Source: an optimization exercise on an open RTL-to-GDS flow (aim: small area and a short achievable clock period). Production flows keep margins and buffers that such runs may drop. Where RTL was checked, it was by simulation tests only, not by an equivalence proof against the original. The series may have gaps, and a smaller design here may also do less where the tests do not look. No functional check of the RTL was part of runs 2 to 8.

$ cat run.sh
#!/bin/bash
# synth_recipe.tcl (not shown) runs the flow's synth.tcl, then flattens the netlist and writes it again
# the make line also repeats each setting of config.mk as NAME=value (left out here)
make -C /OpenROAD-flow-scripts/flow DESIGN_CONFIG=/design/flow/config.mk WORK_HOME=/design/flow/orfs CLKGATE_MAP_FILE= SYNTH_SCRIPT=/design/flow/synth_recipe.tcl finish
$ cat config.mk
export PLATFORM = sky130hd
export DESIGN_NAME = pow_5_pipe
export DESIGN_NICKNAME = pow_5_pipe
export VERILOG_FILES = /design/flow/design.v
export SDC_FILE = /design/flow/constraint.sdc
export NUM_CORES = 4
export LEC_CHECK = 0
export CAP_MARGIN = 20
export CORE_MARGIN = 2
export CORE_UTILIZATION = 40
export SLEW_MARGIN = 20
$ cat constraint.sdc
create_clock -name core_clock -period 6.4 [get_ports {clock}]
set_input_delay 1.2800 -clock core_clock [delete_from_list [all_inputs] [get_ports {clock}]]
set_output_delay 1.2800 -clock core_clock [all_outputs]
set_load 0.01 [all_outputs]
$ cat design.v
module pow_5_pipe
(
    input             clock,
    input      [17:0] n,
    output reg [17:0] n_pow_5
);
    reg [17:0] n_1, n_2, n_3;
    reg [17:0] n_pow_2, n_pow_3, n_pow_4;
    always @(posedge clock)
    begin
        n_1 <= n;
        n_2 <= n_1;
        n_3 <= n_2;
        n_pow_2 <= n * n;
        n_pow_3 <= n_pow_2 * n_1;
        n_pow_4 <= n_pow_3 * n_2;
        n_pow_5 <= n_pow_4 * n_3;
    end
endmodule
==> metrics.md, run 1 <==
| Metric | Value |
|---|---|
| Status | complete, no violations |
| Final WL | 45,840 um |
| Syn. warnings | 1 |
| CTS Buf Count | 17 |
| Total Neg Setup Slack | 0 ps |
| Placed Instances | 3,023 |
| Hold Fails Final Rpt | 0 |
| IO Pins | 37 |
| CTS clk-pin slew, worst paths | 60 ps |
| Fraction of layout cells with a size suffix above 1 | 3.253% |
| Yosys cell types | 41 |
| Post-route cell area | 0.02310 sq mm |
| CORE AREA | 0.05245 sq mm |
| Vias/cell | 4.715 |
| CTS tree | built |
| Final period util | 95.94% |
| RSZ-0062 raised after global routing | false |
| Footprint of the multi-input gates | 0.01616 sq mm |
| Pin count of the biggest net entering global routing | 29 |
| Cell-by-cell listing of the critical path | clkdlybuf4s50_1 > nand2_1 > inv_1 > fa_1 > inv_1 > fa_1 > fa_1 > inv_1 > fa_1 > fa_1 > inv_1 > fa_1 > inv_1 > ha_1 > or3_1 > o21ai_0 > a21oi_1 > a41oi_1 > a21boi_1 |
| Slowest CP cell | clkdlybuf4s50_1 |
| Placement Setup Slack | -202.7 ps |
| Grt ovf | 0 |
| Gp weighted congestion | 0.8091 |
| Storage cell area | 0.002442 sq mm |
| Routed WL per cell | 15.01 um |
| Crit path top cell by count | fa_1 |
| Diode count | 0 |
| Mapped Cells | 2,316 |
| Routed via count | 14,400 |
| Top delay family on crit path | adder cells |
| Max_cap viols | 0 |
| Fin worst setup slack | 259.6 ps |
| Area delta synth->final | 9.247% |
| Synth Cell Area | 0.02115 sq mm |
| Detail Placement HPWL | 37,780 um |
| # fillers | 5,114 |
| Worst EP required | 6810 ps |
| Final min period | 6140 ps |
| Crit Path Category | in2reg |
| Clock skew | 12.16 ps |
| H-tree depth | 4 |
| Skew-Pair Late Insertion Delay | 470 ps |
| Clk sinks | 122 |
| Critical path peak fanout | 6 |
| Hold Path Class | reg2reg |
| Vias in the first global route | 16,390 |
| Crit path largest cell delay | 560 ps |
| Initial core utilization | 40.32% |
| Final net count | 3,003 |
| Drt first-iter violations | 605 |
| Post-CTS setup repair buffer count | 0 |
| Post-CTS Resized | 0 |
| Synthesized flop and latch total | 122 |
| Crit path arrival time | 6550 ps |
| Worst-Margin Slew | 969.1 ps |
| Max Clk Rate | 162.9 MHz |
| First-pass detailed-route iteration total | 5 |
| Area after DPL | 0.02248 sq mm |
| GRT Overall Usage | 18.67% |
| Die Y | 233.9 um |
| Cts hold-fix bufs | 0 |
| Syn Area/Cell | 9.131 sq um |
| Type of origin of the critical path | input port |
| Post-synthesis sequential area ratio | 11.55% |
| Post-route ant nets | 0 |
## run 1: cells in the final DEF, fill, tap and decap left out, types with 22 or more instances in the layout
master / instances
buf_4: 35
ha_1: 218
nor2_1: 22
and2_1: 284
xor2_1: 31
clkdlybuf4s50_1: 36
inv_1: 623
dfxtp_1: 122
a21oi_1: 28
nand2_1: 286
fa_1: 412
xnor2_1: 125
## run 1: area by class of cell
class / instances / area share [%]
multi-input combinational: 1516 / 69.93
sequential: 122 / 10.57
tap: 688 / 3.726
clock inverter: 15 / 0.8557
inverter: 623 / 10.12
clock buffer: 17 / 1.841
timing repair buffer: 74 / 2.957
## run 1: worst paths after layout
check,slack (ps),endpoint,from,cells after the start
setup reg to reg,930,n_pow_4[13],n_2[3],17
hold / removal,360,n_2[16],n_1[16],0
hold reg to reg,360,n_2[16],n_1[16],0
setup / recovery,260,n_pow_2[16],n[5],19
## run 1: cells in the mapped netlist
master	number	area share, %
a2111oi_2	1	0.071
a211oi_1	2	0.071
a21boi_1	3	0.11
a21o_1	17	0.60
a21oi_1	28	0.66
a21oi_2	2	0.083
a311o_1	1	0.047
a311o_2	1	0.053
a31o_1	1	0.041
a31oi_1	2	0.059
a31oi_4	1	0.10
a41oi_1	2	0.083
and2_1	284	8.4
and3_1	2	0.059
buf_2	4	0.095
clkbuf_1	59	1.0
conb_1	2	0.036
dfxtp_1	122	12
fa_1	412	39
ha_1	218	13
inv_1	623	11
mux2i_1	1	0.047
nand2_1	286	5.1
nand2b_1	5	0.15
nand3_1	1	0.024
nand4_1	1	0.030
nor2_1	22	0.39
nor2b_1	9	0.27
nor3_1	5	0.12
nor4_2	1	0.059
o21a_1	11	0.39
o21ai_0	10	0.24
o21ai_1	10	0.24
o21bai_1	4	0.14
o22a_1	1	0.041
o31a_1	1	0.041
o31ai_1	3	0.11
or2_2	1	0.030
or3_1	1	0.030
xnor2_1	125	5.2
xor2_1	31	1.3
## run 1: registers in the layout, indices dropped and copies added, names as in the netlist
register and cells:
n_pow_2 17, n_2 17, n_pow_3 18, n_pow_4 17, n_pow_5 18, n_1 17
n_3 18
## run 1: worst register-to-register path: cells and delay by family, from the launching register on
family | cells | cell delay, ps
DFF | 1 | 830
xor gates and xnor gates | 1 | 190
and+or+nand+nor | 2 | 330
adders and majority gates | 7 | 3060
AOI/OAI and AO/OA | 3 | 750
buffers and inverters | 4 | 230
## run 1: logic make-up (layout without fill, tap and decap cells)
logic type / Yosys count / in the layout / share of synthesized area [%]
buffers and inverters: 686 / 729 / 12.20
adders and majority gates: 630 / 630 / 51.90
and+or+nand+nor: 618 / 618 / 14.63
xor gates and xnor gates: 156 / 156 / 6.461
DFF: 122 / 122 / 11.55
AOI/OAI and AO/OA: 101 / 101 / 3.177
other: 2 / 10 / 0.03551
muxes: 1 / 1 / 0.04733
## run 1: stage by stage
stage	util, %	hold WS (ps)
final	44.05	357.6
after global routing	44.05	365.7
after CTS	44.05	358.2
after detailed placement	42.86	346.4
after global placement	42.86	333.7
after floorplan	-	323.6
## run 1: per-layer routing
metal  GRT usage [%]  wire length [um]  part of all wire [%]  vias up
met5               0                 0                     0        -
met4           5.894              1058                   2.3        0
met3           2.578              1425                   3.1       78
met2           34.06             23750                    52      242
met1           22.66             19610                    43     7372
li1                -                 -                     -     6711
### Placement view, run 1

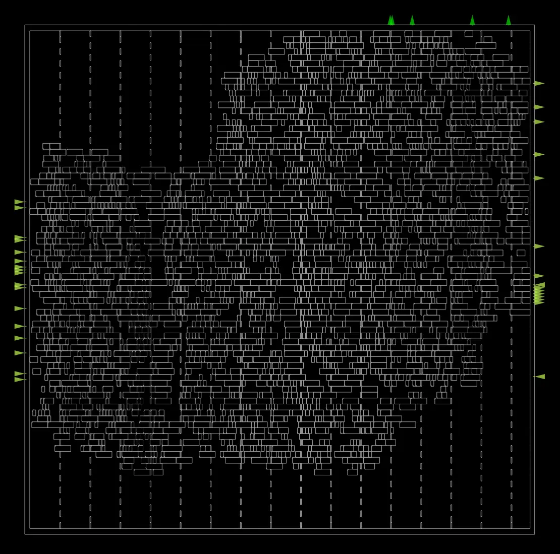
num rows: 84
sequential share of cell area: 10.57%

### Met3 routing, run 1

Scale: 3 px per um.
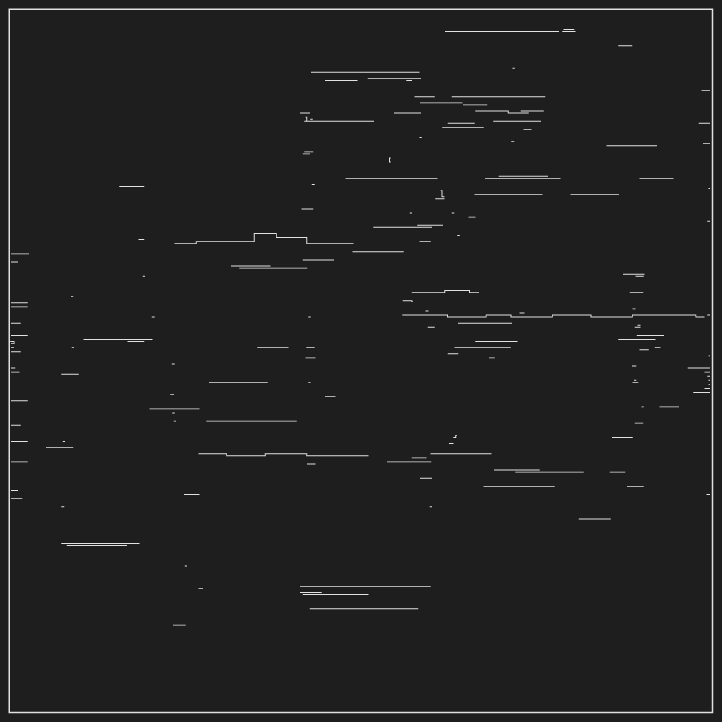
share of all routed wire = 3.1%
longest straight run = 43.2 um
main direction = horizontal
nets with wire on the layer = 97
wire length on this layer = 1,430 um

### Met4 routing, run 1

Scale: 1.5 px per um.
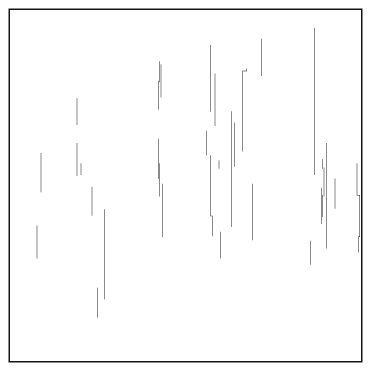
wire length on this layer = 1,060 um
longest straight run = 97.9 um
nets with wire on the layer = 26

### Critical path on the layout, run 1

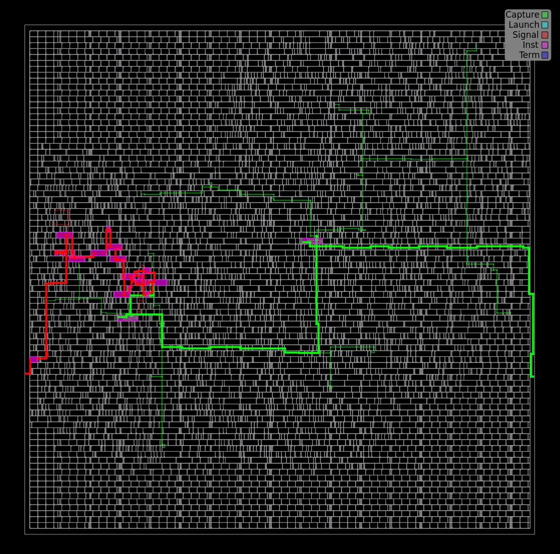

--- run 2 (changed files replaced; the others as in run 1) ---
==> design.v <==
module pow_5_pipe
(
    input             clock,
    input      [17:0] n,
    output reg [17:0] n_pow_5
);
    reg [17:0] n_1;
    always @(posedge clock) n_1 <= n;
    wire [5:0] a_1 = n_1[5:0];
    wire [11:0] ho_1 = n_1[17:6];
    wire [11:0] h_1 = ho_1 + {ho_1[9:0], 2'b00};
    wire [63:0] f_t_dec = 64'd1 << a_1;
    wire f_t_4 = |(f_t_dec & 64'h8282282882822828);
    wire f_t_5 = |(f_t_dec & 64'hc46eec466ec446ec);
    wire f_t_6 = |(f_t_dec & 64'h604ae2e04acae048);
    wire f_t_7 = |(f_t_dec & 64'h468aec2ae6a04688);
    wire f_t_8 = |(f_t_dec & 64'hce440a0864e40880);
    wire f_t_9 = |(f_t_dec & 64'h428ecaac0e42a640);
    wire f_t_10 = |(f_t_dec & 64'h3654f0901094de70);
    wire f_t_11 = |(f_t_dec & 64'h106e786ef40a3060);
    wire f_t_12 = |(f_t_dec & 64'h561646a0b8b4c840);
    wire f_t_13 = |(f_t_dec & 64'h9c3a7c9a28c26a00);
    wire f_t_14 = |(f_t_dec & 64'h8854120cec3c1a80);
    wire f_t_15 = |(f_t_dec & 64'h2988e390f95eb700);
    wire f_t_16 = |(f_t_dec & 64'hf7b0aa4e070ab400);
    wire f_t_17 = |(f_t_dec & 64'he5c2ef3058e09800);
    wire [63:0] a1_t_dec = 64'd1 << a_1;
    wire a1_t_4 = |(a1_t_dec & 64'h6c6c6c6c6c6c6c6c);
    wire a1_t_5 = |(a1_t_dec & 64'haa00aa00aa00aa0);
    wire a1_t_6 = |(a1_t_dec & 64'h2a0280a82a0280a8);
    wire a1_t_7 = |(a1_t_dec & 64'h8a08aaaa20a200);
    wire a1_t_8 = |(a1_t_dec & 64'hbc5094589ef8bed0);
    wire a1_t_9 = |(a1_t_dec & 64'h826e6e00a8666420);
    wire a1_t_10 = |(a1_t_dec & 64'hac66828cc2aae440);
    wire a1_t_11 = |(a1_t_dec & 64'hc44c0ea26c0c2a80);
    wire [63:0] a2_t_dec = 64'd1 << a_1;
    wire a2_t_3 = |(a2_t_dec & 64'hee44ee44ee44ee44);
    wire a2_t_4 = |(a2_t_dec & 64'he04a4ae0e04a4ae0);
    wire [31:0] h2_t_dec = 32'd1 << ho_1[4:0];
    wire h2_t_3 = |(h2_t_dec & 32'h28282828);
    wire h2_t_4 = |(h2_t_dec & 32'h1ab01ab0);
    reg [5:0] a_2;
    reg [11:0] h_2;
    reg f_2_4;
    reg f_2_5;
    reg f_2_6;
    reg f_2_7;
    reg f_2_8;
    reg f_2_9;
    reg f_2_10;
    reg f_2_11;
    reg f_2_12;
    reg f_2_13;
    reg f_2_14;
    reg f_2_15;
    reg f_2_16;
    reg f_2_17;
    reg a1_2_4;
    reg a1_2_5;
    reg a1_2_6;
    reg a1_2_7;
    reg a1_2_8;
    reg a1_2_9;
    reg a1_2_10;
    reg a1_2_11;
    reg a2_2_3;
    reg a2_2_4;
    reg h2_2_3;
    reg h2_2_4;
    always @(posedge clock) begin
        a_2 <= a_1;
        h_2 <= h_1;
        f_2_4 <= f_t_4;
        f_2_5 <= f_t_5;
        f_2_6 <= f_t_6;
        f_2_7 <= f_t_7;
        f_2_8 <= f_t_8;
        f_2_9 <= f_t_9;
        f_2_10 <= f_t_10;
        f_2_11 <= f_t_11;
        f_2_12 <= f_t_12;
        f_2_13 <= f_t_13;
        f_2_14 <= f_t_14;
        f_2_15 <= f_t_15;
        f_2_16 <= f_t_16;
        f_2_17 <= f_t_17;
        a1_2_4 <= a1_t_4;
        a1_2_5 <= a1_t_5;
        a1_2_6 <= a1_t_6;
        a1_2_7 <= a1_t_7;
        a1_2_8 <= a1_t_8;
        a1_2_9 <= a1_t_9;
        a1_2_10 <= a1_t_10;
        a1_2_11 <= a1_t_11;
        a2_2_3 <= a2_t_3;
        a2_2_4 <= a2_t_4;
        h2_2_3 <= h2_t_3;
        h2_2_4 <= h2_t_4;
    end
    wire w1 = ((a_2[0] & a_2[1]));
    wire w2 = ((a_2[0] & a_2[2]));
    wire w3 = ((a_2[0] & a_2[3]));
    wire w4 = a_2[0] & h_2[0];
    wire w5 = a_2[0] & h_2[1];
    wire w6 = a_2[0] & h_2[2];
    wire w7 = a_2[0] & h_2[3];
    wire w8 = a_2[0] & h_2[4];
    wire w9 = a_2[0] & h_2[5];
    wire w10 = a_2[0] & h_2[6];
    wire w11 = a_2[0] & h_2[7];
    wire w12 = a_2[0] & h_2[8];
    wire w13 = a_2[0] & h_2[9];
    wire w14 = a_2[0] & h_2[10];
    wire w15 = a_2[0] & h_2[11];
    wire w16 = a1_2_4 & h_2[0];
    wire w17 = a1_2_4 & h_2[1];
    wire w18 = a1_2_4 & h_2[2];
    wire w19 = a1_2_4 & h_2[3];
    wire w20 = a1_2_4 & h_2[4];
    wire w21 = a1_2_4 & h_2[5];
    wire w22 = a1_2_4 & h_2[6];
    wire w23 = a1_2_4 & h_2[7];
    wire w24 = a1_2_5 & h_2[0];
    wire w25 = a1_2_5 & h_2[1];
    wire w26 = a1_2_5 & h_2[2];
    wire w27 = a1_2_5 & h_2[3];
    wire w28 = a1_2_5 & h_2[4];
    wire w29 = a1_2_5 & h_2[5];
    wire w30 = a1_2_5 & h_2[6];
    wire w31 = a1_2_6 & h_2[0];
    wire w32 = a1_2_6 & h_2[1];
    wire w33 = a1_2_6 & h_2[2];
    wire w34 = a1_2_6 & h_2[3];
    wire w35 = a1_2_6 & h_2[4];
    wire w36 = a1_2_6 & h_2[5];
    wire w37 = a1_2_7 & h_2[0];
    wire w38 = a1_2_7 & h_2[1];
    wire w39 = a1_2_7 & h_2[2];
    wire w40 = a1_2_7 & h_2[3];
    wire w41 = a1_2_7 & h_2[4];
    wire w42 = a1_2_8 & h_2[0];
    wire w43 = a1_2_8 & h_2[1];
    wire w44 = a1_2_8 & h_2[2];
    wire w45 = a1_2_8 & h_2[3];
    wire w46 = a1_2_9 & h_2[0];
    wire w47 = a1_2_9 & h_2[1];
    wire w48 = a1_2_9 & h_2[2];
    wire w49 = a1_2_10 & h_2[0];
    wire w50 = a1_2_10 & h_2[1];
    wire w51 = a1_2_11 & h_2[0];
    wire w52 = a_2[0] & h_2[0];
    wire w53 = ((~h_2[0] & h_2[1]));
    wire w54 = a_2[0] & w53;
    wire w55 = a_2[0] & h2_2_3;
    wire w56 = a_2[0] & h2_2_4;
    wire w57 = ((a_2[0] & a_2[1]));
    wire w58 = w57 & h_2[0];
    wire w59 = ((~h_2[0] & h_2[1]));
    wire w60 = w57 & w59;
    wire w61 = w57 & h2_2_3;
    wire w62 = ((a_2[0] & ~a_2[2]));
    wire w63 = w62 & h_2[0];
    wire w64 = ((~h_2[0] & h_2[1]));
    wire w65 = w62 & w64;
    wire w66 = a2_2_3 & h_2[0];
    wire w67 = a2_2_4 & h_2[0];
    wire w68 = f_2_6 ^ w4;
    wire w69 = f_2_6 & w4;
    wire w70 = f_2_7 ^ w5 ^ w69;
    wire w71 = (f_2_7 & w5) | (f_2_7 & w69) | (w5 & w69);
    wire w72 = f_2_8 ^ w6 ^ w71;
    wire w73 = (f_2_8 & w6) | (f_2_8 & w71) | (w6 & w71);
    wire w74 = f_2_10 ^ w8 ^ w16;
    wire w75 = (f_2_10 & w8) | (f_2_10 & w16) | (w8 & w16);
    wire w76 = f_2_11 ^ w9 ^ w17;
    wire w77 = (f_2_11 & w9) | (f_2_11 & w17) | (w9 & w17);
    wire w78 = w24 ^ w75 ^ w76;
    wire w79 = (w24 & w75) | (w24 & w76) | (w75 & w76);
    wire w80 = f_2_12 ^ w10 ^ w18;
    wire w81 = (f_2_12 & w10) | (f_2_12 & w18) | (w10 & w18);
    wire w82 = w25 ^ w31 ^ w77;
    wire w83 = (w25 & w31) | (w25 & w77) | (w31 & w77);
    wire w84 = w80 ^ w79 ^ w82;
    wire w85 = (w80 & w79) | (w80 & w82) | (w79 & w82);
    wire w86 = f_2_13 ^ w11 ^ w19;
    wire w87 = (f_2_13 & w11) | (f_2_13 & w19) | (w11 & w19);
    wire w88 = w26 ^ w32 ^ w37;
    wire w89 = (w26 & w32) | (w26 & w37) | (w32 & w37);
    wire w90 = w52 ^ w81 ^ w86;
    wire w91 = (w52 & w81) | (w52 & w86) | (w81 & w86);
    wire w92 = w88 ^ w83 ^ w90;
    wire w93 = (w88 & w83) | (w88 & w90) | (w83 & w90);
    wire w94 = f_2_14 ^ w12 ^ w20;
    wire w95 = (f_2_14 & w12) | (f_2_14 & w20) | (w12 & w20);
    wire w96 = w27 ^ w33 ^ w38;
    wire w97 = (w27 & w33) | (w27 & w38) | (w33 & w38);
    wire w98 = w42 ^ w58 ^ w87;
    wire w99 = (w42 & w58) | (w42 & w87) | (w58 & w87);
    wire w100 = w89 ^ w94 ^ w96;
    wire w101 = (w89 & w94) | (w89 & w96) | (w94 & w96);
    wire w102 = w91 ^ w98 ^ w100;
    wire w103 = (w91 & w98) | (w91 & w100) | (w98 & w100);
    wire w104 = f_2_15 ^ w13 ^ w21;
    wire w105 = (f_2_15 & w13) | (f_2_15 & w21) | (w13 & w21);
    wire w106 = w28 ^ w34 ^ w39;
    wire w107 = (w28 & w34) | (w28 & w39) | (w34 & w39);
    wire w108 = w43 ^ w46 ^ w54;
    wire w109 = (w43 & w46) | (w43 & w54) | (w46 & w54);
    wire w110 = w63 ^ w95 ^ w97;
    wire w111 = (w63 & w95) | (w63 & w97) | (w95 & w97);
    wire w112 = w104 ^ w106 ^ w108;
    wire w113 = (w104 & w106) | (w104 & w108) | (w106 & w108);
    wire w114 = w99 ^ w101 ^ w110;
    wire w115 = (w99 & w101) | (w99 & w110) | (w101 & w110);
    wire w116 = f_2_16 ^ w14 ^ w22;
    wire w117 = (f_2_16 & w14) | (f_2_16 & w22) | (w14 & w22);
    wire w118 = w29 ^ w35 ^ w40;
    wire w119 = (w29 & w35) | (w29 & w40) | (w35 & w40);
    wire w120 = w44 ^ w47 ^ w49;
    wire w121 = (w44 & w47) | (w44 & w49) | (w47 & w49);
    wire w122 = w55 ^ w60 ^ w66;
    wire w123 = (w55 & w60) | (w55 & w66) | (w60 & w66);
    wire w124 = w105 ^ w107 ^ w109;
    wire w125 = (w105 & w107) | (w105 & w109) | (w107 & w109);
    wire w126 = w116 ^ w118 ^ w120;
    wire w127 = (w116 & w118) | (w116 & w120) | (w118 & w120);
    wire w128 = w122 ^ w111 ^ w113;
    wire w129 = (w122 & w111) | (w122 & w113) | (w111 & w113);
    wire w130 = f_2_17 ^ w15 ^ w23;
    wire w131 = w30 ^ w36 ^ w41;
    wire w132 = w45 ^ w48 ^ w50;
    wire w133 = w51 ^ w56 ^ w61;
    wire w134 = w65 ^ w67 ^ w117;
    wire w135 = w119 ^ w121 ^ w123;
    wire w136 = w130 ^ w131 ^ w132;
    wire w137 = w133 ^ w125 ^ w127;
    wire w138 = w134 ^ w135 ^ w136;
    reg [28:0] t_3;
    always @(posedge clock) begin
        t_3[0] <= a_2[0];
        t_3[1] <= w1;
        t_3[2] <= w2;
        t_3[3] <= w3;
        t_3[4] <= f_2_4;
        t_3[5] <= f_2_5;
        t_3[6] <= w68;
        t_3[7] <= w70;
        t_3[8] <= w72;
        t_3[9] <= f_2_9;
        t_3[10] <= w7;
        t_3[11] <= w73;
        t_3[12] <= w74;
        t_3[13] <= w78;
        t_3[14] <= w84;
        t_3[15] <= w85;
        t_3[16] <= w92;
        t_3[17] <= w93;
        t_3[18] <= w102;
        t_3[19] <= w112;
        t_3[20] <= w103;
        t_3[21] <= w114;
        t_3[22] <= w124;
        t_3[23] <= w126;
        t_3[24] <= w115;
        t_3[25] <= w128;
        t_3[26] <= w129;
        t_3[27] <= w137;
        t_3[28] <= w138;
    end
    wire w139 = t_3[9] ^ t_3[10] ^ t_3[11];
    wire w140 = (t_3[9] & t_3[10]) | (t_3[9] & t_3[11]) | (t_3[10] & t_3[11]);
    wire w141 = t_3[19] ^ t_3[20] ^ t_3[21];
    wire w142 = (t_3[19] & t_3[20]) | (t_3[19] & t_3[21]) | (t_3[20] & t_3[21]);
    wire w143 = t_3[22] ^ t_3[23] ^ t_3[24];
    wire w144 = (t_3[22] & t_3[23]) | (t_3[22] & t_3[24]) | (t_3[23] & t_3[24]);
    wire w145 = t_3[25] ^ w142 ^ w143;
    wire w146 = (t_3[25] & w142) | (t_3[25] & w143) | (w142 & w143);
    wire w147 = t_3[26] ^ t_3[27];
    wire w148 = t_3[28] ^ w147;
    wire w149 = w148 ^ w144;
    wire w150 = w149 ^ w146;
    wire [11:0] s0 = {1'b0, w145, w141, t_3[17], t_3[15], t_3[14], t_3[13], t_3[12], w139, t_3[8], t_3[7], t_3[6]};
    wire [11:0] s1 = {1'b0, 1'b0, 1'b0, t_3[18], t_3[16], 1'b0, 1'b0, w140, 1'b0, 1'b0, 1'b0, 1'b0};
    wire [11:0] sum = s0 + s1;
    always @(posedge clock) n_pow_5 <= {sum[11] ^ w150, sum[10:0], t_3[5], t_3[4], t_3[3], t_3[2], t_3[1], t_3[0]};
endmodule
==> config.mk <==
export PLATFORM = sky130hd
export DESIGN_NAME = pow_5_pipe
export DESIGN_NICKNAME = pow_5_pipe
export VERILOG_FILES = /design/flow/design.v
export SDC_FILE = /design/flow/constraint.sdc
export NUM_CORES = 4
export LEC_CHECK = 0
export CAP_MARGIN = 20
export CORE_MARGIN = 2
export CORE_UTILIZATION = 40
export CTS_BUF_LIST = sky130_fd_sc_hd__clkbuf_4 sky130_fd_sc_hd__clkbuf_8
export CTS_CLUSTER_DIAMETER = 60
export CTS_CLUSTER_SIZE = 40
export PLACE_DENSITY = 0.75
export SETUP_SLACK_MARGIN = 4.2
export SLEW_MARGIN = 20
### Critical path on the layout, run 2

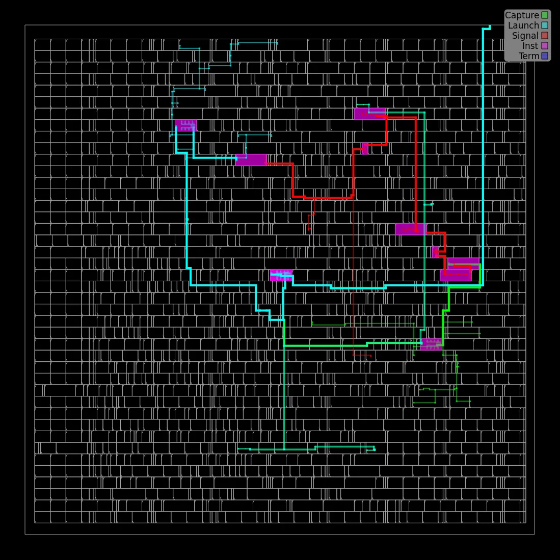
final cell count without fillers: 800
Final min period: 2205 ps

### Placement view, run 2

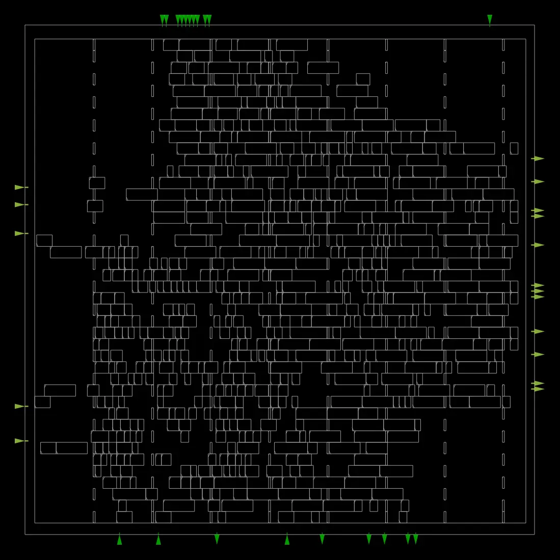
num rows: 42
sequential share of cell area: 35.60%

==> metrics.md, run 2 <==
| Metric | Value |
|---|---|
| Worst setup path start | h_2[4] (was n[5]) |
| Vias/cell | 5.179 (was 4.715) |
| Final period util | 34.46% (was 95.94%) |
| Util after Layout | 46.05% (was 44.05%) |
| Worst Min Path Start | t_3[6] (was n_1[16]) |
| Placed Instances | 777 (was 3,023) |
| Placement Setup Slack | 3994 ps (was -202.7 ps) |
| Max FFs per register | 29 |
| CTS Buf Count | 9 (was 17) |
| Mux share of post-synthesis cell area | 0.3702% (was 0.04733%) |
| Max Clk Rate | 453.4 MHz (was 162.9 MHz) |
| Syn. warnings | 1 (unchanged) |
| Vias in the first global route | 4,097 (was 16,390) |
| Async SR Flop Fraction | 0% (unchanged) |
| First-pass detailed-route iteration total | 5 (unchanged) |
| Fraction of layout cells with a size suffix above 1 | 12.34% (was 3.253%) |
| Detail Placement HPWL | 8559 um (was 37,780 um) |
| Initial core utilization | 40.84% (was 40.32%) |
| Routed via count | 4,143 (was 14,400) |
| Area contributors post-synth | dfxtp_1 40%, fa_1 13%, xnor2_1 5.5%, nand2_1 5.4%, o21ai_0 4.1% (was fa_1 39%, ha_1 13%, dfxtp_1 12%, inv_1 11%, and2_1 8.4%) |
| Complex-gate fraction of the synthesized area | 16.10% (was 3.177%) |
| Pin count of the biggest net entering global routing | 71 (was 29) |
| Area after DPL | 0.005881 sq mm (was 0.02248 sq mm) |
| CTS clk-pin slew, worst paths | 100 ps (was 60 ps) |
| Fin worst setup slack | 4195 ps (was 259.6 ps) |
| Area leader, netlist | dfxtp_1 (was fa_1) |
| Largest regs | t_3 (29), n_1 (18), n_pow_5 (18) (was n_3 (18), n_pow_3 (18), n_pow_5 (18)) |
| Final net count | 687 (was 3,003) |
| Yosys top cell area share | 39.61% (was 39.00%) |
| GRT Overall Usage | 17.61% (was 18.67%) |
| Grt ovf | 0 (unchanged) |
| H-tree depth | 3 (was 4) |
| Mapped Cells | 594 (was 2,316) |
| Worst EP required | 6730 ps (was 6810 ps) |
| Yosys cell types | 49 (was 41) |
| Worst r2r src | h_2[4] (was n_2[3]) |
| Simple logic cell fraction of the synthesized area | 14.14% (was 14.63%) |
| Most common cell after layout, fill and taps aside | dfxtp_1 (was inv_1) |
| Post-synthesis sequential area ratio | 39.61% (was 11.55%) |
| Drt first-iter violations | 351 (was 605) |
| Largest family of logic cells by synthesized area | adder cells (unchanged) |
| Type of origin of the critical path | register (was input port) |
| Status | complete, no violations (unchanged) |
| Total Neg Setup Slack | 0 ps (unchanged) |
| Hold Path Class | reg2reg (unchanged) |
| EDFF count, synth | 0 (unchanged) |
| Top reg by flops | t_3 |
| Routed WL per cell | 15.34 um (was 15.01 um) |
| Post-route cell area | 0.006098 sq mm (was 0.02310 sq mm) |
| Max_cap viols | 0 (unchanged) |
| Adder-Cell Fraction of Synth Area | 16.20% (was 51.90%) |
| Diode count | 0 (unchanged) |
| Synthesized flop and latch total | 107 (was 122) |
| Critical path peak fanout | 5 (was 6) |
==> run 2: changes by cell type after synthesis, moves of 91 or more <==
cell,delta
inv_1,-577
and2_1,-264
xnor2_1,-91
ha_1,-204
fa_1,-377
nand2_1,-208
==> run 2: worst paths after layout <==
kind                 to  slack (ps)  cells past startpoint
max             t_3[18]        4190                      5
min          n_pow_5[6]         330                      0
max reg2reg     t_3[18]        4190                      5
min reg2reg  n_pow_5[6]         330                      0
==> run 2: repair_timing <==
action,CTS,global route
endpoints found under the setup margin,32,17
hold buffers,0,0
setup buffers,5,2
pin swaps,4,8
gates resized for setup,91,12
==> run 2: logic make-up after synthesis <==
logic type | after synthesis
xor gates and xnor gates | 45
muxes | 2
DFF | 107
buffers and inverters | 83
adders and majority gates | 49
and+or+nand+nor | 169
AOI/OAI and AO/OA | 139
==> run 2: worst max-delay path, cell delays in order (launching register included) <==
cell	delay (ps)
dfxtp_1	460
nand2_1	120
fa_1	490
fa_1	510
inv_1	60
fa_1	520
==> run 2: layer usage <==
metal | routed length (um) | track usage [%]
met1 | 5252 | 21.30
met2 | 5998 | 29.76
met5 | 0 | 0
met3 | 604 | 3.396
met4 | 414 | 9.157
==> run 2: cell type report <==
| cell class | instances | area (sq um) |
|---|---|---|
| Clock buffer | 12 | 152.6 |
| Clock inverter | 4 | 33.78 |
| Inverter | 48 | 185.2 |
| Fill cell | 1263 | 7144 |
| Multi-Input combinational cell | 404 | 2965 |
| Timing Repair Buffer | 49 | 370.4 |
| Tap cell | 176 | 220.2 |
| Sequential cell | 107 | 2171 |
### Met3 routing, run 2

Scale: 6 px per um.
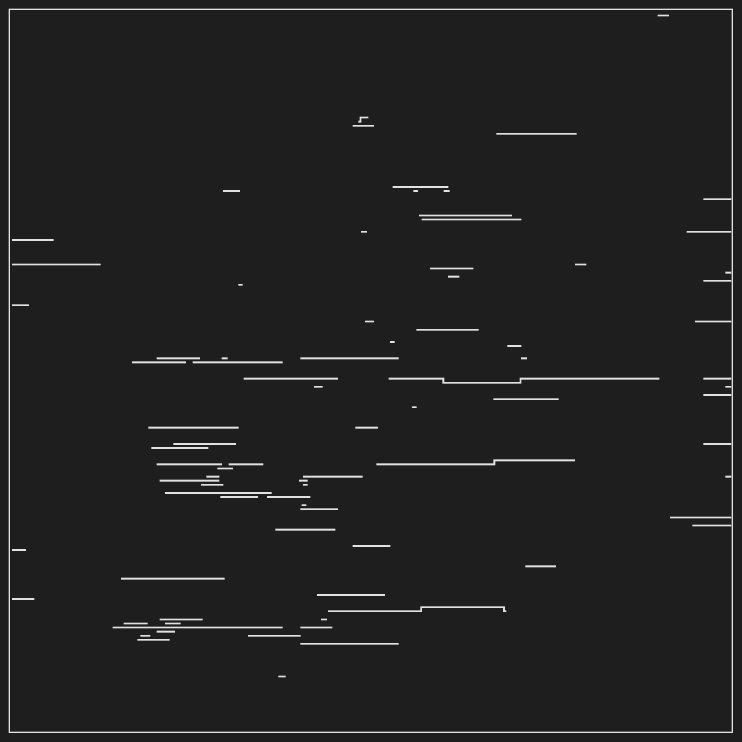

==> run 3: changes to the inputs <==
==> flow/run.sh (new file) <==
#!/bin/bash
set -o pipefail
export BUFFER_PORTS_ARGS="-buffer_cell sky130_fd_sc_hd__buf_1"
export CTS_ARGS="-sink_clustering_enable -repair_clock_nets -dont_use_dummy_load -sink_clustering_size 40 -sink_clustering_max_diameter 60 -buf_list {sky130_fd_sc_hd__clkbuf_4 sky130_fd_sc_hd__clkbuf_8}"
bash standard.sh finish > standard.log 2>&1
==> standard.sh (new file) <==
#!/bin/bash
# synth_recipe.tcl (not shown) runs the flow's synth.tcl, then flattens the netlist and writes it again
# the make line also repeats each setting of config.mk as NAME=value (left out here)
make -C /OpenROAD-flow-scripts/flow DESIGN_CONFIG=/design/flow/config.mk WORK_HOME=/design/flow/orfs CLKGATE_MAP_FILE= SYNTH_SCRIPT=/design/flow/synth_recipe.tcl "${@:-finish}"
removed: run.sh
### Met3 routing, run 3

Scale: 6 px per um.
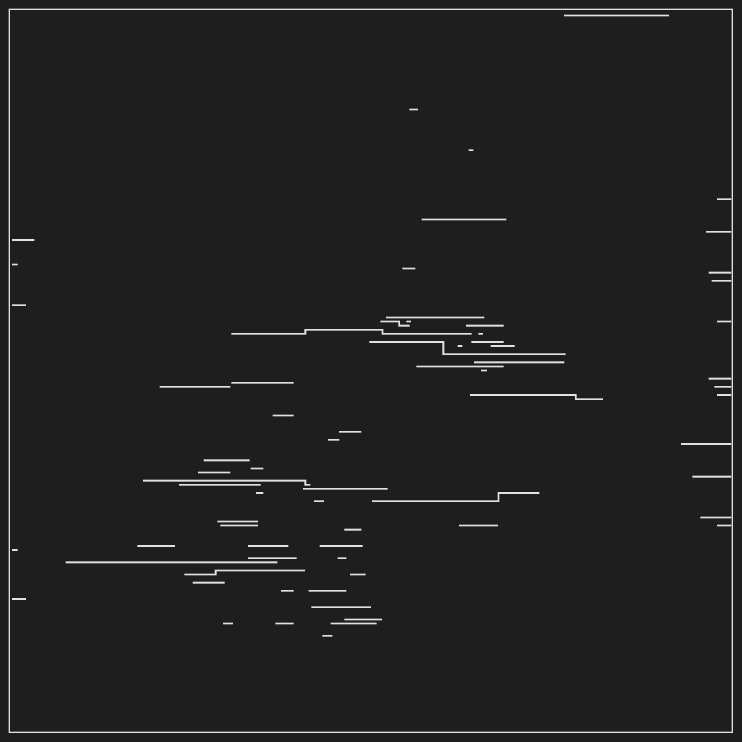
wire length on this layer = 531 um
longest straight run = 35.0 um
nets with wire on the layer = 52
main direction = horizontal
share of all routed wire = 4.9%

==> metrics.md, run 3 <==
| Metric | Value |
|---|---|
| GRT Overall Usage | 15.89% (was 17.61%) |
| Max Clk Rate | 453.2 MHz (was 453.4 MHz) |
| Hold Path Class | reg2reg (unchanged) |
| Crit path largest cell delay | 560 ps (was 520 ps) |
| CTS clk-pin slew, worst paths | 100 ps (about the same) |
| Type of origin of the critical path | register (unchanged) |
| Top delay family on crit path | adder cells (unchanged) |
| DRC | 0 (unchanged) |
| EDFF count, synth | 0 (unchanged) |
| Cell-by-cell listing of the critical path | buf_6 > nand2_2 > fa_1 > fa_1 > inv_2 > fa_1 (was nand2_1 > fa_1 > fa_1 > inv_1 > fa_1) |
| Hold Fails Final Rpt | 0 (unchanged) |
| Clk sinks | 107 (unchanged) |
| Root Buffer | clkbuf_8 (unchanged) |
| H-tree depth | 3 (unchanged) |
| Skew-Pair Late Insertion Delay | 370 ps (was 390 ps) |
| Vias in the first global route | 3,800 (was 4,097) |
| Drt first-iter violations | 398 (was 351) |
| Max FFs per register | 29 (unchanged) |
| Rel. slew slack | 59.10% (was 59.81%) |
| Status | complete, no violations (unchanged) |
| Initial core utilization | 40.84% (unchanged) |
| Commonest non-fill, non-tap cells in the layout | 94 x dfxtp_1, 75 x nand2_1, 44 x inv_1 (was 94 x dfxtp_1, 75 x nand2_1, 44 x inv_1, 44 x o21ai_0, 35 x a21oi_1) |
| Crit end category | register (unchanged) |
| Crit path top cell by count | fa_1 (unchanged) |
| Syn. warnings | 1 (unchanged) |
| Async SR Flop Fraction | 0% (unchanged) |
| Final cell count without fillers | 797 (was 800) |
| Placement Setup Slack | 4003 ps (was 3994 ps) |
| RSZ-0062 raised after global routing | true (unchanged) |
| Most common cell after layout, fill and taps aside | dfxtp_1 (unchanged) |
| CTS Buf Count | 9 (unchanged) |
| Total Neg Setup Slack | 0 ps (unchanged) |
| Die Wd | 120.3 um (unchanged) |
| Slowest CP cell | fa_1 (unchanged) |
| Top reg by flops | t_3 (unchanged) |
| Routed WL per cell | 13.64 um (was 15.34 um) |
| Main synth FF type | dfxtp_1 (unchanged) |
| Area delta synth->final | 10.13% (was 12.77%) |
| First-pass detailed-route iteration total | 5 (unchanged) |
| Pin count of the biggest net entering global routing | 71 (unchanged) |
| Yosys cell types | 49 (unchanged) |
| Port Buf Inserts | 36 (unchanged) |
| Worst EP required | 6630 ps (was 6730 ps) |
| First-pass GRT wire length | 18,180 um (was 19,950 um) |
| Fraction of layout cells with a size suffix above 1 | 9.662% (was 12.34%) |
| Final setup viols | 0 (unchanged) |
| Crit path arrival time | 2440 ps (was 2540 ps) |
| Post-route ant nets | 0 (unchanged) |
| Area leader, netlist | dfxtp_1 (unchanged) |
| Final period util | 34.48% (was 34.46%) |
| Die Y | 120.3 um (unchanged) |
| Synth Cell Area | 0.005408 sq mm (unchanged) |
| Clock skew | 33.94 ps (was 20.15 ps) |
| Gp weighted congestion | 0.8765 (was 0.9200) |
| Final min period | 2207 ps (was 2205 ps) |
| Area contributors post-synth | dfxtp_1 40%, fa_1 13%, xnor2_1 5.5%, nand2_1 5.4%, o21ai_0 4.1% (unchanged) |
| Detail Placement HPWL | 7550 um (was 8559 um) |
| Num rows | 42 (unchanged) |
| Post-synthesis sequential area ratio | 39.61% (unchanged) |
| Syn Area/Cell | 9.104 sq um (unchanged) |
| Diode count | 0 (unchanged) |
| Worst-Margin Slew | 613.5 ps (was 602.9 ps) |
| Fin worst setup slack | 4193 ps (was 4195 ps) |
| Final net count | 691 (was 687) |
| IO Pins | 37 (unchanged) |
| Critical path peak fanout | 7 (was 5) |
| Top cells by instance count after synthesis | 107 x dfxtp_1, 78 x nand2_1, 46 x inv_1, 44 x o21ai_0 (unchanged) |
| CTS tree | built (unchanged) |
| Slew Viols, Final | 0 (unchanged) |
| Yosys top cell area share | 39.61% (unchanged) |
| Die Area | 0.01446 sq mm (unchanged) |
| Synthesized flop and latch total | 107 (unchanged) |
| Max_cap viols | 0 (unchanged) |
| Util after Layout | 44.97% (was 46.05%) |
| Max clock buf depth | 2 (unchanged) |
| Largest regs | t_3 (29), n_1 (18), n_pow_5 (18) (unchanged) |
| Mapped Cells | 594 (unchanged) |
| CORE AREA | 0.01324 sq mm (unchanged) |
| Initial antenna violation count | 0 (unchanged) |
| Vias/cell | 5.005 (was 5.179) |
| CP Buf/Inv Count | 2 (was 1) |
| Grt ovf | 0 (unchanged) |
| Crit Path Category | reg2reg (unchanged) |
| Count leader, synth | dfxtp_1 (unchanged) |
| Placed Instances | 777 (unchanged) |
### Signal wires on met2, run 3

Scale: 4 px per um.
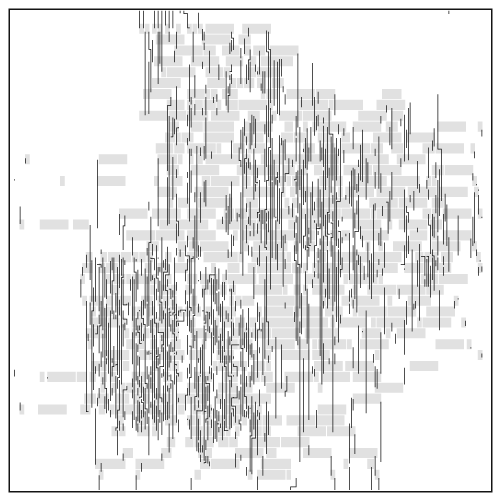
nets with wire on the layer = 536
longest straight run = 45.6 um
share of all routed wire = 48%
wire length on this layer = 5,230 um
main direction = vertical
met2 Use GR: 25.78%
final WL: 10,870 um
routed via count: 3,989

-- run 3: changes by cell type in the layout (fill, tap and decap cells not counted), sizes merged --
| cell | previous run | this run |
|---|---|---|
| buf | 31 | 51 |
| clkdlybuf4s50 | 18 | 0 |
| clkinv | 3 | 0 |
| clkbuf | 12 | 11 |
| inv | 47 | 46 |
-- run 3: per-stage QoR --
step | area (sq um) | hold WS, ps
floorplan | 5438 | 309.6
global placement | 5655 | 310.7
detailed placement | 5655 | 312.1
CTS | 5839 | 335.1
global route | 5956 | 337.6
finish | 5956 | 333.8
-- run 3: cells by family after synthesis --
family | Yosys count | synth area share [%]
compound gates | 139 | 16.10
xor+xnor | 45 | 7.288
fa+ha+maj | 49 | 16.20
buf+inv | 83 | 6.294
flops | 107 | 39.61
mux | 2 | 0.3702
simple gates | 169 | 14.14
-- run 3: final timing paths --
check / from / end / slack [ps] / depth (start not counted)
worst max-delay path: a_2[0] / t_3[18] / 4190 / 6
worst min-delay path: t_3[1] / n_pow_5[1] / 330 / 0
worst max register to register: a_2[0] / t_3[18] / 4190 / 6
worst min register to register: t_3[1] / n_pow_5[1] / 330 / 0
-- run 3: final cells by class --
| class | instances | area, sq um |
|---|---|---|
| timing repair buffer | 53 | 270.3 |
| sequential | 107 | 2178 |
| multi-input combinational | 404 | 2975 |
| fill | 1325 | 7287 |
| tap | 176 | 220.2 |
| inverter | 48 | 187.7 |
| clock buffer | 9 | 123.9 |
-- run 3: metal layers --
layer  GRT usage, %  vias to the layer above  wire (um)
met4          6.105                        0        222
li1               -                     2018          -
met2          25.78                      120       5230
met5              0                        -          0
met1          20.81                     1835       4889
met3          3.396                       16        530
-- run 3: timing repair --
action	in CTS	in global routing
pin swaps	3	12
hold buffers	0	0
gates cloned	0	0
resized for setup	11	27
endpoints found under the setup margin	10	21
setup buffers	6	5
### Met4 routing, run 3

Scale: 3 px per um.
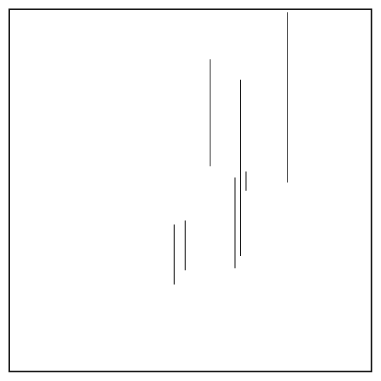

==> run 4: changes to the inputs <==
--- a/design.v
+++ b/design.v
@@ -189,52 +189,47 @@
     wire w90 = w52 ^ w81 ^ w86;
     wire w91 = (w52 & w81) | (w52 & w86) | (w81 & w86);
-    wire w92 = w88 ^ w83 ^ w90;
-    wire w93 = (w88 & w83) | (w88 & w90) | (w83 & w90);
-    wire w94 = f_2_14 ^ w12 ^ w20;
-    wire w95 = (f_2_14 & w12) | (f_2_14 & w20) | (w12 & w20);
-    wire w96 = w27 ^ w33 ^ w38;
-    wire w97 = (w27 & w33) | (w27 & w38) | (w33 & w38);
-    wire w98 = w42 ^ w58 ^ w87;
-    wire w99 = (w42 & w58) | (w42 & w87) | (w58 & w87);
-    wire w100 = w89 ^ w94 ^ w96;
-    wire w101 = (w89 & w94) | (w89 & w96) | (w94 & w96);
-    wire w102 = w91 ^ w98 ^ w100;
-    wire w103 = (w91 & w98) | (w91 & w100) | (w98 & w100);
-    wire w104 = f_2_15 ^ w13 ^ w21;
-    wire w105 = (f_2_15 & w13) | (f_2_15 & w21) | (w13 & w21);
-    wire w106 = w28 ^ w34 ^ w39;
-    wire w107 = (w28 & w34) | (w28 & w39) | (w34 & w39);
-    wire w108 = w43 ^ w46 ^ w54;
-    wire w109 = (w43 & w46) | (w43 & w54) | (w46 & w54);
-    wire w110 = w63 ^ w95 ^ w97;
-    wire w111 = (w63 & w95) | (w63 & w97) | (w95 & w97);
-    wire w112 = w104 ^ w106 ^ w108;
-    wire w113 = (w104 & w106) | (w104 & w108) | (w106 & w108);
-    wire w114 = w99 ^ w101 ^ w110;
-    wire w115 = (w99 & w101) | (w99 & w110) | (w101 & w110);
-    wire w116 = f_2_16 ^ w14 ^ w22;
-    wire w117 = (f_2_16 & w14) | (f_2_16 & w22) | (w14 & w22);
-    wire w118 = w29 ^ w35 ^ w40;
-    wire w119 = (w29 & w35) | (w29 & w40) | (w35 & w40);
-    wire w120 = w44 ^ w47 ^ w49;
-    wire w121 = (w44 & w47) | (w44 & w49) | (w47 & w49);
-    wire w122 = w55 ^ w60 ^ w66;
-    wire w123 = (w55 & w60) | (w55 & w66) | (w60 & w66);
-    wire w124 = w105 ^ w107 ^ w109;
-    wire w125 = (w105 & w107) | (w105 & w109) | (w107 & w109);
-    wire w126 = w116 ^ w118 ^ w120;
-    wire w127 = (w116 & w118) | (w116 & w120) | (w118 & w120);
-    wire w128 = w122 ^ w111 ^ w113;
-    wire w129 = (w122 & w111) | (w122 & w113) | (w111 & w113);
-    wire w130 = f_2_17 ^ w15 ^ w23;
-    wire w131 = w30 ^ w36 ^ w41;
-    wire w132 = w45 ^ w48 ^ w50;
-    wire w133 = w51 ^ w56 ^ w61;
-    wire w134 = w65 ^ w67 ^ w117;
-    wire w135 = w119 ^ w121 ^ w123;
-    wire w136 = w130 ^ w131 ^ w132;
-    wire w137 = w133 ^ w125 ^ w127;
-    wire w138 = w134 ^ w135 ^ w136;
-    reg [28:0] t_3;
+    wire w92 = f_2_14 ^ w12 ^ w20;
+    wire w93 = (f_2_14 & w12) | (f_2_14 & w20) | (w12 & w20);
+    wire w94 = w27 ^ w33 ^ w38;
+    wire w95 = (w27 & w33) | (w27 & w38) | (w33 & w38);
+    wire w96 = w42 ^ w58 ^ w87;
+    wire w97 = (w42 & w58) | (w42 & w87) | (w58 & w87);
+    wire w98 = w89 ^ w92 ^ w94;
+    wire w99 = (w89 & w92) | (w89 & w94) | (w92 & w94);
+    wire w100 = f_2_15 ^ w13 ^ w21;
+    wire w101 = (f_2_15 & w13) | (f_2_15 & w21) | (w13 & w21);
+    wire w102 = w28 ^ w34 ^ w39;
+    wire w103 = (w28 & w34) | (w28 & w39) | (w34 & w39);
+    wire w104 = w43 ^ w46 ^ w54;
+    wire w105 = (w43 & w46) | (w43 & w54) | (w46 & w54);
+    wire w106 = w63 ^ w93 ^ w95;
+    wire w107 = (w63 & w93) | (w63 & w95) | (w93 & w95);
+    wire w108 = w100 ^ w102 ^ w104;
+    wire w109 = (w100 & w102) | (w100 & w104) | (w102 & w104);
+    wire w110 = w97 ^ w99 ^ w106;
+    wire w111 = (w97 & w99) | (w97 & w106) | (w99 & w106);
+    wire w112 = f_2_16 ^ w14 ^ w22;
+    wire w113 = (f_2_16 & w14) | (f_2_16 & w22) | (w14 & w22);
+    wire w114 = w29 ^ w35 ^ w40;
+    wire w115 = (w29 & w35) | (w29 & w40) | (w35 & w40);
+    wire w116 = w44 ^ w47 ^ w49;
+    wire w117 = (w44 & w47) | (w44 & w49) | (w47 & w49);
+    wire w118 = w55 ^ w60 ^ w66;
+    wire w119 = (w55 & w60) | (w55 & w66) | (w60 & w66);
+    wire w120 = w101 ^ w103 ^ w105;
+    wire w121 = (w101 & w103) | (w101 & w105) | (w103 & w105);
+    wire w122 = w112 ^ w114 ^ w116;
+    wire w123 = (w112 & w114) | (w112 & w116) | (w114 & w116);
+    wire w124 = w118 ^ w107 ^ w109;
+    wire w125 = (w118 & w107) | (w118 & w109) | (w107 & w109);
+    wire w126 = f_2_17 ^ w15 ^ w23;
+    wire w127 = w30 ^ w36 ^ w41;
+    wire w128 = w45 ^ w48 ^ w50;
+    wire w129 = w51 ^ w56 ^ w61;
+    wire w130 = w65 ^ w67 ^ w113;
+    wire w131 = w115 ^ w117 ^ w119;
+    wire w132 = w126 ^ w127 ^ w128;
+    wire w133 = w129 ^ w121 ^ w123;
+    reg [32:0] t_3;
     always @(posedge clock) begin
         t_3[0] <= a_2[0];
@@ -253,34 +248,44 @@
         t_3[13] <= w78;
         t_3[14] <= w84;
-        t_3[15] <= w85;
-        t_3[16] <= w92;
-        t_3[17] <= w93;
-        t_3[18] <= w102;
-        t_3[19] <= w112;
-        t_3[20] <= w103;
-        t_3[21] <= w114;
-        t_3[22] <= w124;
-        t_3[23] <= w126;
-        t_3[24] <= w115;
-        t_3[25] <= w128;
-        t_3[26] <= w129;
-        t_3[27] <= w137;
-        t_3[28] <= w138;
+        t_3[15] <= w88;
+        t_3[16] <= w83;
+        t_3[17] <= w90;
+        t_3[18] <= w85;
+        t_3[19] <= w91;
+        t_3[20] <= w96;
+        t_3[21] <= w98;
+        t_3[22] <= w108;
+        t_3[23] <= w110;
+        t_3[24] <= w120;
+        t_3[25] <= w122;
+        t_3[26] <= w111;
+        t_3[27] <= w124;
+        t_3[28] <= w130;
+        t_3[29] <= w131;
+        t_3[30] <= w132;
+        t_3[31] <= w125;
+        t_3[32] <= w133;
     end
-    wire w139 = t_3[9] ^ t_3[10] ^ t_3[11];
-    wire w140 = (t_3[9] & t_3[10]) | (t_3[9] & t_3[11]) | (t_3[10] & t_3[11]);
-    wire w141 = t_3[19] ^ t_3[20] ^ t_3[21];
-    wire w142 = (t_3[19] & t_3[20]) | (t_3[19] & t_3[21]) | (t_3[20] & t_3[21]);
-    wire w143 = t_3[22] ^ t_3[23] ^ t_3[24];
-    wire w144 = (t_3[22] & t_3[23]) | (t_3[22] & t_3[24]) | (t_3[23] & t_3[24]);
-    wire w145 = t_3[25] ^ w142 ^ w143;
-    wire w146 = (t_3[25] & w142) | (t_3[25] & w143) | (w142 & w143);
-    wire w147 = t_3[26] ^ t_3[27];
-    wire w148 = t_3[28] ^ w147;
-    wire w149 = w148 ^ w144;
-    wire w150 = w149 ^ w146;
-    wire [11:0] s0 = {1'b0, w145, w141, t_3[17], t_3[15], t_3[14], t_3[13], t_3[12], w139, t_3[8], t_3[7], t_3[6]};
-    wire [11:0] s1 = {1'b0, 1'b0, 1'b0, t_3[18], t_3[16], 1'b0, 1'b0, w140, 1'b0, 1'b0, 1'b0, 1'b0};
+    wire w134 = t_3[9] ^ t_3[10] ^ t_3[11];
+    wire w135 = (t_3[9] & t_3[10]) | (t_3[9] & t_3[11]) | (t_3[10] & t_3[11]);
+    wire w136 = t_3[15] ^ t_3[16] ^ t_3[17];
+    wire w137 = (t_3[15] & t_3[16]) | (t_3[15] & t_3[17]) | (t_3[16] & t_3[17]);
+    wire w138 = t_3[19] ^ t_3[20] ^ t_3[21];
+    wire w139 = (t_3[19] & t_3[20]) | (t_3[19] & t_3[21]) | (t_3[20] & t_3[21]);
+    wire w140 = t_3[22] ^ t_3[23] ^ w139;
+    wire w141 = (t_3[22] & t_3[23]) | (t_3[22] & w139) | (t_3[23] & w139);
+    wire w142 = t_3[24] ^ t_3[25] ^ t_3[26];
+    wire w143 = (t_3[24] & t_3[25]) | (t_3[24] & t_3[26]) | (t_3[25] & t_3[26]);
+    wire w144 = t_3[27] ^ w142 ^ w141;
+    wire w145 = (t_3[27] & w142) | (t_3[27] & w141) | (w142 & w141);
+    wire w146 = t_3[28] ^ t_3[29];
+    wire w147 = t_3[30] ^ t_3[31];
+    wire w148 = t_3[32] ^ w146;
+    wire w149 = w147 ^ w148;
+    wire w150 = w143 ^ w149;
+    wire w151 = w150 ^ w145;
+    wire [11:0] s0 = {1'b0, w144, w140, w137, t_3[18], t_3[14], t_3[13], t_3[12], w134, t_3[8], t_3[7], t_3[6]};
+    wire [11:0] s1 = {1'b0, 1'b0, 1'b0, w138, w136, 1'b0, 1'b0, w135, 1'b0, 1'b0, 1'b0, 1'b0};
     wire [11:0] sum = s0 + s1;
-    always @(posedge clock) n_pow_5 <= {sum[11] ^ w150, sum[10:0], t_3[5], t_3[4], t_3[3], t_3[2], t_3[1], t_3[0]};
+    always @(posedge clock) n_pow_5 <= {sum[11] ^ w151, sum[10:0], t_3[5], t_3[4], t_3[3], t_3[2], t_3[1], t_3[0]};
 endmodule
### Met4 routing, run 4

Scale: 3 px per um.
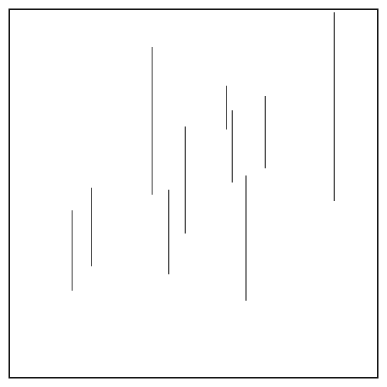
longest straight run = 62.6 um
wire length on this layer = 331 um
main direction = vertical

### Met3 routing, run 4

Scale: 6 px per um.
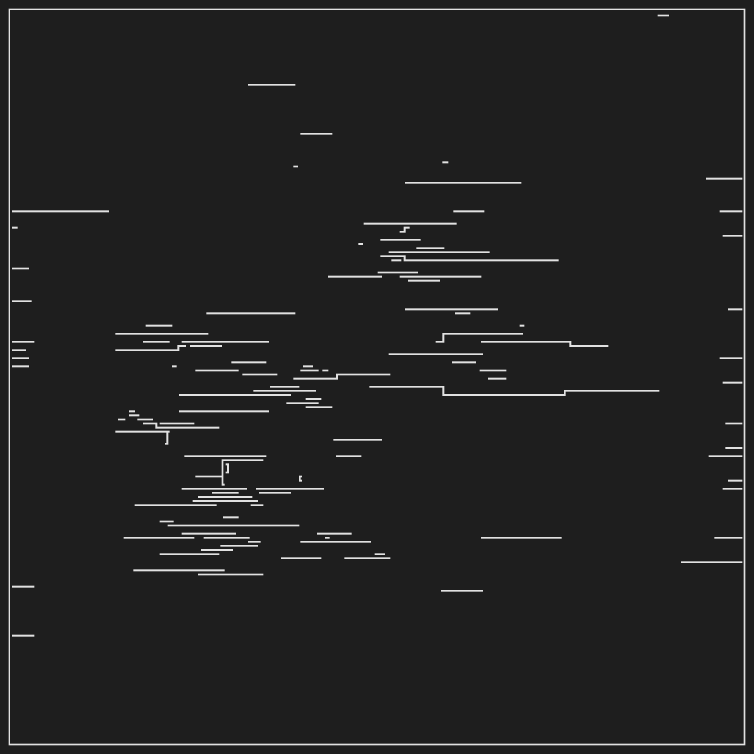
nets with wire on the layer = 79
longest straight run = 25.5 um
wire length on this layer = 836 um
share of all routed wire = 7.4%
routed via count: 4,162
final WL: 11,360 um
met3 GRT Util: 3.950%

==> metrics.md, run 4 <==
| Metric | Value |
|---|---|
| Status | complete, no violations (unchanged) |
| Worst-Margin Slew | 618.4 ps (was 613.5 ps) |
| Diode count | 0 (unchanged) |
| Rel. slew slack | 58.77% (was 59.10%) |
| Clk sinks | 111 (was 107) |
| CTS Buf Count | 9 (unchanged) |
| Post-route ant nets | 0 (unchanged) |
| Count leader, synth | dfxtp_1 (unchanged) |
| Largest regs | t_3 (33), n_1 (18), n_pow_5 (18) (was t_3 (29), n_1 (18), n_pow_5 (18)) |
| Synth Cell Area | 0.005598 sq mm (was 0.005408 sq mm) |
| Routed WL per cell | 14.13 um (was 13.64 um) |
| Initial core utilization | 40.64% (was 40.84%) |
| Area leader, netlist | dfxtp_1 (unchanged) |
| Critical path peak fanout | 4 (was 7) |
| GRT Overall Usage | 16.16% (was 15.89%) |
| Final min period | 2155 ps (was 2207 ps) |
| Worst R2R End | t_3[27] (was t_3[18]) |
| Mapped Cells | 600 (was 594) |
| Vias/cell | 5.177 (was 5.005) |
| Async SR Flop Fraction | 0% (unchanged) |
| Final period util | 33.68% (was 34.48%) |
| Synthesized flop and latch total | 111 (was 107) |
| Skew-Pair Late Insertion Delay | 390 ps (was 370 ps) |
| Gp weighted congestion | 0.9140 (was 0.8765) |
| Crit Path Category | reg2reg (unchanged) |
| Yosys cell types | 54 (was 49) |
| Main synth FF type | dfxtp_1 (unchanged) |
| # fillers | 1,364 (was 1,325) |
| Detail Placement HPWL | 7847 um (was 7550 um) |
| Max FFs per register | 33 (was 29) |
| IO Pins | 37 (unchanged) |
| Most common cell after layout, fill and taps aside | dfxtp_1 (unchanged) |
| Hold WS | 334.4 ps (was 333.8 ps) |
| Pin count of the biggest net entering global routing | 66 (was 71) |
| Vias in the first global route | 3,787 (was 3,800) |
| Worst EP required | 6670 ps (was 6630 ps) |
| Type of origin of the critical path | register (unchanged) |
| Cts hold-fix bufs | 0 (unchanged) |
| R2R Setup Slk | 4240 ps (was 4190 ps) |
| Initial antenna violation count | 0 (unchanged) |
| Hold Fails Final Rpt | 0 (unchanged) |
| CTS clk-pin slew, worst paths | 90 ps (was 100 ps) |
| Post-synthesis sequential area ratio | 39.70% (was 39.61%) |
| Max Clk Rate | 464.0 MHz (was 453.2 MHz) |
| Final setup viols | 0 (unchanged) |
| Top cells by instance count after synthesis | 111 x dfxtp_1, 63 x nand2_1, 47 x inv_1, 38 x a21oi_1, 35 x fa_1 (was 107 x dfxtp_1, 78 x nand2_1, 46 x inv_1, 44 x o21ai_0) |
| Worst r2r src | h_2[1] (was a_2[0]) |
| H-tree depth | 3 (unchanged) |
| Worst Min Path Start | t_3[1] (unchanged) |
| EDFF count, synth | 0 (unchanged) |
| Yosys top cell area share | 39.70% (was 39.61%) |
| Slew Viols, Final | 0 (unchanged) |
| Port Buf Inserts | 36 (unchanged) |
| Syn Area/Cell | 9.330 sq um (was 9.104 sq um) |
| Root Buffer | clkbuf_8 (unchanged) |
| Die Y | 122.3 um (was 120.3 um) |
| Max_cap viols | 0 (unchanged) |
| Die Area | 0.01496 sq mm (was 0.01446 sq mm) |
| Worst Reg-to-Reg Cells | 7 (was 6) |
| Area delta synth->final | 7.801% (was 10.13%) |
| Top reg by flops | t_3 (unchanged) |
| Area contributors post-synth | dfxtp_1 40%, fa_1 13%, xnor2_1 4.7%, nand2_1 4.2%, a21oi_1 3.4% (was dfxtp_1 40%, fa_1 13%, xnor2_1 5.5%, nand2_1 5.4%, o21ai_0 4.1%) |
| Total Neg Setup Slack | 0 ps (unchanged) |
| First-pass GRT wire length | 18,760 um (was 18,180 um) |
| Syn. warnings | 1 (unchanged) |
| Clock skew | 24.50 ps (was 33.94 ps) |
| Commonest non-fill, non-tap cells in the layout | 101 x dfxtp_1, 63 x nand2_1, 45 x inv_1 (was 94 x dfxtp_1, 75 x nand2_1, 44 x inv_1) |
## run 4: cells by family after synthesis
kind of cell,synth area share [%]
adder cells (fa/ha/maj),15.65
buffers and inverters,6.750
flip-flops,39.70
AO/OA/AOI/OAI,16.25
multiplexers,0.3576
AND/OR/NAND/NOR,14.42
XOR/XNOR,6.884
## run 4: metrics by stage
step           setup WS [ps]  area (sq um)  util, %  instances
2_1_floorplan           4202          5618        -        600
3_3_place_gp            3863          5802    42.12        786
3_5_place_dp            3814          5802    42.12        786
4_1_cts                 4197          5964    43.30        799
5_1_grt                 4116          6035    43.81        804
6_report                4245          6035    43.81        804
## run 4: worst max path at each step
stage | to | slack (ps) | cells after the start
floorplan | t_3[14] | 4200 | 8
global placement | t_3[27] | 3860 | 7
detailed placement | t_3[27] | 3810 | 7
CTS | t_3[27] | 4200 | 7
global route | t_3[27] | 4120 | 7
finish | t_3[27] | 4240 | 7
## run 4: timing repair
item	in CTS	in global routing
setup endpoints to repair	8	14
setup buffers	4	4
gates cloned	0	1
resized for setup	7	14
pin swaps	1	2
## run 4: area by class of cell
cell class | instances | share of cell area, %
multi-input cells | 406 | 49.97
flip-flops and latches | 111 | 37.16
repair buffers | 49 | 3.898
well taps | 180 | 3.732
inverters | 48 | 3.110
clock buffers | 9 | 2.053
repair inverters | 1 | 0.08294
## run 4: routing by layer
metal,part of all wire (%),up-vias,global-route usage (%)
met3,7.3,24,3.950
met5,0,-,0
met4,2.9,0,7.543
met2,45,193,24.55
li1,-,2049,-
met1,44,1896,21.66
## run 4: worst max-delay path: stages, from the launching register on
cell and delay [ps]:
dfxtp_4 370, nand2_1 90, nor2_2 110, inv_1 70, fa_1 540, inv_1 60, fa_2 350, fa_1 480
### Placement view, run 4

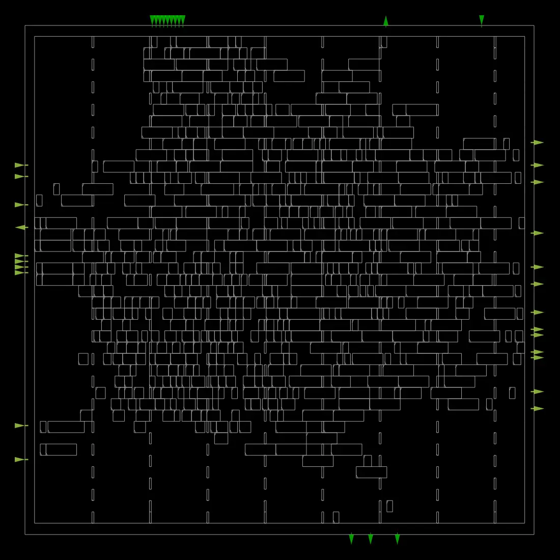

==> run 5: changes to the inputs <==
==> run.sh (new file) <==
#!/bin/bash
# synth_recipe.tcl (not shown) runs the flow's synth.tcl, then flattens the netlist and writes it again
# the make line also repeats each setting of config.mk as NAME=value (left out here)
make -C /OpenROAD-flow-scripts/flow DESIGN_CONFIG=/design/flow/config.mk WORK_HOME=/design/flow/orfs CLKGATE_MAP_FILE= SYNTH_SCRIPT=/design/flow/synth_recipe.tcl finish
removed: flow/run.sh
removed: standard.sh
### Placement view, run 5

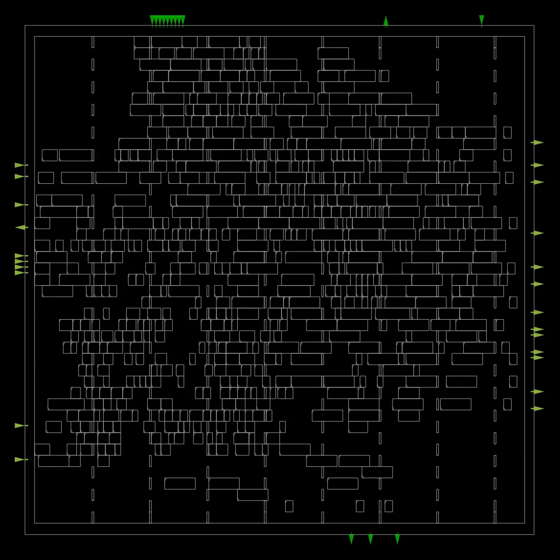
FF+latch count: 111
CORE AREA: 0.01377 sq mm
sequential share of cell area: 35.93%
final cell count without fillers: 809
Util after Layout: 45.36%

### Met3 routing, run 5

Scale: 6 px per um.
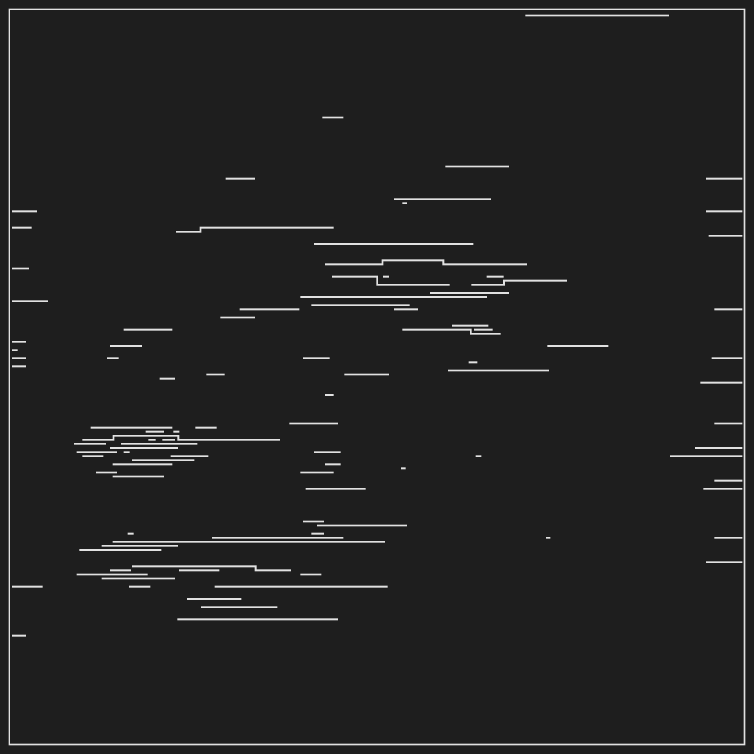
final WL: 12,740 um
met3 GRT Util: 3.299%
routed via count: 4,243

==> metrics.md, run 5 <==
| Metric | Value |
|---|---|
| Most common cell after layout, fill and taps aside | dfxtp_1 (unchanged) |
| Yosys top cell area share | 39.70% (unchanged) |
| Area leader, netlist | dfxtp_1 (unchanged) |
| Vias/cell | 5.245 (was 5.177) |
| Max FFs per register | 33 (unchanged) |
| Async SR Flop Fraction | 0% (unchanged) |
| Type of origin of the critical path | register (unchanged) |
| Drt first-iter violations | 426 (was 483) |
| IO Pins | 37 (unchanged) |
| Gp weighted congestion | 0.9359 (was 0.9140) |
| DRC | 0 (unchanged) |
| Die Wd | 122.3 um (unchanged) |
| Placement Setup Slack | 3810 ps (was 3814 ps) |
| Status | complete, no violations (unchanged) |
| Final setup viols | 0 (unchanged) |
| Grt peak-use layer | met2 (unchanged) |
| Commonest non-fill, non-tap cells in the layout | 101 x dfxtp_1, 62 x nand2_1, 43 x inv_1 (was 101 x dfxtp_1, 63 x nand2_1, 45 x inv_1) |
| Clock skew | 10.53 ps (was 24.50 ps) |
| Largest regs | t_3 (33), n_1 (18), n_pow_5 (18) (unchanged) |
| Post-route ant nets | 0 (unchanged) |
| Routed WL per cell | 15.75 um (was 14.13 um) |
| Count leader, synth | dfxtp_1 (unchanged) |
| Met1 Track Usage GR | 24.25% (was 21.66%) |
| First-pass detailed-route iteration total | 5 (unchanged) |
| Hold Path Depth | 0 (unchanged) |
| Worst Reg-to-Reg Cells | 6 (was 7) |
| Num rows | 43 (unchanged) |
| Pin count of the biggest net entering global routing | 66 (unchanged) |
| Final period util | 33.44% (was 33.68%) |
| Grt ovf | 0 (unchanged) |
| Detail Placement HPWL | 8729 um (was 7847 um) |
| Clk sinks | 111 (unchanged) |
| Fraction of layout cells with a size suffix above 1 | 11.76% (was 8.013%) |
| Area contributors post-synth | dfxtp_1 40%, fa_1 13%, xnor2_1 4.7%, nand2_1 4.2%, a21oi_1 3.4% (unchanged) |
| Area after DPL | 0.006021 sq mm (was 0.005802 sq mm) |
| RSZ-0062 raised after global routing | true (unchanged) |
| Hold Path Class | reg2reg (unchanged) |
| CTS tree | built (unchanged) |
| Hold Fails Final Rpt | 0 (unchanged) |
| Crit path arrival time | 2410 ps (was 2420 ps) |
| Worst-Margin Slew | 633.9 ps (was 618.4 ps) |
| Die Y | 122.3 um (unchanged) |
| Slew Viols, Final | 0 (unchanged) |
| Max_cap viols | 0 (unchanged) |
| Mapped Cells | 600 (unchanged) |
| Initial core utilization | 40.64% (unchanged) |
| Critical path peak fanout | 5 (was 4) |
| CTS clk-pin slew, worst paths | 100 ps (was 90 ps) |
| Total Neg Setup Slack | 0 ps (unchanged) |
| CTS Buf Count | 9 (unchanged) |
| Vias in the first global route | 4,091 (was 3,787) |
| Met2 Use GR | 28.16% (was 24.55%) |
| Diode count | 0 (unchanged) |
| Max Clk Rate | 467.3 MHz (was 464.0 MHz) |
| Post-route cell area | 0.006247 sq mm (was 0.006035 sq mm) |
| GRT Overall Usage | 17.89% (was 16.16%) |
| Syn. warnings | 1 (unchanged) |
| Synth Cell Area | 0.005598 sq mm (unchanged) |
| EDFF count, synth | 0 (unchanged) |
| Final net count | 692 (was 694) |
| Max clock buf depth | 2 (unchanged) |
| First-pass GRT wire length | 20,700 um (was 18,760 um) |
| Area delta synth->final | 11.60% (was 7.801%) |
| Post-synthesis sequential area ratio | 39.70% (unchanged) |
| Skew-Pair Late Insertion Delay | 380 ps (was 390 ps) |
| Top cells by instance count after synthesis | 111 x dfxtp_1, 63 x nand2_1, 47 x inv_1, 38 x a21oi_1, 35 x fa_1 (unchanged) |
| Synthesized flop and latch total | 111 (unchanged) |
| Yosys cell types | 54 (unchanged) |
| Initial antenna violation count | 0 (unchanged) |
| Main synth FF type | dfxtp_1 (unchanged) |
| Cts hold-fix bufs | 0 (unchanged) |
| Root Buffer | clkbuf_8 (unchanged) |
| Port Buf Inserts | 36 (unchanged) |
| Crit end category | register (unchanged) |
| Syn Area/Cell | 9.330 sq um (unchanged) |
| Worst EP required | 6670 ps (about the same) |
| Die Area | 0.01496 sq mm (unchanged) |
| Final min period | 2140 ps (was 2155 ps) |
| Fin worst setup slack | 4260 ps (was 4245 ps) |
| Rel. slew slack | 57.74% (was 58.77%) |
| Crit Path Category | reg2reg (unchanged) |
| Top reg by flops | t_3 (unchanged) |
| H-tree depth | 3 (unchanged) |
==> run 5: cell counts after synthesis <==
Identical to the previous run, type by type.
==> run 5: layout make-up <==
| type | instances | area, sq um |
|---|---|---|
| Timing Repair inverter | 1 | 5.005 |
| Tap cell | 180 | 225.2 |
| Clock buffer | 13 | 178.9 |
| Timing Repair Buffer | 47 | 350.3 |
| Multi-Input combinational cell | 406 | 3032 |
| Inverter | 48 | 187.7 |
| Sequential cell | 111 | 2245 |
| Clock inverter | 3 | 23.77 |
| Fill cell | 1377 | 7526 |
==> run 5: repair_timing <==
action	CTS	global route
gates resized for setup	77	19
setup endpoints to repair	27	15
setup buffers	1	6
gates cloned	0	1
pin swaps	0	6
==> run 5: path summary, 6_finish.rpt <==
check	start	endpoint	slack [ps]
max	h_2[1]	t_3[23]	4260
min	t_3[1]	n_pow_5[1]	330
max reg2reg	h_2[1]	t_3[23]	4260
min reg2reg	t_3[1]	n_pow_5[1]	330
==> run 5: per-stage QoR <==
stage	util [%]	hold WS, ps	cells
final	45.36	334.5	809
after global routing	45.36	340.2	809
after CTS	44.62	335.5	802
after detailed placement	43.71	312.8	785
after global placement	43.71	311.2	785
after floorplan	-	309.6	600
==> run 5: cells by family after synthesis <==
family | Yosys count | synth area share [%]
adders and majority gates | 49 | 15.65
muxes | 2 | 0.3576
and+or+nand+nor | 169 | 14.42
buffers and inverters | 83 | 6.750
DFF | 111 | 39.70
xor gates and xnor gates | 44 | 6.884
AOI/OAI and AO/OA | 142 | 16.25
==> run 5: metal layers <==
layer  wire length (um)  vias to the layer above
li1                   -                     2051
met1               5635                     1998
met2               5904                      167
met3                873                       27
met4                325                        0
met5                  0                        -
==> run 5: worst max-delay path, cell delays in order (launching register included) <==
cell     delay [ps]
dfxtp_4         380
buf_4           130
nand2_1          80
fa_1            510
fa_1            430
inv_1            80
fa_1            410
### Met4 routing, run 5

Scale: 3 px per um.
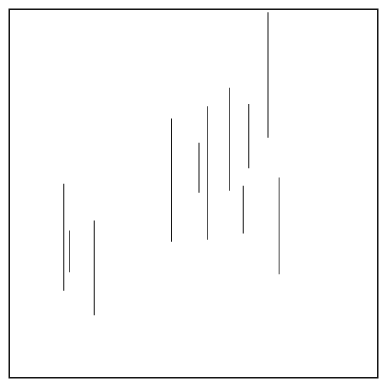

==> run 6: changes to the inputs <==
--- a/config.mk
+++ b/config.mk
@@ -12,5 +12,5 @@
 export CTS_CLUSTER_DIAMETER = 60
 export CTS_CLUSTER_SIZE = 40
-export PLACE_DENSITY = 0.75
-export SETUP_SLACK_MARGIN = 4.2
+export PLACE_DENSITY = 0.7
+export SETUP_SLACK_MARGIN = 4.25
 export SLEW_MARGIN = 20
### Met4 routing, run 6

Scale: 3 px per um.
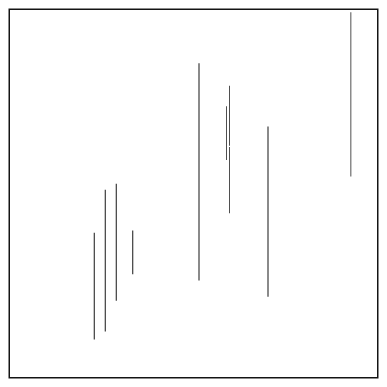
main direction = vertical
share of all routed wire = 3.0%
nets with wire on the layer = 10
wire length on this layer = 377 um

### Met3 routing, run 6

Scale: 6 px per um.
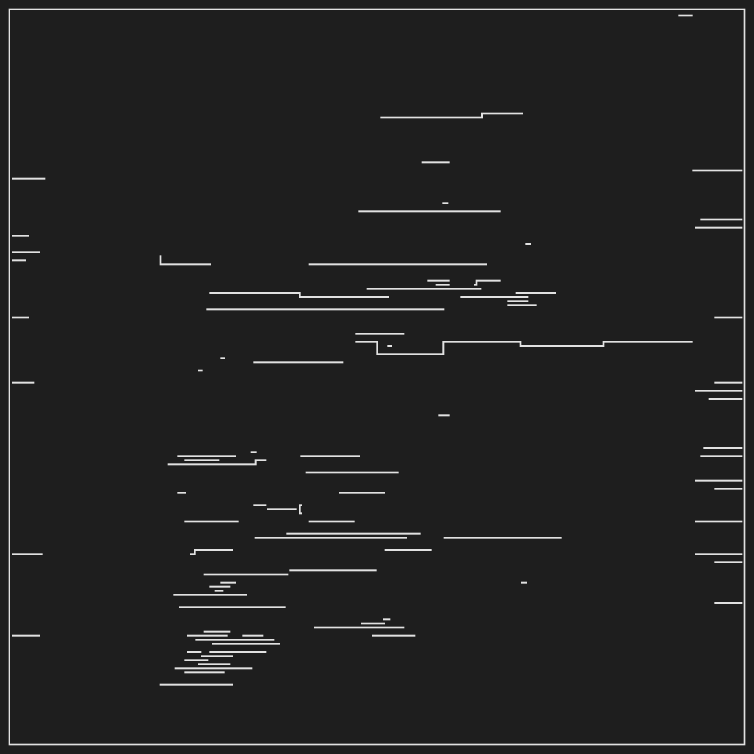
met3 GRT Util: 4.089%
routed via count: 4,258
final WL: 12,480 um

==> metrics.md, run 6 <==
| Metric | Value |
|---|---|
| Status | complete, no violations (unchanged) |
| Crit Path Category | reg2out (was reg2reg) |
| First-pass detailed-route iteration total | 5 (unchanged) |
| Yosys cell types | 54 (unchanged) |
| Num rows | 43 (unchanged) |
| # fillers | 1,347 (was 1,377) |
| Hold Path Depth | 0 (unchanged) |
| Max clock buf depth | 2 (unchanged) |
| Worst-Margin Slew | 646.7 ps (was 633.9 ps) |
| Final min period | 2107 ps (was 2140 ps) |
| EDFF count, synth | 0 (unchanged) |
| Async SR Flop Fraction | 0% (unchanged) |
| Gp weighted congestion | 0.8637 (was 0.9359) |
| Pin count of the biggest net entering global routing | 66 (unchanged) |
| Area contributors post-synth | dfxtp_1 40%, fa_1 13%, xnor2_1 4.7%, nand2_1 4.2%, a21oi_1 3.4% (unchanged) |
| Vias/cell | 5.231 (was 5.245) |
| Clock skew | 18.96 ps (was 10.53 ps) |
| Top reg by flops | t_3 (unchanged) |
| Syn Area/Cell | 9.330 sq um (unchanged) |
| Post-route ant nets | 0 (unchanged) |
| Worst Reg-to-Reg Cells | 6 (unchanged) |
| Placed Instances | 786 (was 785) |
| Yosys top cell area share | 39.70% (unchanged) |
| Vias in the first global route | 4,134 (was 4,091) |
| Mapped Cells | 600 (unchanged) |
| Footprint of the multi-input gates | 0.003020 sq mm (was 0.003032 sq mm) |
| Critical path peak fanout | 1 (was 5) |
| CP Buf/Inv Count | 1 (was 2) |
| Final period util | 32.92% (was 33.44%) |
| Die Wd | 122.3 um (unchanged) |
| H-tree depth | 3 (unchanged) |
| Max Clk Rate | 474.7 MHz (was 467.3 MHz) |
| Synthesized flop and latch total | 111 (unchanged) |
| Grt ovf | 0 (unchanged) |
| Max_cap viols | 0 (unchanged) |
| Area leader, netlist | dfxtp_1 (unchanged) |
| CORE AREA | 0.01377 sq mm (unchanged) |
| Crit path largest cell delay | 320 ps (was 510 ps) |
| Max FFs per register | 33 (unchanged) |
| Top delay family on crit path | flip-flops (was adder cells) |
| Clk sinks | 111 (unchanged) |
| Port Buf Inserts | 36 (unchanged) |
| Stages on the worst setup path | 1 (was 6) |
| Final net count | 698 (was 692) |
| Most common cell after layout, fill and taps aside | dfxtp_1 (unchanged) |
| GRT Overall Usage | 17.45% (was 17.89%) |
| Area delta synth->final | 12.92% (was 11.60%) |
| Hold Fails Final Rpt | 0 (unchanged) |
| Hold WS | 325.6 ps (was 334.5 ps) |
| Cts hold-fix bufs | 0 (unchanged) |
| Initial core utilization | 40.64% (unchanged) |
| Top cells by instance count after synthesis | 111 x dfxtp_1, 63 x nand2_1, 47 x inv_1, 38 x a21oi_1, 35 x fa_1 (unchanged) |
| Initial antenna violation count | 0 (unchanged) |
| Crit path arrival time | 830 ps (was 2410 ps) |
| Drt first-iter violations | 434 (was 426) |
| Rel. slew slack | 56.34% (was 57.74%) |
| Storage cell area | 0.002252 sq mm (was 0.002245 sq mm) |
| Die Y | 122.3 um (unchanged) |
| DRC | 0 (unchanged) |
| Final cell count without fillers | 814 (was 809) |
| Syn. warnings | 1 (unchanged) |
| RSZ-0062 raised after global routing | false (was true) |
| First-pass GRT wire length | 20,220 um (was 20,700 um) |
| Detail Placement HPWL | 8577 um (was 8729 um) |
| IO Pins | 37 (unchanged) |
| Total Neg Setup Slack | 0 ps (unchanged) |
| Skew-Pair Late Insertion Delay | 390 ps (was 380 ps) |
| Routed WL per cell | 15.33 um (was 15.75 um) |
| Worst EP required | 5120 ps (was 6670 ps) |
| Synth Cell Area | 0.005598 sq mm (unchanged) |
| Slew Viols, Final | 0 (unchanged) |
| Commonest non-fill, non-tap cells in the layout | 97 x dfxtp_1, 62 x nand2_1, 44 x inv_1 (was 101 x dfxtp_1, 62 x nand2_1, 43 x inv_1) |
| Fraction of layout cells with a size suffix above 1 | 12.93% (was 11.76%) |
| Root Buffer | clkbuf_8 (unchanged) |
| Largest regs | t_3 (33), n_1 (18), n_pow_5 (18) (unchanged) |
| Final setup viols | 0 (unchanged) |
| Cell-by-cell listing of the critical path | buf_2 (was buf_4 > nand2_1 > fa_1 > fa_1 > inv_1 > fa_1) |
| Type of origin of the critical path | register (unchanged) |
| Main synth FF type | dfxtp_1 (unchanged) |
| Count leader, synth | dfxtp_1 (unchanged) |
run 6: final cells by class:
type                            instances  area share, %
Tap cell                              180          3.563
Sequential cell                       111          35.63
Timing Repair Buffer                   53          6.512
Clock inverter                          5          1.287
Inverter                               48          2.969
Timing Repair inverter                  1        0.07918
Multi-Input combinational cell        406          47.78
Clock buffer                           10          2.177
run 6: logic make-up (layout without fill, tap and decap cells):
kind of cell | after synthesis | in the layout | synth area share, %
DFF | 111 | 111 | 39.70
xor gates and xnor gates | 44 | 44 | 6.884
and+or+nand+nor | 169 | 169 | 14.42
AOI/OAI and AO/OA | 142 | 142 | 16.25
muxes | 2 | 2 | 0.3576
adders and majority gates | 49 | 49 | 15.65
buffers and inverters | 83 | 117 | 6.750
run 6: repair_timing:
action                     4_1_cts  5_1_grt
resized for setup               85       13
setup endpoints to repair       28       11
pin swaps                        2        5
gates cloned                     1        0
buffers inserted                 3        9
hold endpoints to repair         0        0
run 6: layer usage:
layer  track usage [%]  vias to the layer above  routed length [um]
li1                  -                     2070                   -
met1             22.74                     2014                5374
met2             27.36                      151                5939
met3             4.089                       23                 783
met4             8.261                        0                 377
met5                 0                        -                   0
run 6: final timing paths:
path / startpoint / slack (ps) / to
min: f_2_4 / 330 / t_3[4]
min reg2reg: f_2_4 / 330 / t_3[4]
max: n_pow_5[0] / 4290 / n_pow_5[0]
max reg2reg: n_1[1] / 4300 / f_2_11
run 6: per-stage QoR:
step | utilization [%] | cell area (sq um) | setup WS [ps]
3_3_place_gp | 43.80 | 6032 | 3814
5_1_grt | 45.89 | 6321 | 4220
2_1_floorplan | - | 5623 | 4212
3_5_place_dp | 43.80 | 6032 | 3732
4_1_cts | 45.09 | 6210 | 4223
6_report | 45.89 | 6321 | 4293
### Placement view, run 6

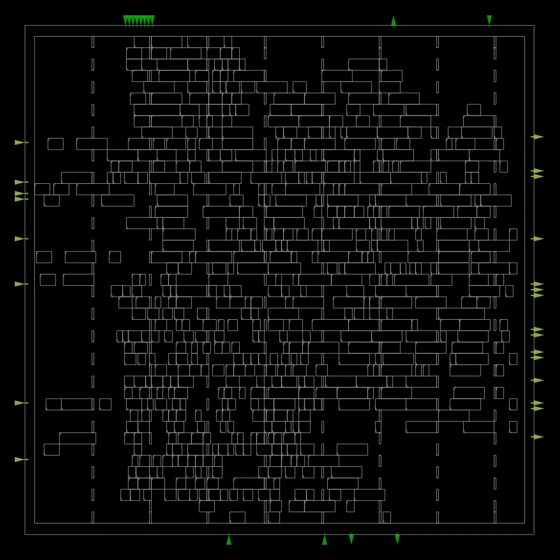

--- run 7 (changed files replaced; the others as in run 6) ---
==> design.v <==
module pow_5_pipe
(
    input             clock,
    input      [17:0] n,
    output reg [17:0] n_pow_5
);
    reg [17:0] n_1;
    always @(posedge clock) n_1 <= n;
    wire [5:0] a_1 = n_1[5:0];
    wire [11:0] ho_1 = n_1[17:6];
    wire [11:0] h_1 = ho_1 + {ho_1[9:0], 2'b00};
    wire [63:0] f_t_dec = 64'd1 << a_1;
    wire f_t_4 = |(f_t_dec & 64'h8282282882822828);
    wire f_t_5 = |(f_t_dec & 64'hc46eec466ec446ec);
    wire f_t_6 = |(f_t_dec & 64'h604ae2e04acae048);
    wire f_t_7 = |(f_t_dec & 64'h468aec2ae6a04688);
    wire f_t_8 = |(f_t_dec & 64'hce440a0864e40880);
    wire f_t_9 = |(f_t_dec & 64'h428ecaac0e42a640);
    wire f_t_10 = |(f_t_dec & 64'h3654f0901094de70);
    wire f_t_11 = |(f_t_dec & 64'h106e786ef40a3060);
    wire f_t_12 = |(f_t_dec & 64'h561646a0b8b4c840);
    wire f_t_13 = |(f_t_dec & 64'h9c3a7c9a28c26a00);
    wire f_t_14 = |(f_t_dec & 64'h8854120cec3c1a80);
    wire f_t_15 = |(f_t_dec & 64'h2988e390f95eb700);
    wire f_t_16 = |(f_t_dec & 64'hf7b0aa4e070ab400);
    wire f_t_17 = |(f_t_dec & 64'he5c2ef3058e09800);
    wire [63:0] a1_t_dec = 64'd1 << a_1;
    wire a1_t_4 = |(a1_t_dec & 64'h6c6c6c6c6c6c6c6c);
    wire a1_t_5 = |(a1_t_dec & 64'haa00aa00aa00aa0);
    wire a1_t_6 = |(a1_t_dec & 64'h2a0280a82a0280a8);
    wire a1_t_7 = |(a1_t_dec & 64'h8a08aaaa20a200);
    wire a1_t_8 = |(a1_t_dec & 64'hbc5094589ef8bed0);
    wire a1_t_9 = |(a1_t_dec & 64'h826e6e00a8666420);
    wire a1_t_10 = |(a1_t_dec & 64'hac66828cc2aae440);
    wire a1_t_11 = |(a1_t_dec & 64'hc44c0ea26c0c2a80);
    wire [63:0] a2_t_dec = 64'd1 << a_1;
    wire a2_t_3 = |(a2_t_dec & 64'hee44ee44ee44ee44);
    wire a2_t_4 = |(a2_t_dec & 64'he04a4ae0e04a4ae0);
    wire [31:0] h2_t_dec = 32'd1 << ho_1[4:0];
    wire h2_t_3 = |(h2_t_dec & 32'h28282828);
    wire h2_t_4 = |(h2_t_dec & 32'h1ab01ab0);
    reg [5:0] a_2;
    reg [11:0] h_2;
    reg f_2_4;
    reg f_2_5;
    reg f_2_6;
    reg f_2_7;
    reg f_2_8;
    reg f_2_9;
    reg f_2_10;
    reg f_2_11;
    reg f_2_12;
    reg f_2_13;
    reg f_2_14;
    reg f_2_15;
    reg f_2_16;
    reg f_2_17;
    reg a1_2_4;
    reg a1_2_5;
    reg a1_2_6;
    reg a1_2_7;
    reg a1_2_8;
    reg a1_2_9;
    reg a1_2_10;
    reg a1_2_11;
    reg a2_2_3;
    reg a2_2_4;
    reg h2_2_3;
    reg h2_2_4;
    always @(posedge clock) begin
        a_2 <= a_1;
        h_2 <= h_1;
        f_2_4 <= f_t_4;
        f_2_5 <= f_t_5;
        f_2_6 <= f_t_6;
        f_2_7 <= f_t_7;
        f_2_8 <= f_t_8;
        f_2_9 <= f_t_9;
        f_2_10 <= f_t_10;
        f_2_11 <= f_t_11;
        f_2_12 <= f_t_12;
        f_2_13 <= f_t_13;
        f_2_14 <= f_t_14;
        f_2_15 <= f_t_15;
        f_2_16 <= f_t_16;
        f_2_17 <= f_t_17;
        a1_2_4 <= a1_t_4;
        a1_2_5 <= a1_t_5;
        a1_2_6 <= a1_t_6;
        a1_2_7 <= a1_t_7;
        a1_2_8 <= a1_t_8;
        a1_2_9 <= a1_t_9;
        a1_2_10 <= a1_t_10;
        a1_2_11 <= a1_t_11;
        a2_2_3 <= a2_t_3;
        a2_2_4 <= a2_t_4;
        h2_2_3 <= h2_t_3;
        h2_2_4 <= h2_t_4;
    end
    wire w1 = ((a_2[0] & a_2[1]));
    wire w2 = ((a_2[0] & a_2[2]));
    wire w3 = ((a_2[0] & a_2[3]));
    wire w4 = a_2[0] & h_2[0];
    wire w5 = a_2[0] & h_2[1];
    wire w6 = a_2[0] & h_2[2];
    wire w7 = a_2[0] & h_2[3];
    wire w8 = a_2[0] & h_2[4];
    wire w9 = a_2[0] & h_2[5];
    wire w10 = a_2[0] & h_2[6];
    wire w11 = a_2[0] & h_2[7];
    wire w12 = a_2[0] & h_2[8];
    wire w13 = a_2[0] & h_2[9];
    wire w14 = a_2[0] & h_2[10];
    wire w15 = a_2[0] & h_2[11];
    wire w16 = a1_2_4 & h_2[0];
    wire w17 = a1_2_4 & h_2[1];
    wire w18 = a1_2_4 & h_2[2];
    wire w19 = a1_2_4 & h_2[3];
    wire w20 = a1_2_4 & h_2[4];
    wire w21 = a1_2_4 & h_2[5];
    wire w22 = a1_2_4 & h_2[6];
    wire w23 = a1_2_4 & h_2[7];
    wire w24 = a1_2_5 & h_2[0];
    wire w25 = a1_2_5 & h_2[1];
    wire w26 = a1_2_5 & h_2[2];
    wire w27 = a1_2_5 & h_2[3];
    wire w28 = a1_2_5 & h_2[4];
    wire w29 = a1_2_5 & h_2[5];
    wire w30 = a1_2_5 & h_2[6];
    wire w31 = a1_2_6 & h_2[0];
    wire w32 = a1_2_6 & h_2[1];
    wire w33 = a1_2_6 & h_2[2];
    wire w34 = a1_2_6 & h_2[3];
    wire w35 = a1_2_6 & h_2[4];
    wire w36 = a1_2_6 & h_2[5];
    wire w37 = a1_2_7 & h_2[0];
    wire w38 = a1_2_7 & h_2[1];
    wire w39 = a1_2_7 & h_2[2];
    wire w40 = a1_2_7 & h_2[3];
    wire w41 = a1_2_7 & h_2[4];
    wire w42 = a1_2_8 & h_2[0];
    wire w43 = a1_2_8 & h_2[1];
    wire w44 = a1_2_8 & h_2[2];
    wire w45 = a1_2_8 & h_2[3];
    wire w46 = a1_2_9 & h_2[0];
    wire w47 = a1_2_9 & h_2[1];
    wire w48 = a1_2_9 & h_2[2];
    wire w49 = a1_2_10 & h_2[0];
    wire w50 = a1_2_10 & h_2[1];
    wire w51 = a1_2_11 & h_2[0];
    wire w52 = a_2[0] & h_2[0];
    wire w53 = ((~h_2[0] & h_2[1]));
    wire w54 = a_2[0] & w53;
    wire w55 = a_2[0] & h2_2_3;
    wire w56 = a_2[0] & h2_2_4;
    wire w57 = ((a_2[0] & a_2[1]));
    wire w58 = w57 & h_2[0];
    wire w59 = ((~h_2[0] & h_2[1]));
    wire w60 = w57 & w59;
    wire w61 = w57 & h2_2_3;
    wire w62 = ((a_2[0] & ~a_2[2]));
    wire w63 = w62 & h_2[0];
    wire w64 = ((~h_2[0] & h_2[1]));
    wire w65 = w62 & w64;
    wire w66 = a2_2_3 & h_2[0];
    wire w67 = a2_2_4 & h_2[0];
    wire w68 = f_2_6 ^ w4;
    wire w69 = f_2_6 & w4;
    wire w70 = f_2_7 ^ w5 ^ w69;
    wire w71 = (f_2_7 & w5) | (f_2_7 & w69) | (w5 & w69);
    wire w72 = f_2_8 ^ w6 ^ w71;
    wire w73 = (f_2_8 & w6) | (f_2_8 & w71) | (w6 & w71);
    wire w74 = f_2_9 ^ w7 ^ w73;
    wire w75 = (f_2_9 & w7) | (f_2_9 & w73) | (w7 & w73);
    wire w76 = f_2_10 ^ w8 ^ w16;
    wire w77 = (f_2_10 & w8) | (f_2_10 & w16) | (w8 & w16);
    wire w78 = f_2_11 ^ w9 ^ w17;
    wire w79 = (f_2_11 & w9) | (f_2_11 & w17) | (w9 & w17);
    wire w80 = w24 ^ w77 ^ w78;
    wire w81 = (w24 & w77) | (w24 & w78) | (w77 & w78);
    wire w82 = f_2_12 ^ w10 ^ w18;
    wire w83 = (f_2_12 & w10) | (f_2_12 & w18) | (w10 & w18);
    wire w84 = w25 ^ w31 ^ w79;
    wire w85 = (w25 & w31) | (w25 & w79) | (w31 & w79);
    wire w86 = w82 ^ w81 ^ w84;
    wire w87 = (w82 & w81) | (w82 & w84) | (w81 & w84);
    wire w88 = f_2_13 ^ w11 ^ w19;
    wire w89 = (f_2_13 & w11) | (f_2_13 & w19) | (w11 & w19);
    wire w90 = w26 ^ w32 ^ w37;
    wire w91 = (w26 & w32) | (w26 & w37) | (w32 & w37);
    wire w92 = w52 ^ w83 ^ w88;
    wire w93 = (w52 & w83) | (w52 & w88) | (w83 & w88);
    wire w94 = w90 ^ w85 ^ w92;
    wire w95 = (w90 & w85) | (w90 & w92) | (w85 & w92);
    wire w96 = f_2_14 ^ w12 ^ w20;
    wire w97 = (f_2_14 & w12) | (f_2_14 & w20) | (w12 & w20);
    wire w98 = w27 ^ w33 ^ w38;
    wire w99 = (w27 & w33) | (w27 & w38) | (w33 & w38);
    wire w100 = w42 ^ w58 ^ w89;
    wire w101 = (w42 & w58) | (w42 & w89) | (w58 & w89);
    wire w102 = w91 ^ w96 ^ w98;
    wire w103 = (w91 & w96) | (w91 & w98) | (w96 & w98);
    wire w104 = w93 ^ w100 ^ w102;
    wire w105 = (w93 & w100) | (w93 & w102) | (w100 & w102);
    wire w106 = f_2_15 ^ w13 ^ w21;
    wire w107 = (f_2_15 & w13) | (f_2_15 & w21) | (w13 & w21);
    wire w108 = w28 ^ w34 ^ w39;
    wire w109 = (w28 & w34) | (w28 & w39) | (w34 & w39);
    wire w110 = w43 ^ w46 ^ w54;
    wire w111 = (w43 & w46) | (w43 & w54) | (w46 & w54);
    wire w112 = w63 ^ w97 ^ w99;
    wire w113 = (w63 & w97) | (w63 & w99) | (w97 & w99);
    wire w114 = w106 ^ w108 ^ w110;
    wire w115 = (w106 & w108) | (w106 & w110) | (w108 & w110);
    wire w116 = w101 ^ w103 ^ w112;
    wire w117 = (w101 & w103) | (w101 & w112) | (w103 & w112);
    wire w118 = f_2_16 ^ w14 ^ w22;
    wire w119 = (f_2_16 & w14) | (f_2_16 & w22) | (w14 & w22);
    wire w120 = w29 ^ w35 ^ w40;
    wire w121 = (w29 & w35) | (w29 & w40) | (w35 & w40);
    wire w122 = w44 ^ w47 ^ w49;
    wire w123 = (w44 & w47) | (w44 & w49) | (w47 & w49);
    wire w124 = w55 ^ w60 ^ w66;
    wire w125 = (w55 & w60) | (w55 & w66) | (w60 & w66);
    wire w126 = w107 ^ w109 ^ w111;
    wire w127 = (w107 & w109) | (w107 & w111) | (w109 & w111);
    wire w128 = w118 ^ w120 ^ w122;
    wire w129 = (w118 & w120) | (w118 & w122) | (w120 & w122);
    wire w130 = w124 ^ w113 ^ w115;
    wire w131 = (w124 & w113) | (w124 & w115) | (w113 & w115);
    wire w132 = f_2_17 ^ w15 ^ w23;
    wire w133 = w30 ^ w36 ^ w41;
    wire w134 = w45 ^ w48 ^ w50;
    wire w135 = w51 ^ w56 ^ w61;
    wire w136 = w65 ^ w67 ^ w119;
    wire w137 = w121 ^ w123 ^ w125;
    wire w138 = w132 ^ w133 ^ w134;
    wire w139 = w135 ^ w127 ^ w129;
    wire w140 = w136 ^ w137 ^ w138;
    reg [27:0] t_3;
    always @(posedge clock) begin
        t_3[0] <= a_2[0];
        t_3[1] <= w1;
        t_3[2] <= w2;
        t_3[3] <= w3;
        t_3[4] <= f_2_4;
        t_3[5] <= f_2_5;
        t_3[6] <= w68;
        t_3[7] <= w70;
        t_3[8] <= w72;
        t_3[9] <= w74;
        t_3[10] <= w76;
        t_3[11] <= w75;
        t_3[12] <= w80;
        t_3[13] <= w86;
        t_3[14] <= w87;
        t_3[15] <= w94;
        t_3[16] <= w95;
        t_3[17] <= w104;
        t_3[18] <= w114;
        t_3[19] <= w105;
        t_3[20] <= w116;
        t_3[21] <= w126;
        t_3[22] <= w128;
        t_3[23] <= w117;
        t_3[24] <= w130;
        t_3[25] <= w131;
        t_3[26] <= w139;
        t_3[27] <= w140;
    end
    wire w141 = t_3[18] ^ t_3[19] ^ t_3[20];
    wire w142 = (t_3[18] & t_3[19]) | (t_3[18] & t_3[20]) | (t_3[19] & t_3[20]);
    wire w143 = t_3[21] ^ t_3[22] ^ t_3[23];
    wire w144 = (t_3[21] & t_3[22]) | (t_3[21] & t_3[23]) | (t_3[22] & t_3[23]);
    wire w145 = t_3[24] ^ w142 ^ w143;
    wire w146 = (t_3[24] & w142) | (t_3[24] & w143) | (w142 & w143);
    wire w147 = t_3[25] ^ t_3[26];
    wire w148 = t_3[27] ^ w147;
    wire w149 = w144 ^ w148;
    wire w150 = w149 ^ w146;
    wire [11:0] s0 = {1'b0, w145, w141, t_3[16], t_3[14], t_3[13], t_3[12], t_3[10], t_3[9], t_3[8], t_3[7], t_3[6]};
    wire [11:0] s1 = {1'b0, 1'b0, 1'b0, t_3[17], t_3[15], 1'b0, 1'b0, t_3[11], 1'b0, 1'b0, 1'b0, 1'b0};
    wire [11:0] sum = s0 + s1;
    always @(posedge clock) n_pow_5 <= {sum[11] ^ w150, sum[10:0], t_3[5], t_3[4], t_3[3], t_3[2], t_3[1], t_3[0]};
endmodule
==> config.mk <==
export PLATFORM = sky130hd
export DESIGN_NAME = pow_5_pipe
export DESIGN_NICKNAME = pow_5_pipe
export VERILOG_FILES = /design/flow/design.v
export SDC_FILE = /design/flow/constraint.sdc
export NUM_CORES = 4
export LEC_CHECK = 0
export CAP_MARGIN = 20
export CORE_MARGIN = 2
export CORE_UTILIZATION = 40
export CTS_BUF_LIST = sky130_fd_sc_hd__clkbuf_4 sky130_fd_sc_hd__clkbuf_8
export CTS_CLUSTER_DIAMETER = 60
export CTS_CLUSTER_SIZE = 40
export PLACE_DENSITY = 0.75
export SETUP_SLACK_MARGIN = 4.2
export SLEW_MARGIN = 20
### Placement view, run 7

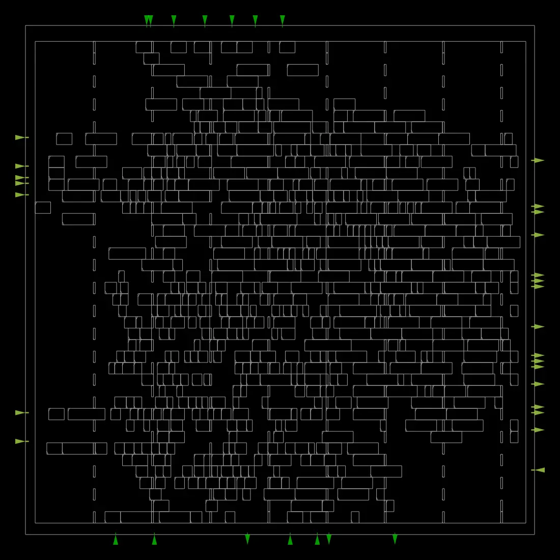
sequential share of cell area: 35.50%
final cell count without fillers: 789
FF+latch count: 106

### Met4 routing, run 7

Scale: 3 px per um.
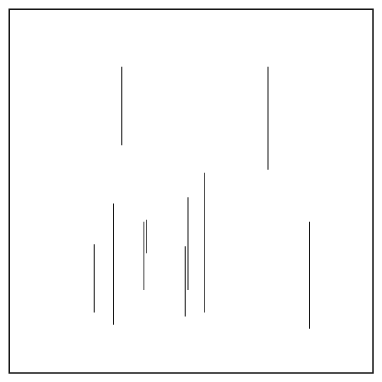
main direction = vertical
longest straight run = 46.2 um
share of all routed wire = 2.4%
nets with wire on the layer = 8
wire length on this layer = 291 um

==> metrics.md, run 7 <==
| Metric | Value |
|---|---|
| Status | complete, no violations (unchanged) |
| CTS tree | built (unchanged) |
| Crit end category | register (was primary output) |
| Main synth FF type | dfxtp_1 (unchanged) |
| Type of origin of the critical path | register (unchanged) |
| Initial core utilization | 41.00% (was 40.64%) |
| Hold Path Depth | 0 (unchanged) |
| Clock skew | 14.26 ps (was 18.96 ps) |
| Max clock buf depth | 2 (unchanged) |
| Worst hold endpoint | n_pow_5[1] (was t_3[4]) |
| Yosys cell types | 52 (was 54) |
| Synthesized flop and latch total | 106 (was 111) |
| Routed WL per cell | 15.15 um (was 15.33 um) |
| Gp weighted congestion | 0.9255 (was 0.8637) |
| # fillers | 1,255 (was 1,347) |
| Slew Viols, Final | 0 (unchanged) |
| Worst EP required | 6730 ps (was 5120 ps) |
| Count leader, synth | dfxtp_1 (unchanged) |
| Die Y | 120.7 um (was 122.3 um) |
| Die Wd | 120.7 um (was 122.3 um) |
| Fin worst setup slack | 4176 ps (was 4293 ps) |
| Top reg by flops | t_3 (unchanged) |
| Worst Reg-to-Reg Cells | 7 (was 6) |
| Drt first-iter violations | 437 (was 434) |
| Fraction of layout cells with a size suffix above 1 | 11.58% (was 12.93%) |
| CTS clk-pin slew, worst paths | 90 ps (was 110 ps) |
| Final min period | 2224 ps (was 2107 ps) |
| Diode count | 0 (unchanged) |
| Area contributors post-synth | dfxtp_1 39%, fa_1 13%, xnor2_1 4.8%, nand2_1 4.5%, a21oi_1 3.3% (was dfxtp_1 40%, fa_1 13%, xnor2_1 4.7%, nand2_1 4.2%, a21oi_1 3.4%) |
| Cts hold-fix bufs | 0 (unchanged) |
| Skew-Pair Late Insertion Delay | 390 ps (about the same) |
| CORE AREA | 0.01330 sq mm (was 0.01377 sq mm) |
| Critical path peak fanout | 11 (was 1) |
| Util after Layout | 45.84% (was 45.89%) |
| Num rows | 42 (was 43) |
| Clk sinks | 106 (was 111) |
| Initial antenna violation count | 0 (unchanged) |
| Syn Area/Cell | 9.319 sq um (was 9.330 sq um) |
| Worst Min Path Start | t_3[1] (was f_2_4) |
| Vias/cell | 5.307 (was 5.231) |
| Port Buf Inserts | 36 (unchanged) |
| CTS Buf Count | 9 (unchanged) |
| RSZ-0062 raised after global routing | true (was false) |
| EDFF count, synth | 0 (unchanged) |
| Hold WS | 333.6 ps (was 325.6 ps) |
| DRC | 0 (unchanged) |
| Detail Placement HPWL | 8352 um (was 8577 um) |
| Worst setup path start | a_2[0] (was n_pow_5[0]) |
| Async SR Flop Fraction | 0% (unchanged) |
| Worst R2R End | t_3[24] (was f_2_11) |
| First-pass detailed-route iteration total | 5 (unchanged) |
| Worst-Margin Slew | 637.1 ps (was 646.7 ps) |
| Crit path arrival time | 2560 ps (was 830 ps) |
| Area leader, netlist | dfxtp_1 (unchanged) |
| Pin count of the biggest net entering global routing | 66 (unchanged) |
| Synth Cell Area | 0.005451 sq mm (was 0.005598 sq mm) |
| Crit Path Category | reg2reg (was reg2out) |
| First-pass GRT wire length | 19,660 um (was 20,220 um) |
| Mapped Cells | 585 (was 600) |
| Rel. slew slack | 57.53% (was 56.34%) |
| Root Buffer | clkbuf_8 (unchanged) |
| Hold Fails Final Rpt | 0 (unchanged) |
| Syn. warnings | 1 (unchanged) |
| Final period util | 34.75% (was 32.92%) |
| Area delta synth->final | 11.80% (was 12.92%) |
| Most common cell after layout, fill and taps aside | dfxtp_1 (unchanged) |
| Die Area | 0.01458 sq mm (was 0.01496 sq mm) |
| Final net count | 676 (was 698) |
## run 7: cell count changes in the layout (fill, tap and decap cells not counted), sizes merged, moves of 2 or more
cell / change
nor2: -3
nand2: +3
clkinv: -2
nor3b: -2
and2: +3
and4: -2
a21oi: -2
buf: -6
inv: -10
clkbuf: +3
dfxtp: -5
## run 7: metrics by stage
stage | instances | instance area (sq um)
global placement | 765 | 5864
global route | 789 | 6095
CTS | 784 | 6040
finish | 789 | 6095
floorplan | 585 | 5474
detailed placement | 765 | 5864
## run 7: worst max-delay path by stage
stage | end | slack, ps | depth (start not counted)
after floorplan | t_3[15] | 4200 | 7
after global routing | t_3[24] | 4110 | 7
after detailed placement | t_3[24] | 3820 | 7
final | t_3[24] | 4180 | 7
after CTS | t_3[24] | 4180 | 7
after global placement | t_3[24] | 3880 | 7
## run 7: timing repair
action / CTS / global route
buffers inserted: 2 / 5
cloned: 1 / 0
endpoints found under the setup margin: 35 / 16
gates resized for setup: 88 / 9
## run 7: routing by layer
layer  routed length, um  vias to the layer above  global-route usage [%]
li1                    -                     2014                       -
met1                5204                     1997                   23.02
met2                5645                      152                   26.84
met3                 816                       24                   4.198
met4                 291                        0                   7.049
met5                   0                        -                       0
## run 7: kinds of logic (layout without fill, tap and decap cells)
logic type      after synthesis  after routing  share of synthesized area (%)
simple gates                171            171                          14.80
compound gates              139            139                          16.43
xor+xnor                     44             44                          7.069
mux                           2              2                         0.3672
flops                       106            106                          38.93
fa+ha+maj                    49             49                          16.07
buf+inv                      74            102                          6.334
## run 7: worst max-delay path: stages (launching register included)
cell and delay [ps]:
dfxtp_4 410, nand2_1 80, nor2_1 140, inv_1 90, fa_1 530, inv_1 50
fa_2 340, fa_1 530
## run 7: cell type report
type / count / area, sq um / area share, %
multi-input cells: 405 / 2989 / 49.05
flip-flops and latches: 106 / 2163 / 35.50
repair buffers: 47 / 350.3 / 5.748
well taps: 176 / 220.2 / 3.613
clock buffers: 13 / 166.4 / 2.730
inverters: 38 / 153.9 / 2.525
clock inverters: 3 / 46.29 / 0.7596
repair inverters: 1 / 5.005 / 0.08212
### Met3 routing, run 7

Scale: 6 px per um.
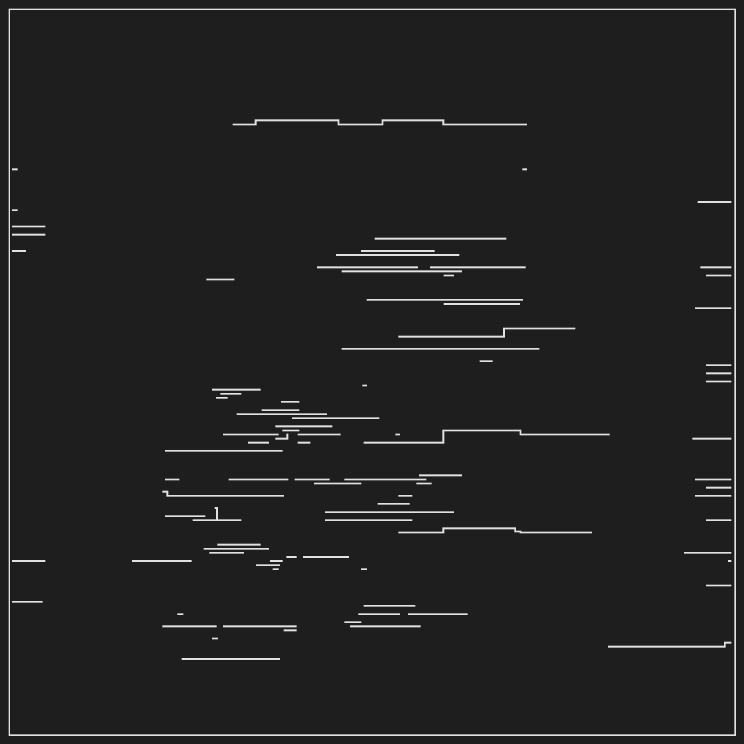

## Run 8: large edit since run 7, in outline
design.v: 285 -> 308 lines; modules unchanged: 0
  pow_5_pipe: edited, 285 -> 308 lines
==> flow/run.sh (new file) <==
#!/bin/bash
# The standard layout, with these changes to how the layout is made:
#  - synthesis skips Yosys's early "abc -fast" pass (synth -noabc), so that extract_fa
#    finds the carry-save adder tree as the RTL writes it; everything else in the
#    synthesis script is the standard flow's (including -nofsm -noshare, flatten and renaming)
#  - port buffers use sky130_fd_sc_hd__buf_1 (every input and output still gets its own buffer)
#  - clock tree synthesis does not add dummy load cells
set -o pipefail
export BUFFER_PORTS_ARGS="-buffer_cell sky130_fd_sc_hd__buf_1"
export CTS_ARGS="-sink_clustering_enable -repair_clock_nets -dont_use_dummy_load -sink_clustering_size 40 -sink_clustering_max_diameter 60 -buf_list {sky130_fd_sc_hd__clkbuf_4 sky130_fd_sc_hd__clkbuf_8}"
sed '1s/yosys synth -nofsm -noshare /yosys synth -nofsm -noshare -noabc /' synth_recipe.tcl > flow_synth.tcl
sed "s#SYNTH_SCRIPT=[^ ]*synth_recipe.tcl#SYNTH_SCRIPT=$PWD/flow_synth.tcl#" standard.sh > flow_standard.sh
grep -q -- "-noabc" flow_synth.tcl && grep -q "flow_synth.tcl" flow_standard.sh || { echo "could not set up synthesis script" > standard.log; exit 1; }
bash flow_standard.sh finish > standard.log 2>&1
==> standard.sh (new file) <==
#!/bin/bash
# synth_recipe.tcl (not shown) runs the flow's synth.tcl, then flattens the netlist and writes it again
# the make line also repeats each setting of config.mk as NAME=value (left out here)
make -C /OpenROAD-flow-scripts/flow DESIGN_CONFIG=/design/flow/config.mk WORK_HOME=/design/flow/orfs CLKGATE_MAP_FILE= SYNTH_SCRIPT=/design/flow/synth_recipe.tcl "${@:-finish}"
removed: run.sh
### Met3 routing, run 8

Scale: 6 px per um.
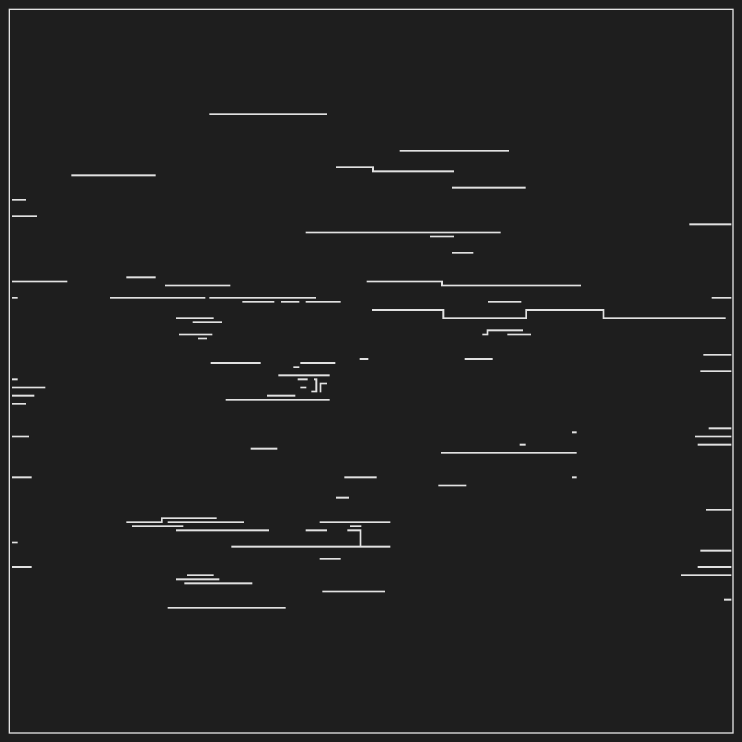
main direction = horizontal
share of all routed wire = 5.4%
nets with wire on the layer = 50
longest straight run = 32.2 um
final WL: 12,130 um
routed via count: 3,844

==> metrics.md, run 8 <==
| Metric | Value |
|---|---|
| First-pass GRT wire length | 19,750 um (was 19,660 um) |
| Synthesized flop and latch total | 115 (was 106) |
| DRC | 0 (unchanged) |
| Clock skew | 24.22 ps (was 14.26 ps) |
| Status | complete, no violations (unchanged) |
| Area leader, netlist | dfxtp_1 (unchanged) |
| Area delta synth->final | 9.307% (was 11.80%) |
| Placed Instances | 712 (was 765) |
| Detail Placement HPWL | 8457 um (was 8352 um) |
| Worst Min Path Start | n_1[8] (was t_3[1]) |
| CORE AREA | 0.01324 sq mm (was 0.01330 sq mm) |
| First-pass detailed-route iteration total | 5 (unchanged) |
| Critical path peak fanout | 1 (was 11) |
| Hold Fails Final Rpt | 0 (unchanged) |
| # fillers | 1,277 (was 1,255) |
| Max FFs per register | 32 (was 28) |
| Die Area | 0.01449 sq mm (was 0.01458 sq mm) |
| Simple logic cell fraction of the synthesized area | 13.97% (was 14.80%) |
| Cell-by-cell listing of the critical path | buf_1 (was nand2_1 > nor2_1 > inv_1 > fa_1 > inv_1 > fa_2 > fa_1) |
| Area after DPL | 0.005622 sq mm (was 0.005864 sq mm) |
| Hold WS | 298.9 ps (was 333.6 ps) |
| Gp weighted congestion | 0.8930 (was 0.9255) |
| Final net count | 628 (was 676) |
| Initial antenna violation count | 0 (unchanged) |
| Top delay family on crit path | flip-flops (was adder cells) |
| Grt ovf | 0 (unchanged) |
| Crit Path Category | reg2out (was reg2reg) |
| Die Wd | 120.4 um (was 120.7 um) |
| Util after Layout | 44.72% (was 45.84%) |
| Worst EP required | 5120 ps (was 6730 ps) |
| Area contributors post-synth | dfxtp_1 42%, fa_1 15%, and2_1 5.5%, xnor2_1 5.5%, o21ai_0 3.3% (was dfxtp_1 39%, fa_1 13%, xnor2_1 4.8%, nand2_1 4.5%, a21oi_1 3.3%) |
| CTS Buf Count | 17 (was 9) |
| Routed WL per cell | 16.54 um (was 15.15 um) |
| RSZ-0062 raised after global routing | true (unchanged) |
| Post-route cell area | 0.005922 sq mm (was 0.006095 sq mm) |
| Worst-Margin Slew | 584.5 ps (was 637.1 ps) |
| Crit path largest cell delay | 310 ps (was 530 ps) |
| Yosys cell types | 51 (was 52) |
| Vias/cell | 5.244 (was 5.307) |
| Initial core utilization | 40.91% (was 41.00%) |
| Adder-Cell Fraction of Synth Area | 17.09% (was 16.07%) |
| Worst r2r src | h_2[1] (was a_2[0]) |
| Post-synthesis sequential area ratio | 42.49% (was 38.93%) |
| Syn. warnings | 1 (unchanged) |
| Type of origin of the critical path | register (unchanged) |
| H-tree depth | 4 (was 3) |
| Max Clk Rate | 465.6 MHz (was 449.6 MHz) |
| Diode count | 0 (unchanged) |
| Num rows | 42 (unchanged) |
| Hold Path Class | reg2reg (unchanged) |
| Placement Setup Slack | 3926 ps (was 3817 ps) |
| Rel. slew slack | 60.96% (was 57.53%) |
| Largest regs | t_3 (32), n_1 (18), n_pow_5 (18) (was t_3 (28), n_1 (18), n_pow_5 (18)) |
| Largest family of logic cells by synthesized area | adder cells (was compound AO/OA/AOI/OAI gates) |
| Fin worst setup slack | 4252 ps (was 4176 ps) |
| Clk sinks | 115 (was 106) |
| Count leader, synth | dfxtp_1 (unchanged) |
| CTS clk-pin slew, worst paths | 70 ps (was 90 ps) |
| Cts hold-fix bufs | 0 (unchanged) |
| Post-Synth XOR/XNOR Area | 6.305% (was 7.069%) |
### Signal wires on met2, run 8

Scale: 4 px per um.
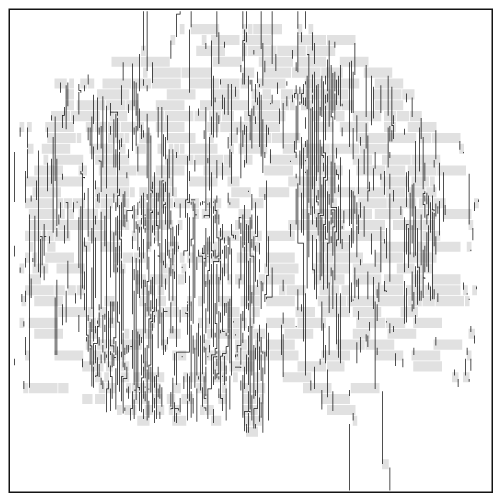
wire length on this layer = 5,870 um
nets with wire on the layer = 498
longest straight run = 48.6 um
main direction = vertical
share of all routed wire = 48%
met2 Use GR: 27.90%

==> run 8: changes by cell type after synthesis, sizes merged, moves of 6 or more <==
cell,change
inv,-29
and2,+28
nand2,-24
a21oi,-12
dfxtp,+9
xor2,-9
a21o,-8
clkbuf,-7
nor3,-7
a211oi,-6
nor2b,-6
o21ai,+6
==> run 8: worst paths after layout <==
kind,end,slack (ps),cells after the start
min,h_2[2],300,0
min reg2reg,h_2[2],300,0
max reg2reg,t_3[16],4260,4
max,n_pow_5[3],4250,1
==> run 8: cell type report <==
type                       count  area (sq um)  share of cell area, %
tap                          176         220.2                  3.719
sequential                   115          2313                  39.07
inverter                       9         33.78                 0.5705
clock buffer                  17         234.0                  3.951
multi-input combinational    371          2900                  48.98
timing repair buffer          45         220.2                  3.719
==> run 8: timing repair <==
| item | 4_1_cts | 5_1_grt |
|---|---|---|
| resized for setup | 6 | 10 |
| endpoints found under the setup margin | 15 | 6 |
| gates cloned | 0 | 0 |
| buffers inserted | 0 | 4 |
| endpoints found under the hold margin | 0 | 0 |
==> run 8: per-layer routing <==
metal,wire (um),track usage (%)
met1,5378,22.76
met2,5871,27.90
met3,657,3.726
met4,218,8.067
met5,0,0
==> run 8: cell families (layout without fill, tap and decap cells) <==
logic type / after synthesis / after routing
fa+ha+maj: 50 / 50
compound gates: 126 / 126
simple gates: 153 / 153
mux: 3 / 3
buf+inv: 40 / 71
flops: 115 / 115
xor+xnor: 39 / 39

==> screenshots <==
Signal wires on met2.
(a)
Scale: 2 px per um.
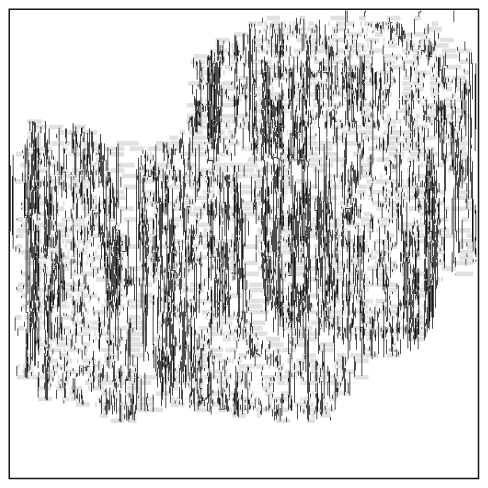
(b)
Scale: 4 px per um.
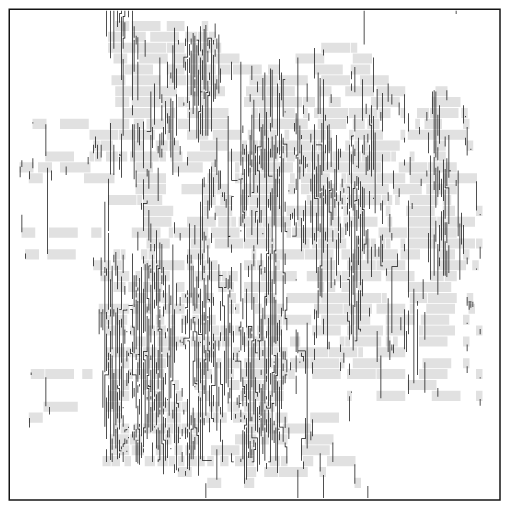
(a) comes from run 1.
(b) comes from run 6.
The one with the largest die is (a).


==> layout pictures side by side <==
M1 wires.
picture 1
Scale: 4 px per um.
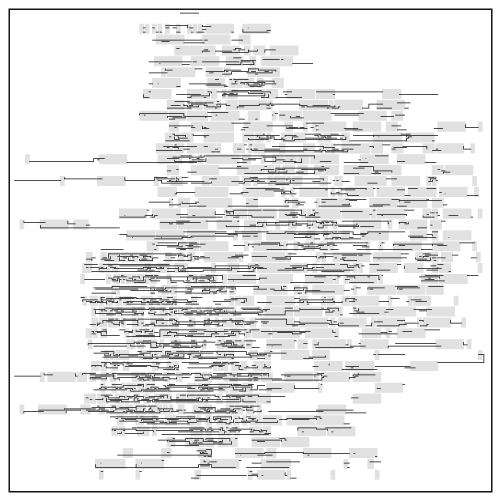
picture 2
Scale: 2 px per um.
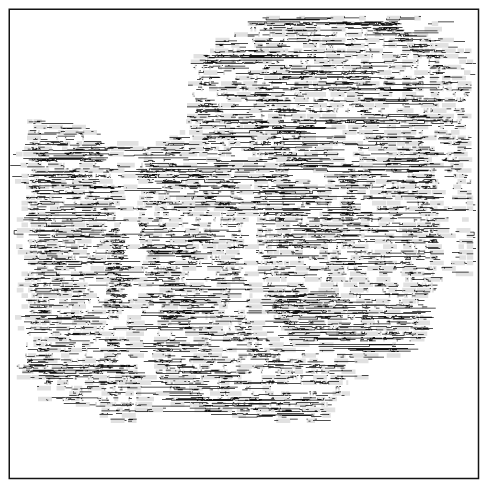
picture 3
Scale: 4 px per um.
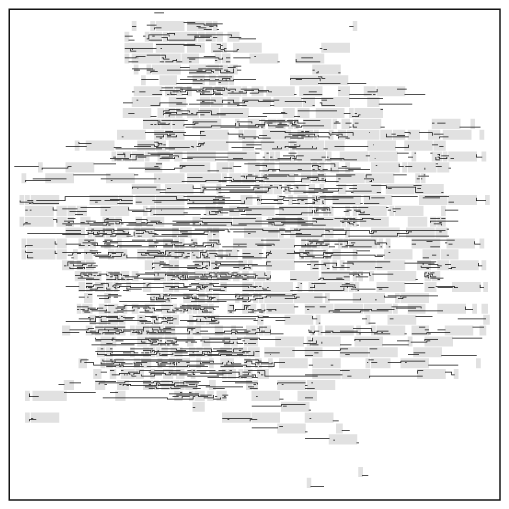
picture 4
Scale: 4 px per um.
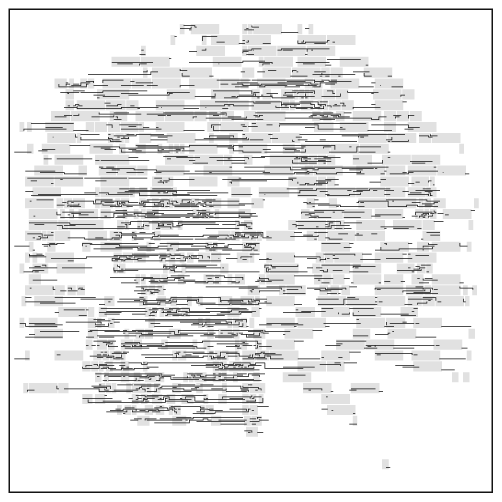
| from | picture |
|---|---|
| run 8 | picture 4 |
| run 3 | picture 1 |
| run 1 | picture 2 |
| run 4 | picture 3 |
- largest die: picture 2

## separate check: timing with driven ports
The flow's constraints put no driver on any port. The routed layouts listed below were extracted and timed again, unchanged, in two steps.
Step 1 sets driving cells, clkbuf_16 on the clock port and buf_2 on the other inputs (assumed; they add their load-dependent delay and slew).
Step 2, shift: input delay + t, output delay - t, t = (earliest + latest rising clock arrival at the registers) / 2. This alone moves slack from input paths to output paths.
Slacks: no drivers / after step 1 / after step 2; pairs: no drivers / after step 1.
run	t (ns)	setup slack, ns	worst setup path after step 2	cell pins on the clock port's net
run 1	0.518	0.260 / 0.288 / -0.231	input to register	1
run 2	0.419	4.195 / 4.195 / 4.195	register to register	1
run 3	0.394	4.193 / 4.193 / 4.193	register to register	1
run 4	0.407	4.245 / 4.226 / 4.245	register to register	1
run 5	0.413	4.260 / 4.251 / 4.260	register to register	1
run 6	0.414	4.293 / 4.256 / 4.297	register to register	1
run 7	0.413	4.176 / 4.176 / 4.176	register to register	1
run 8	0.436	4.252 / 4.217 / 4.261	register to register	1
With both steps, setup timing fails in run 1, where it was met with ideal ports. For run 1, which loses most, drivers alone change the setup slack by +0.028 ns; drivers and shift together by -0.491 ns.
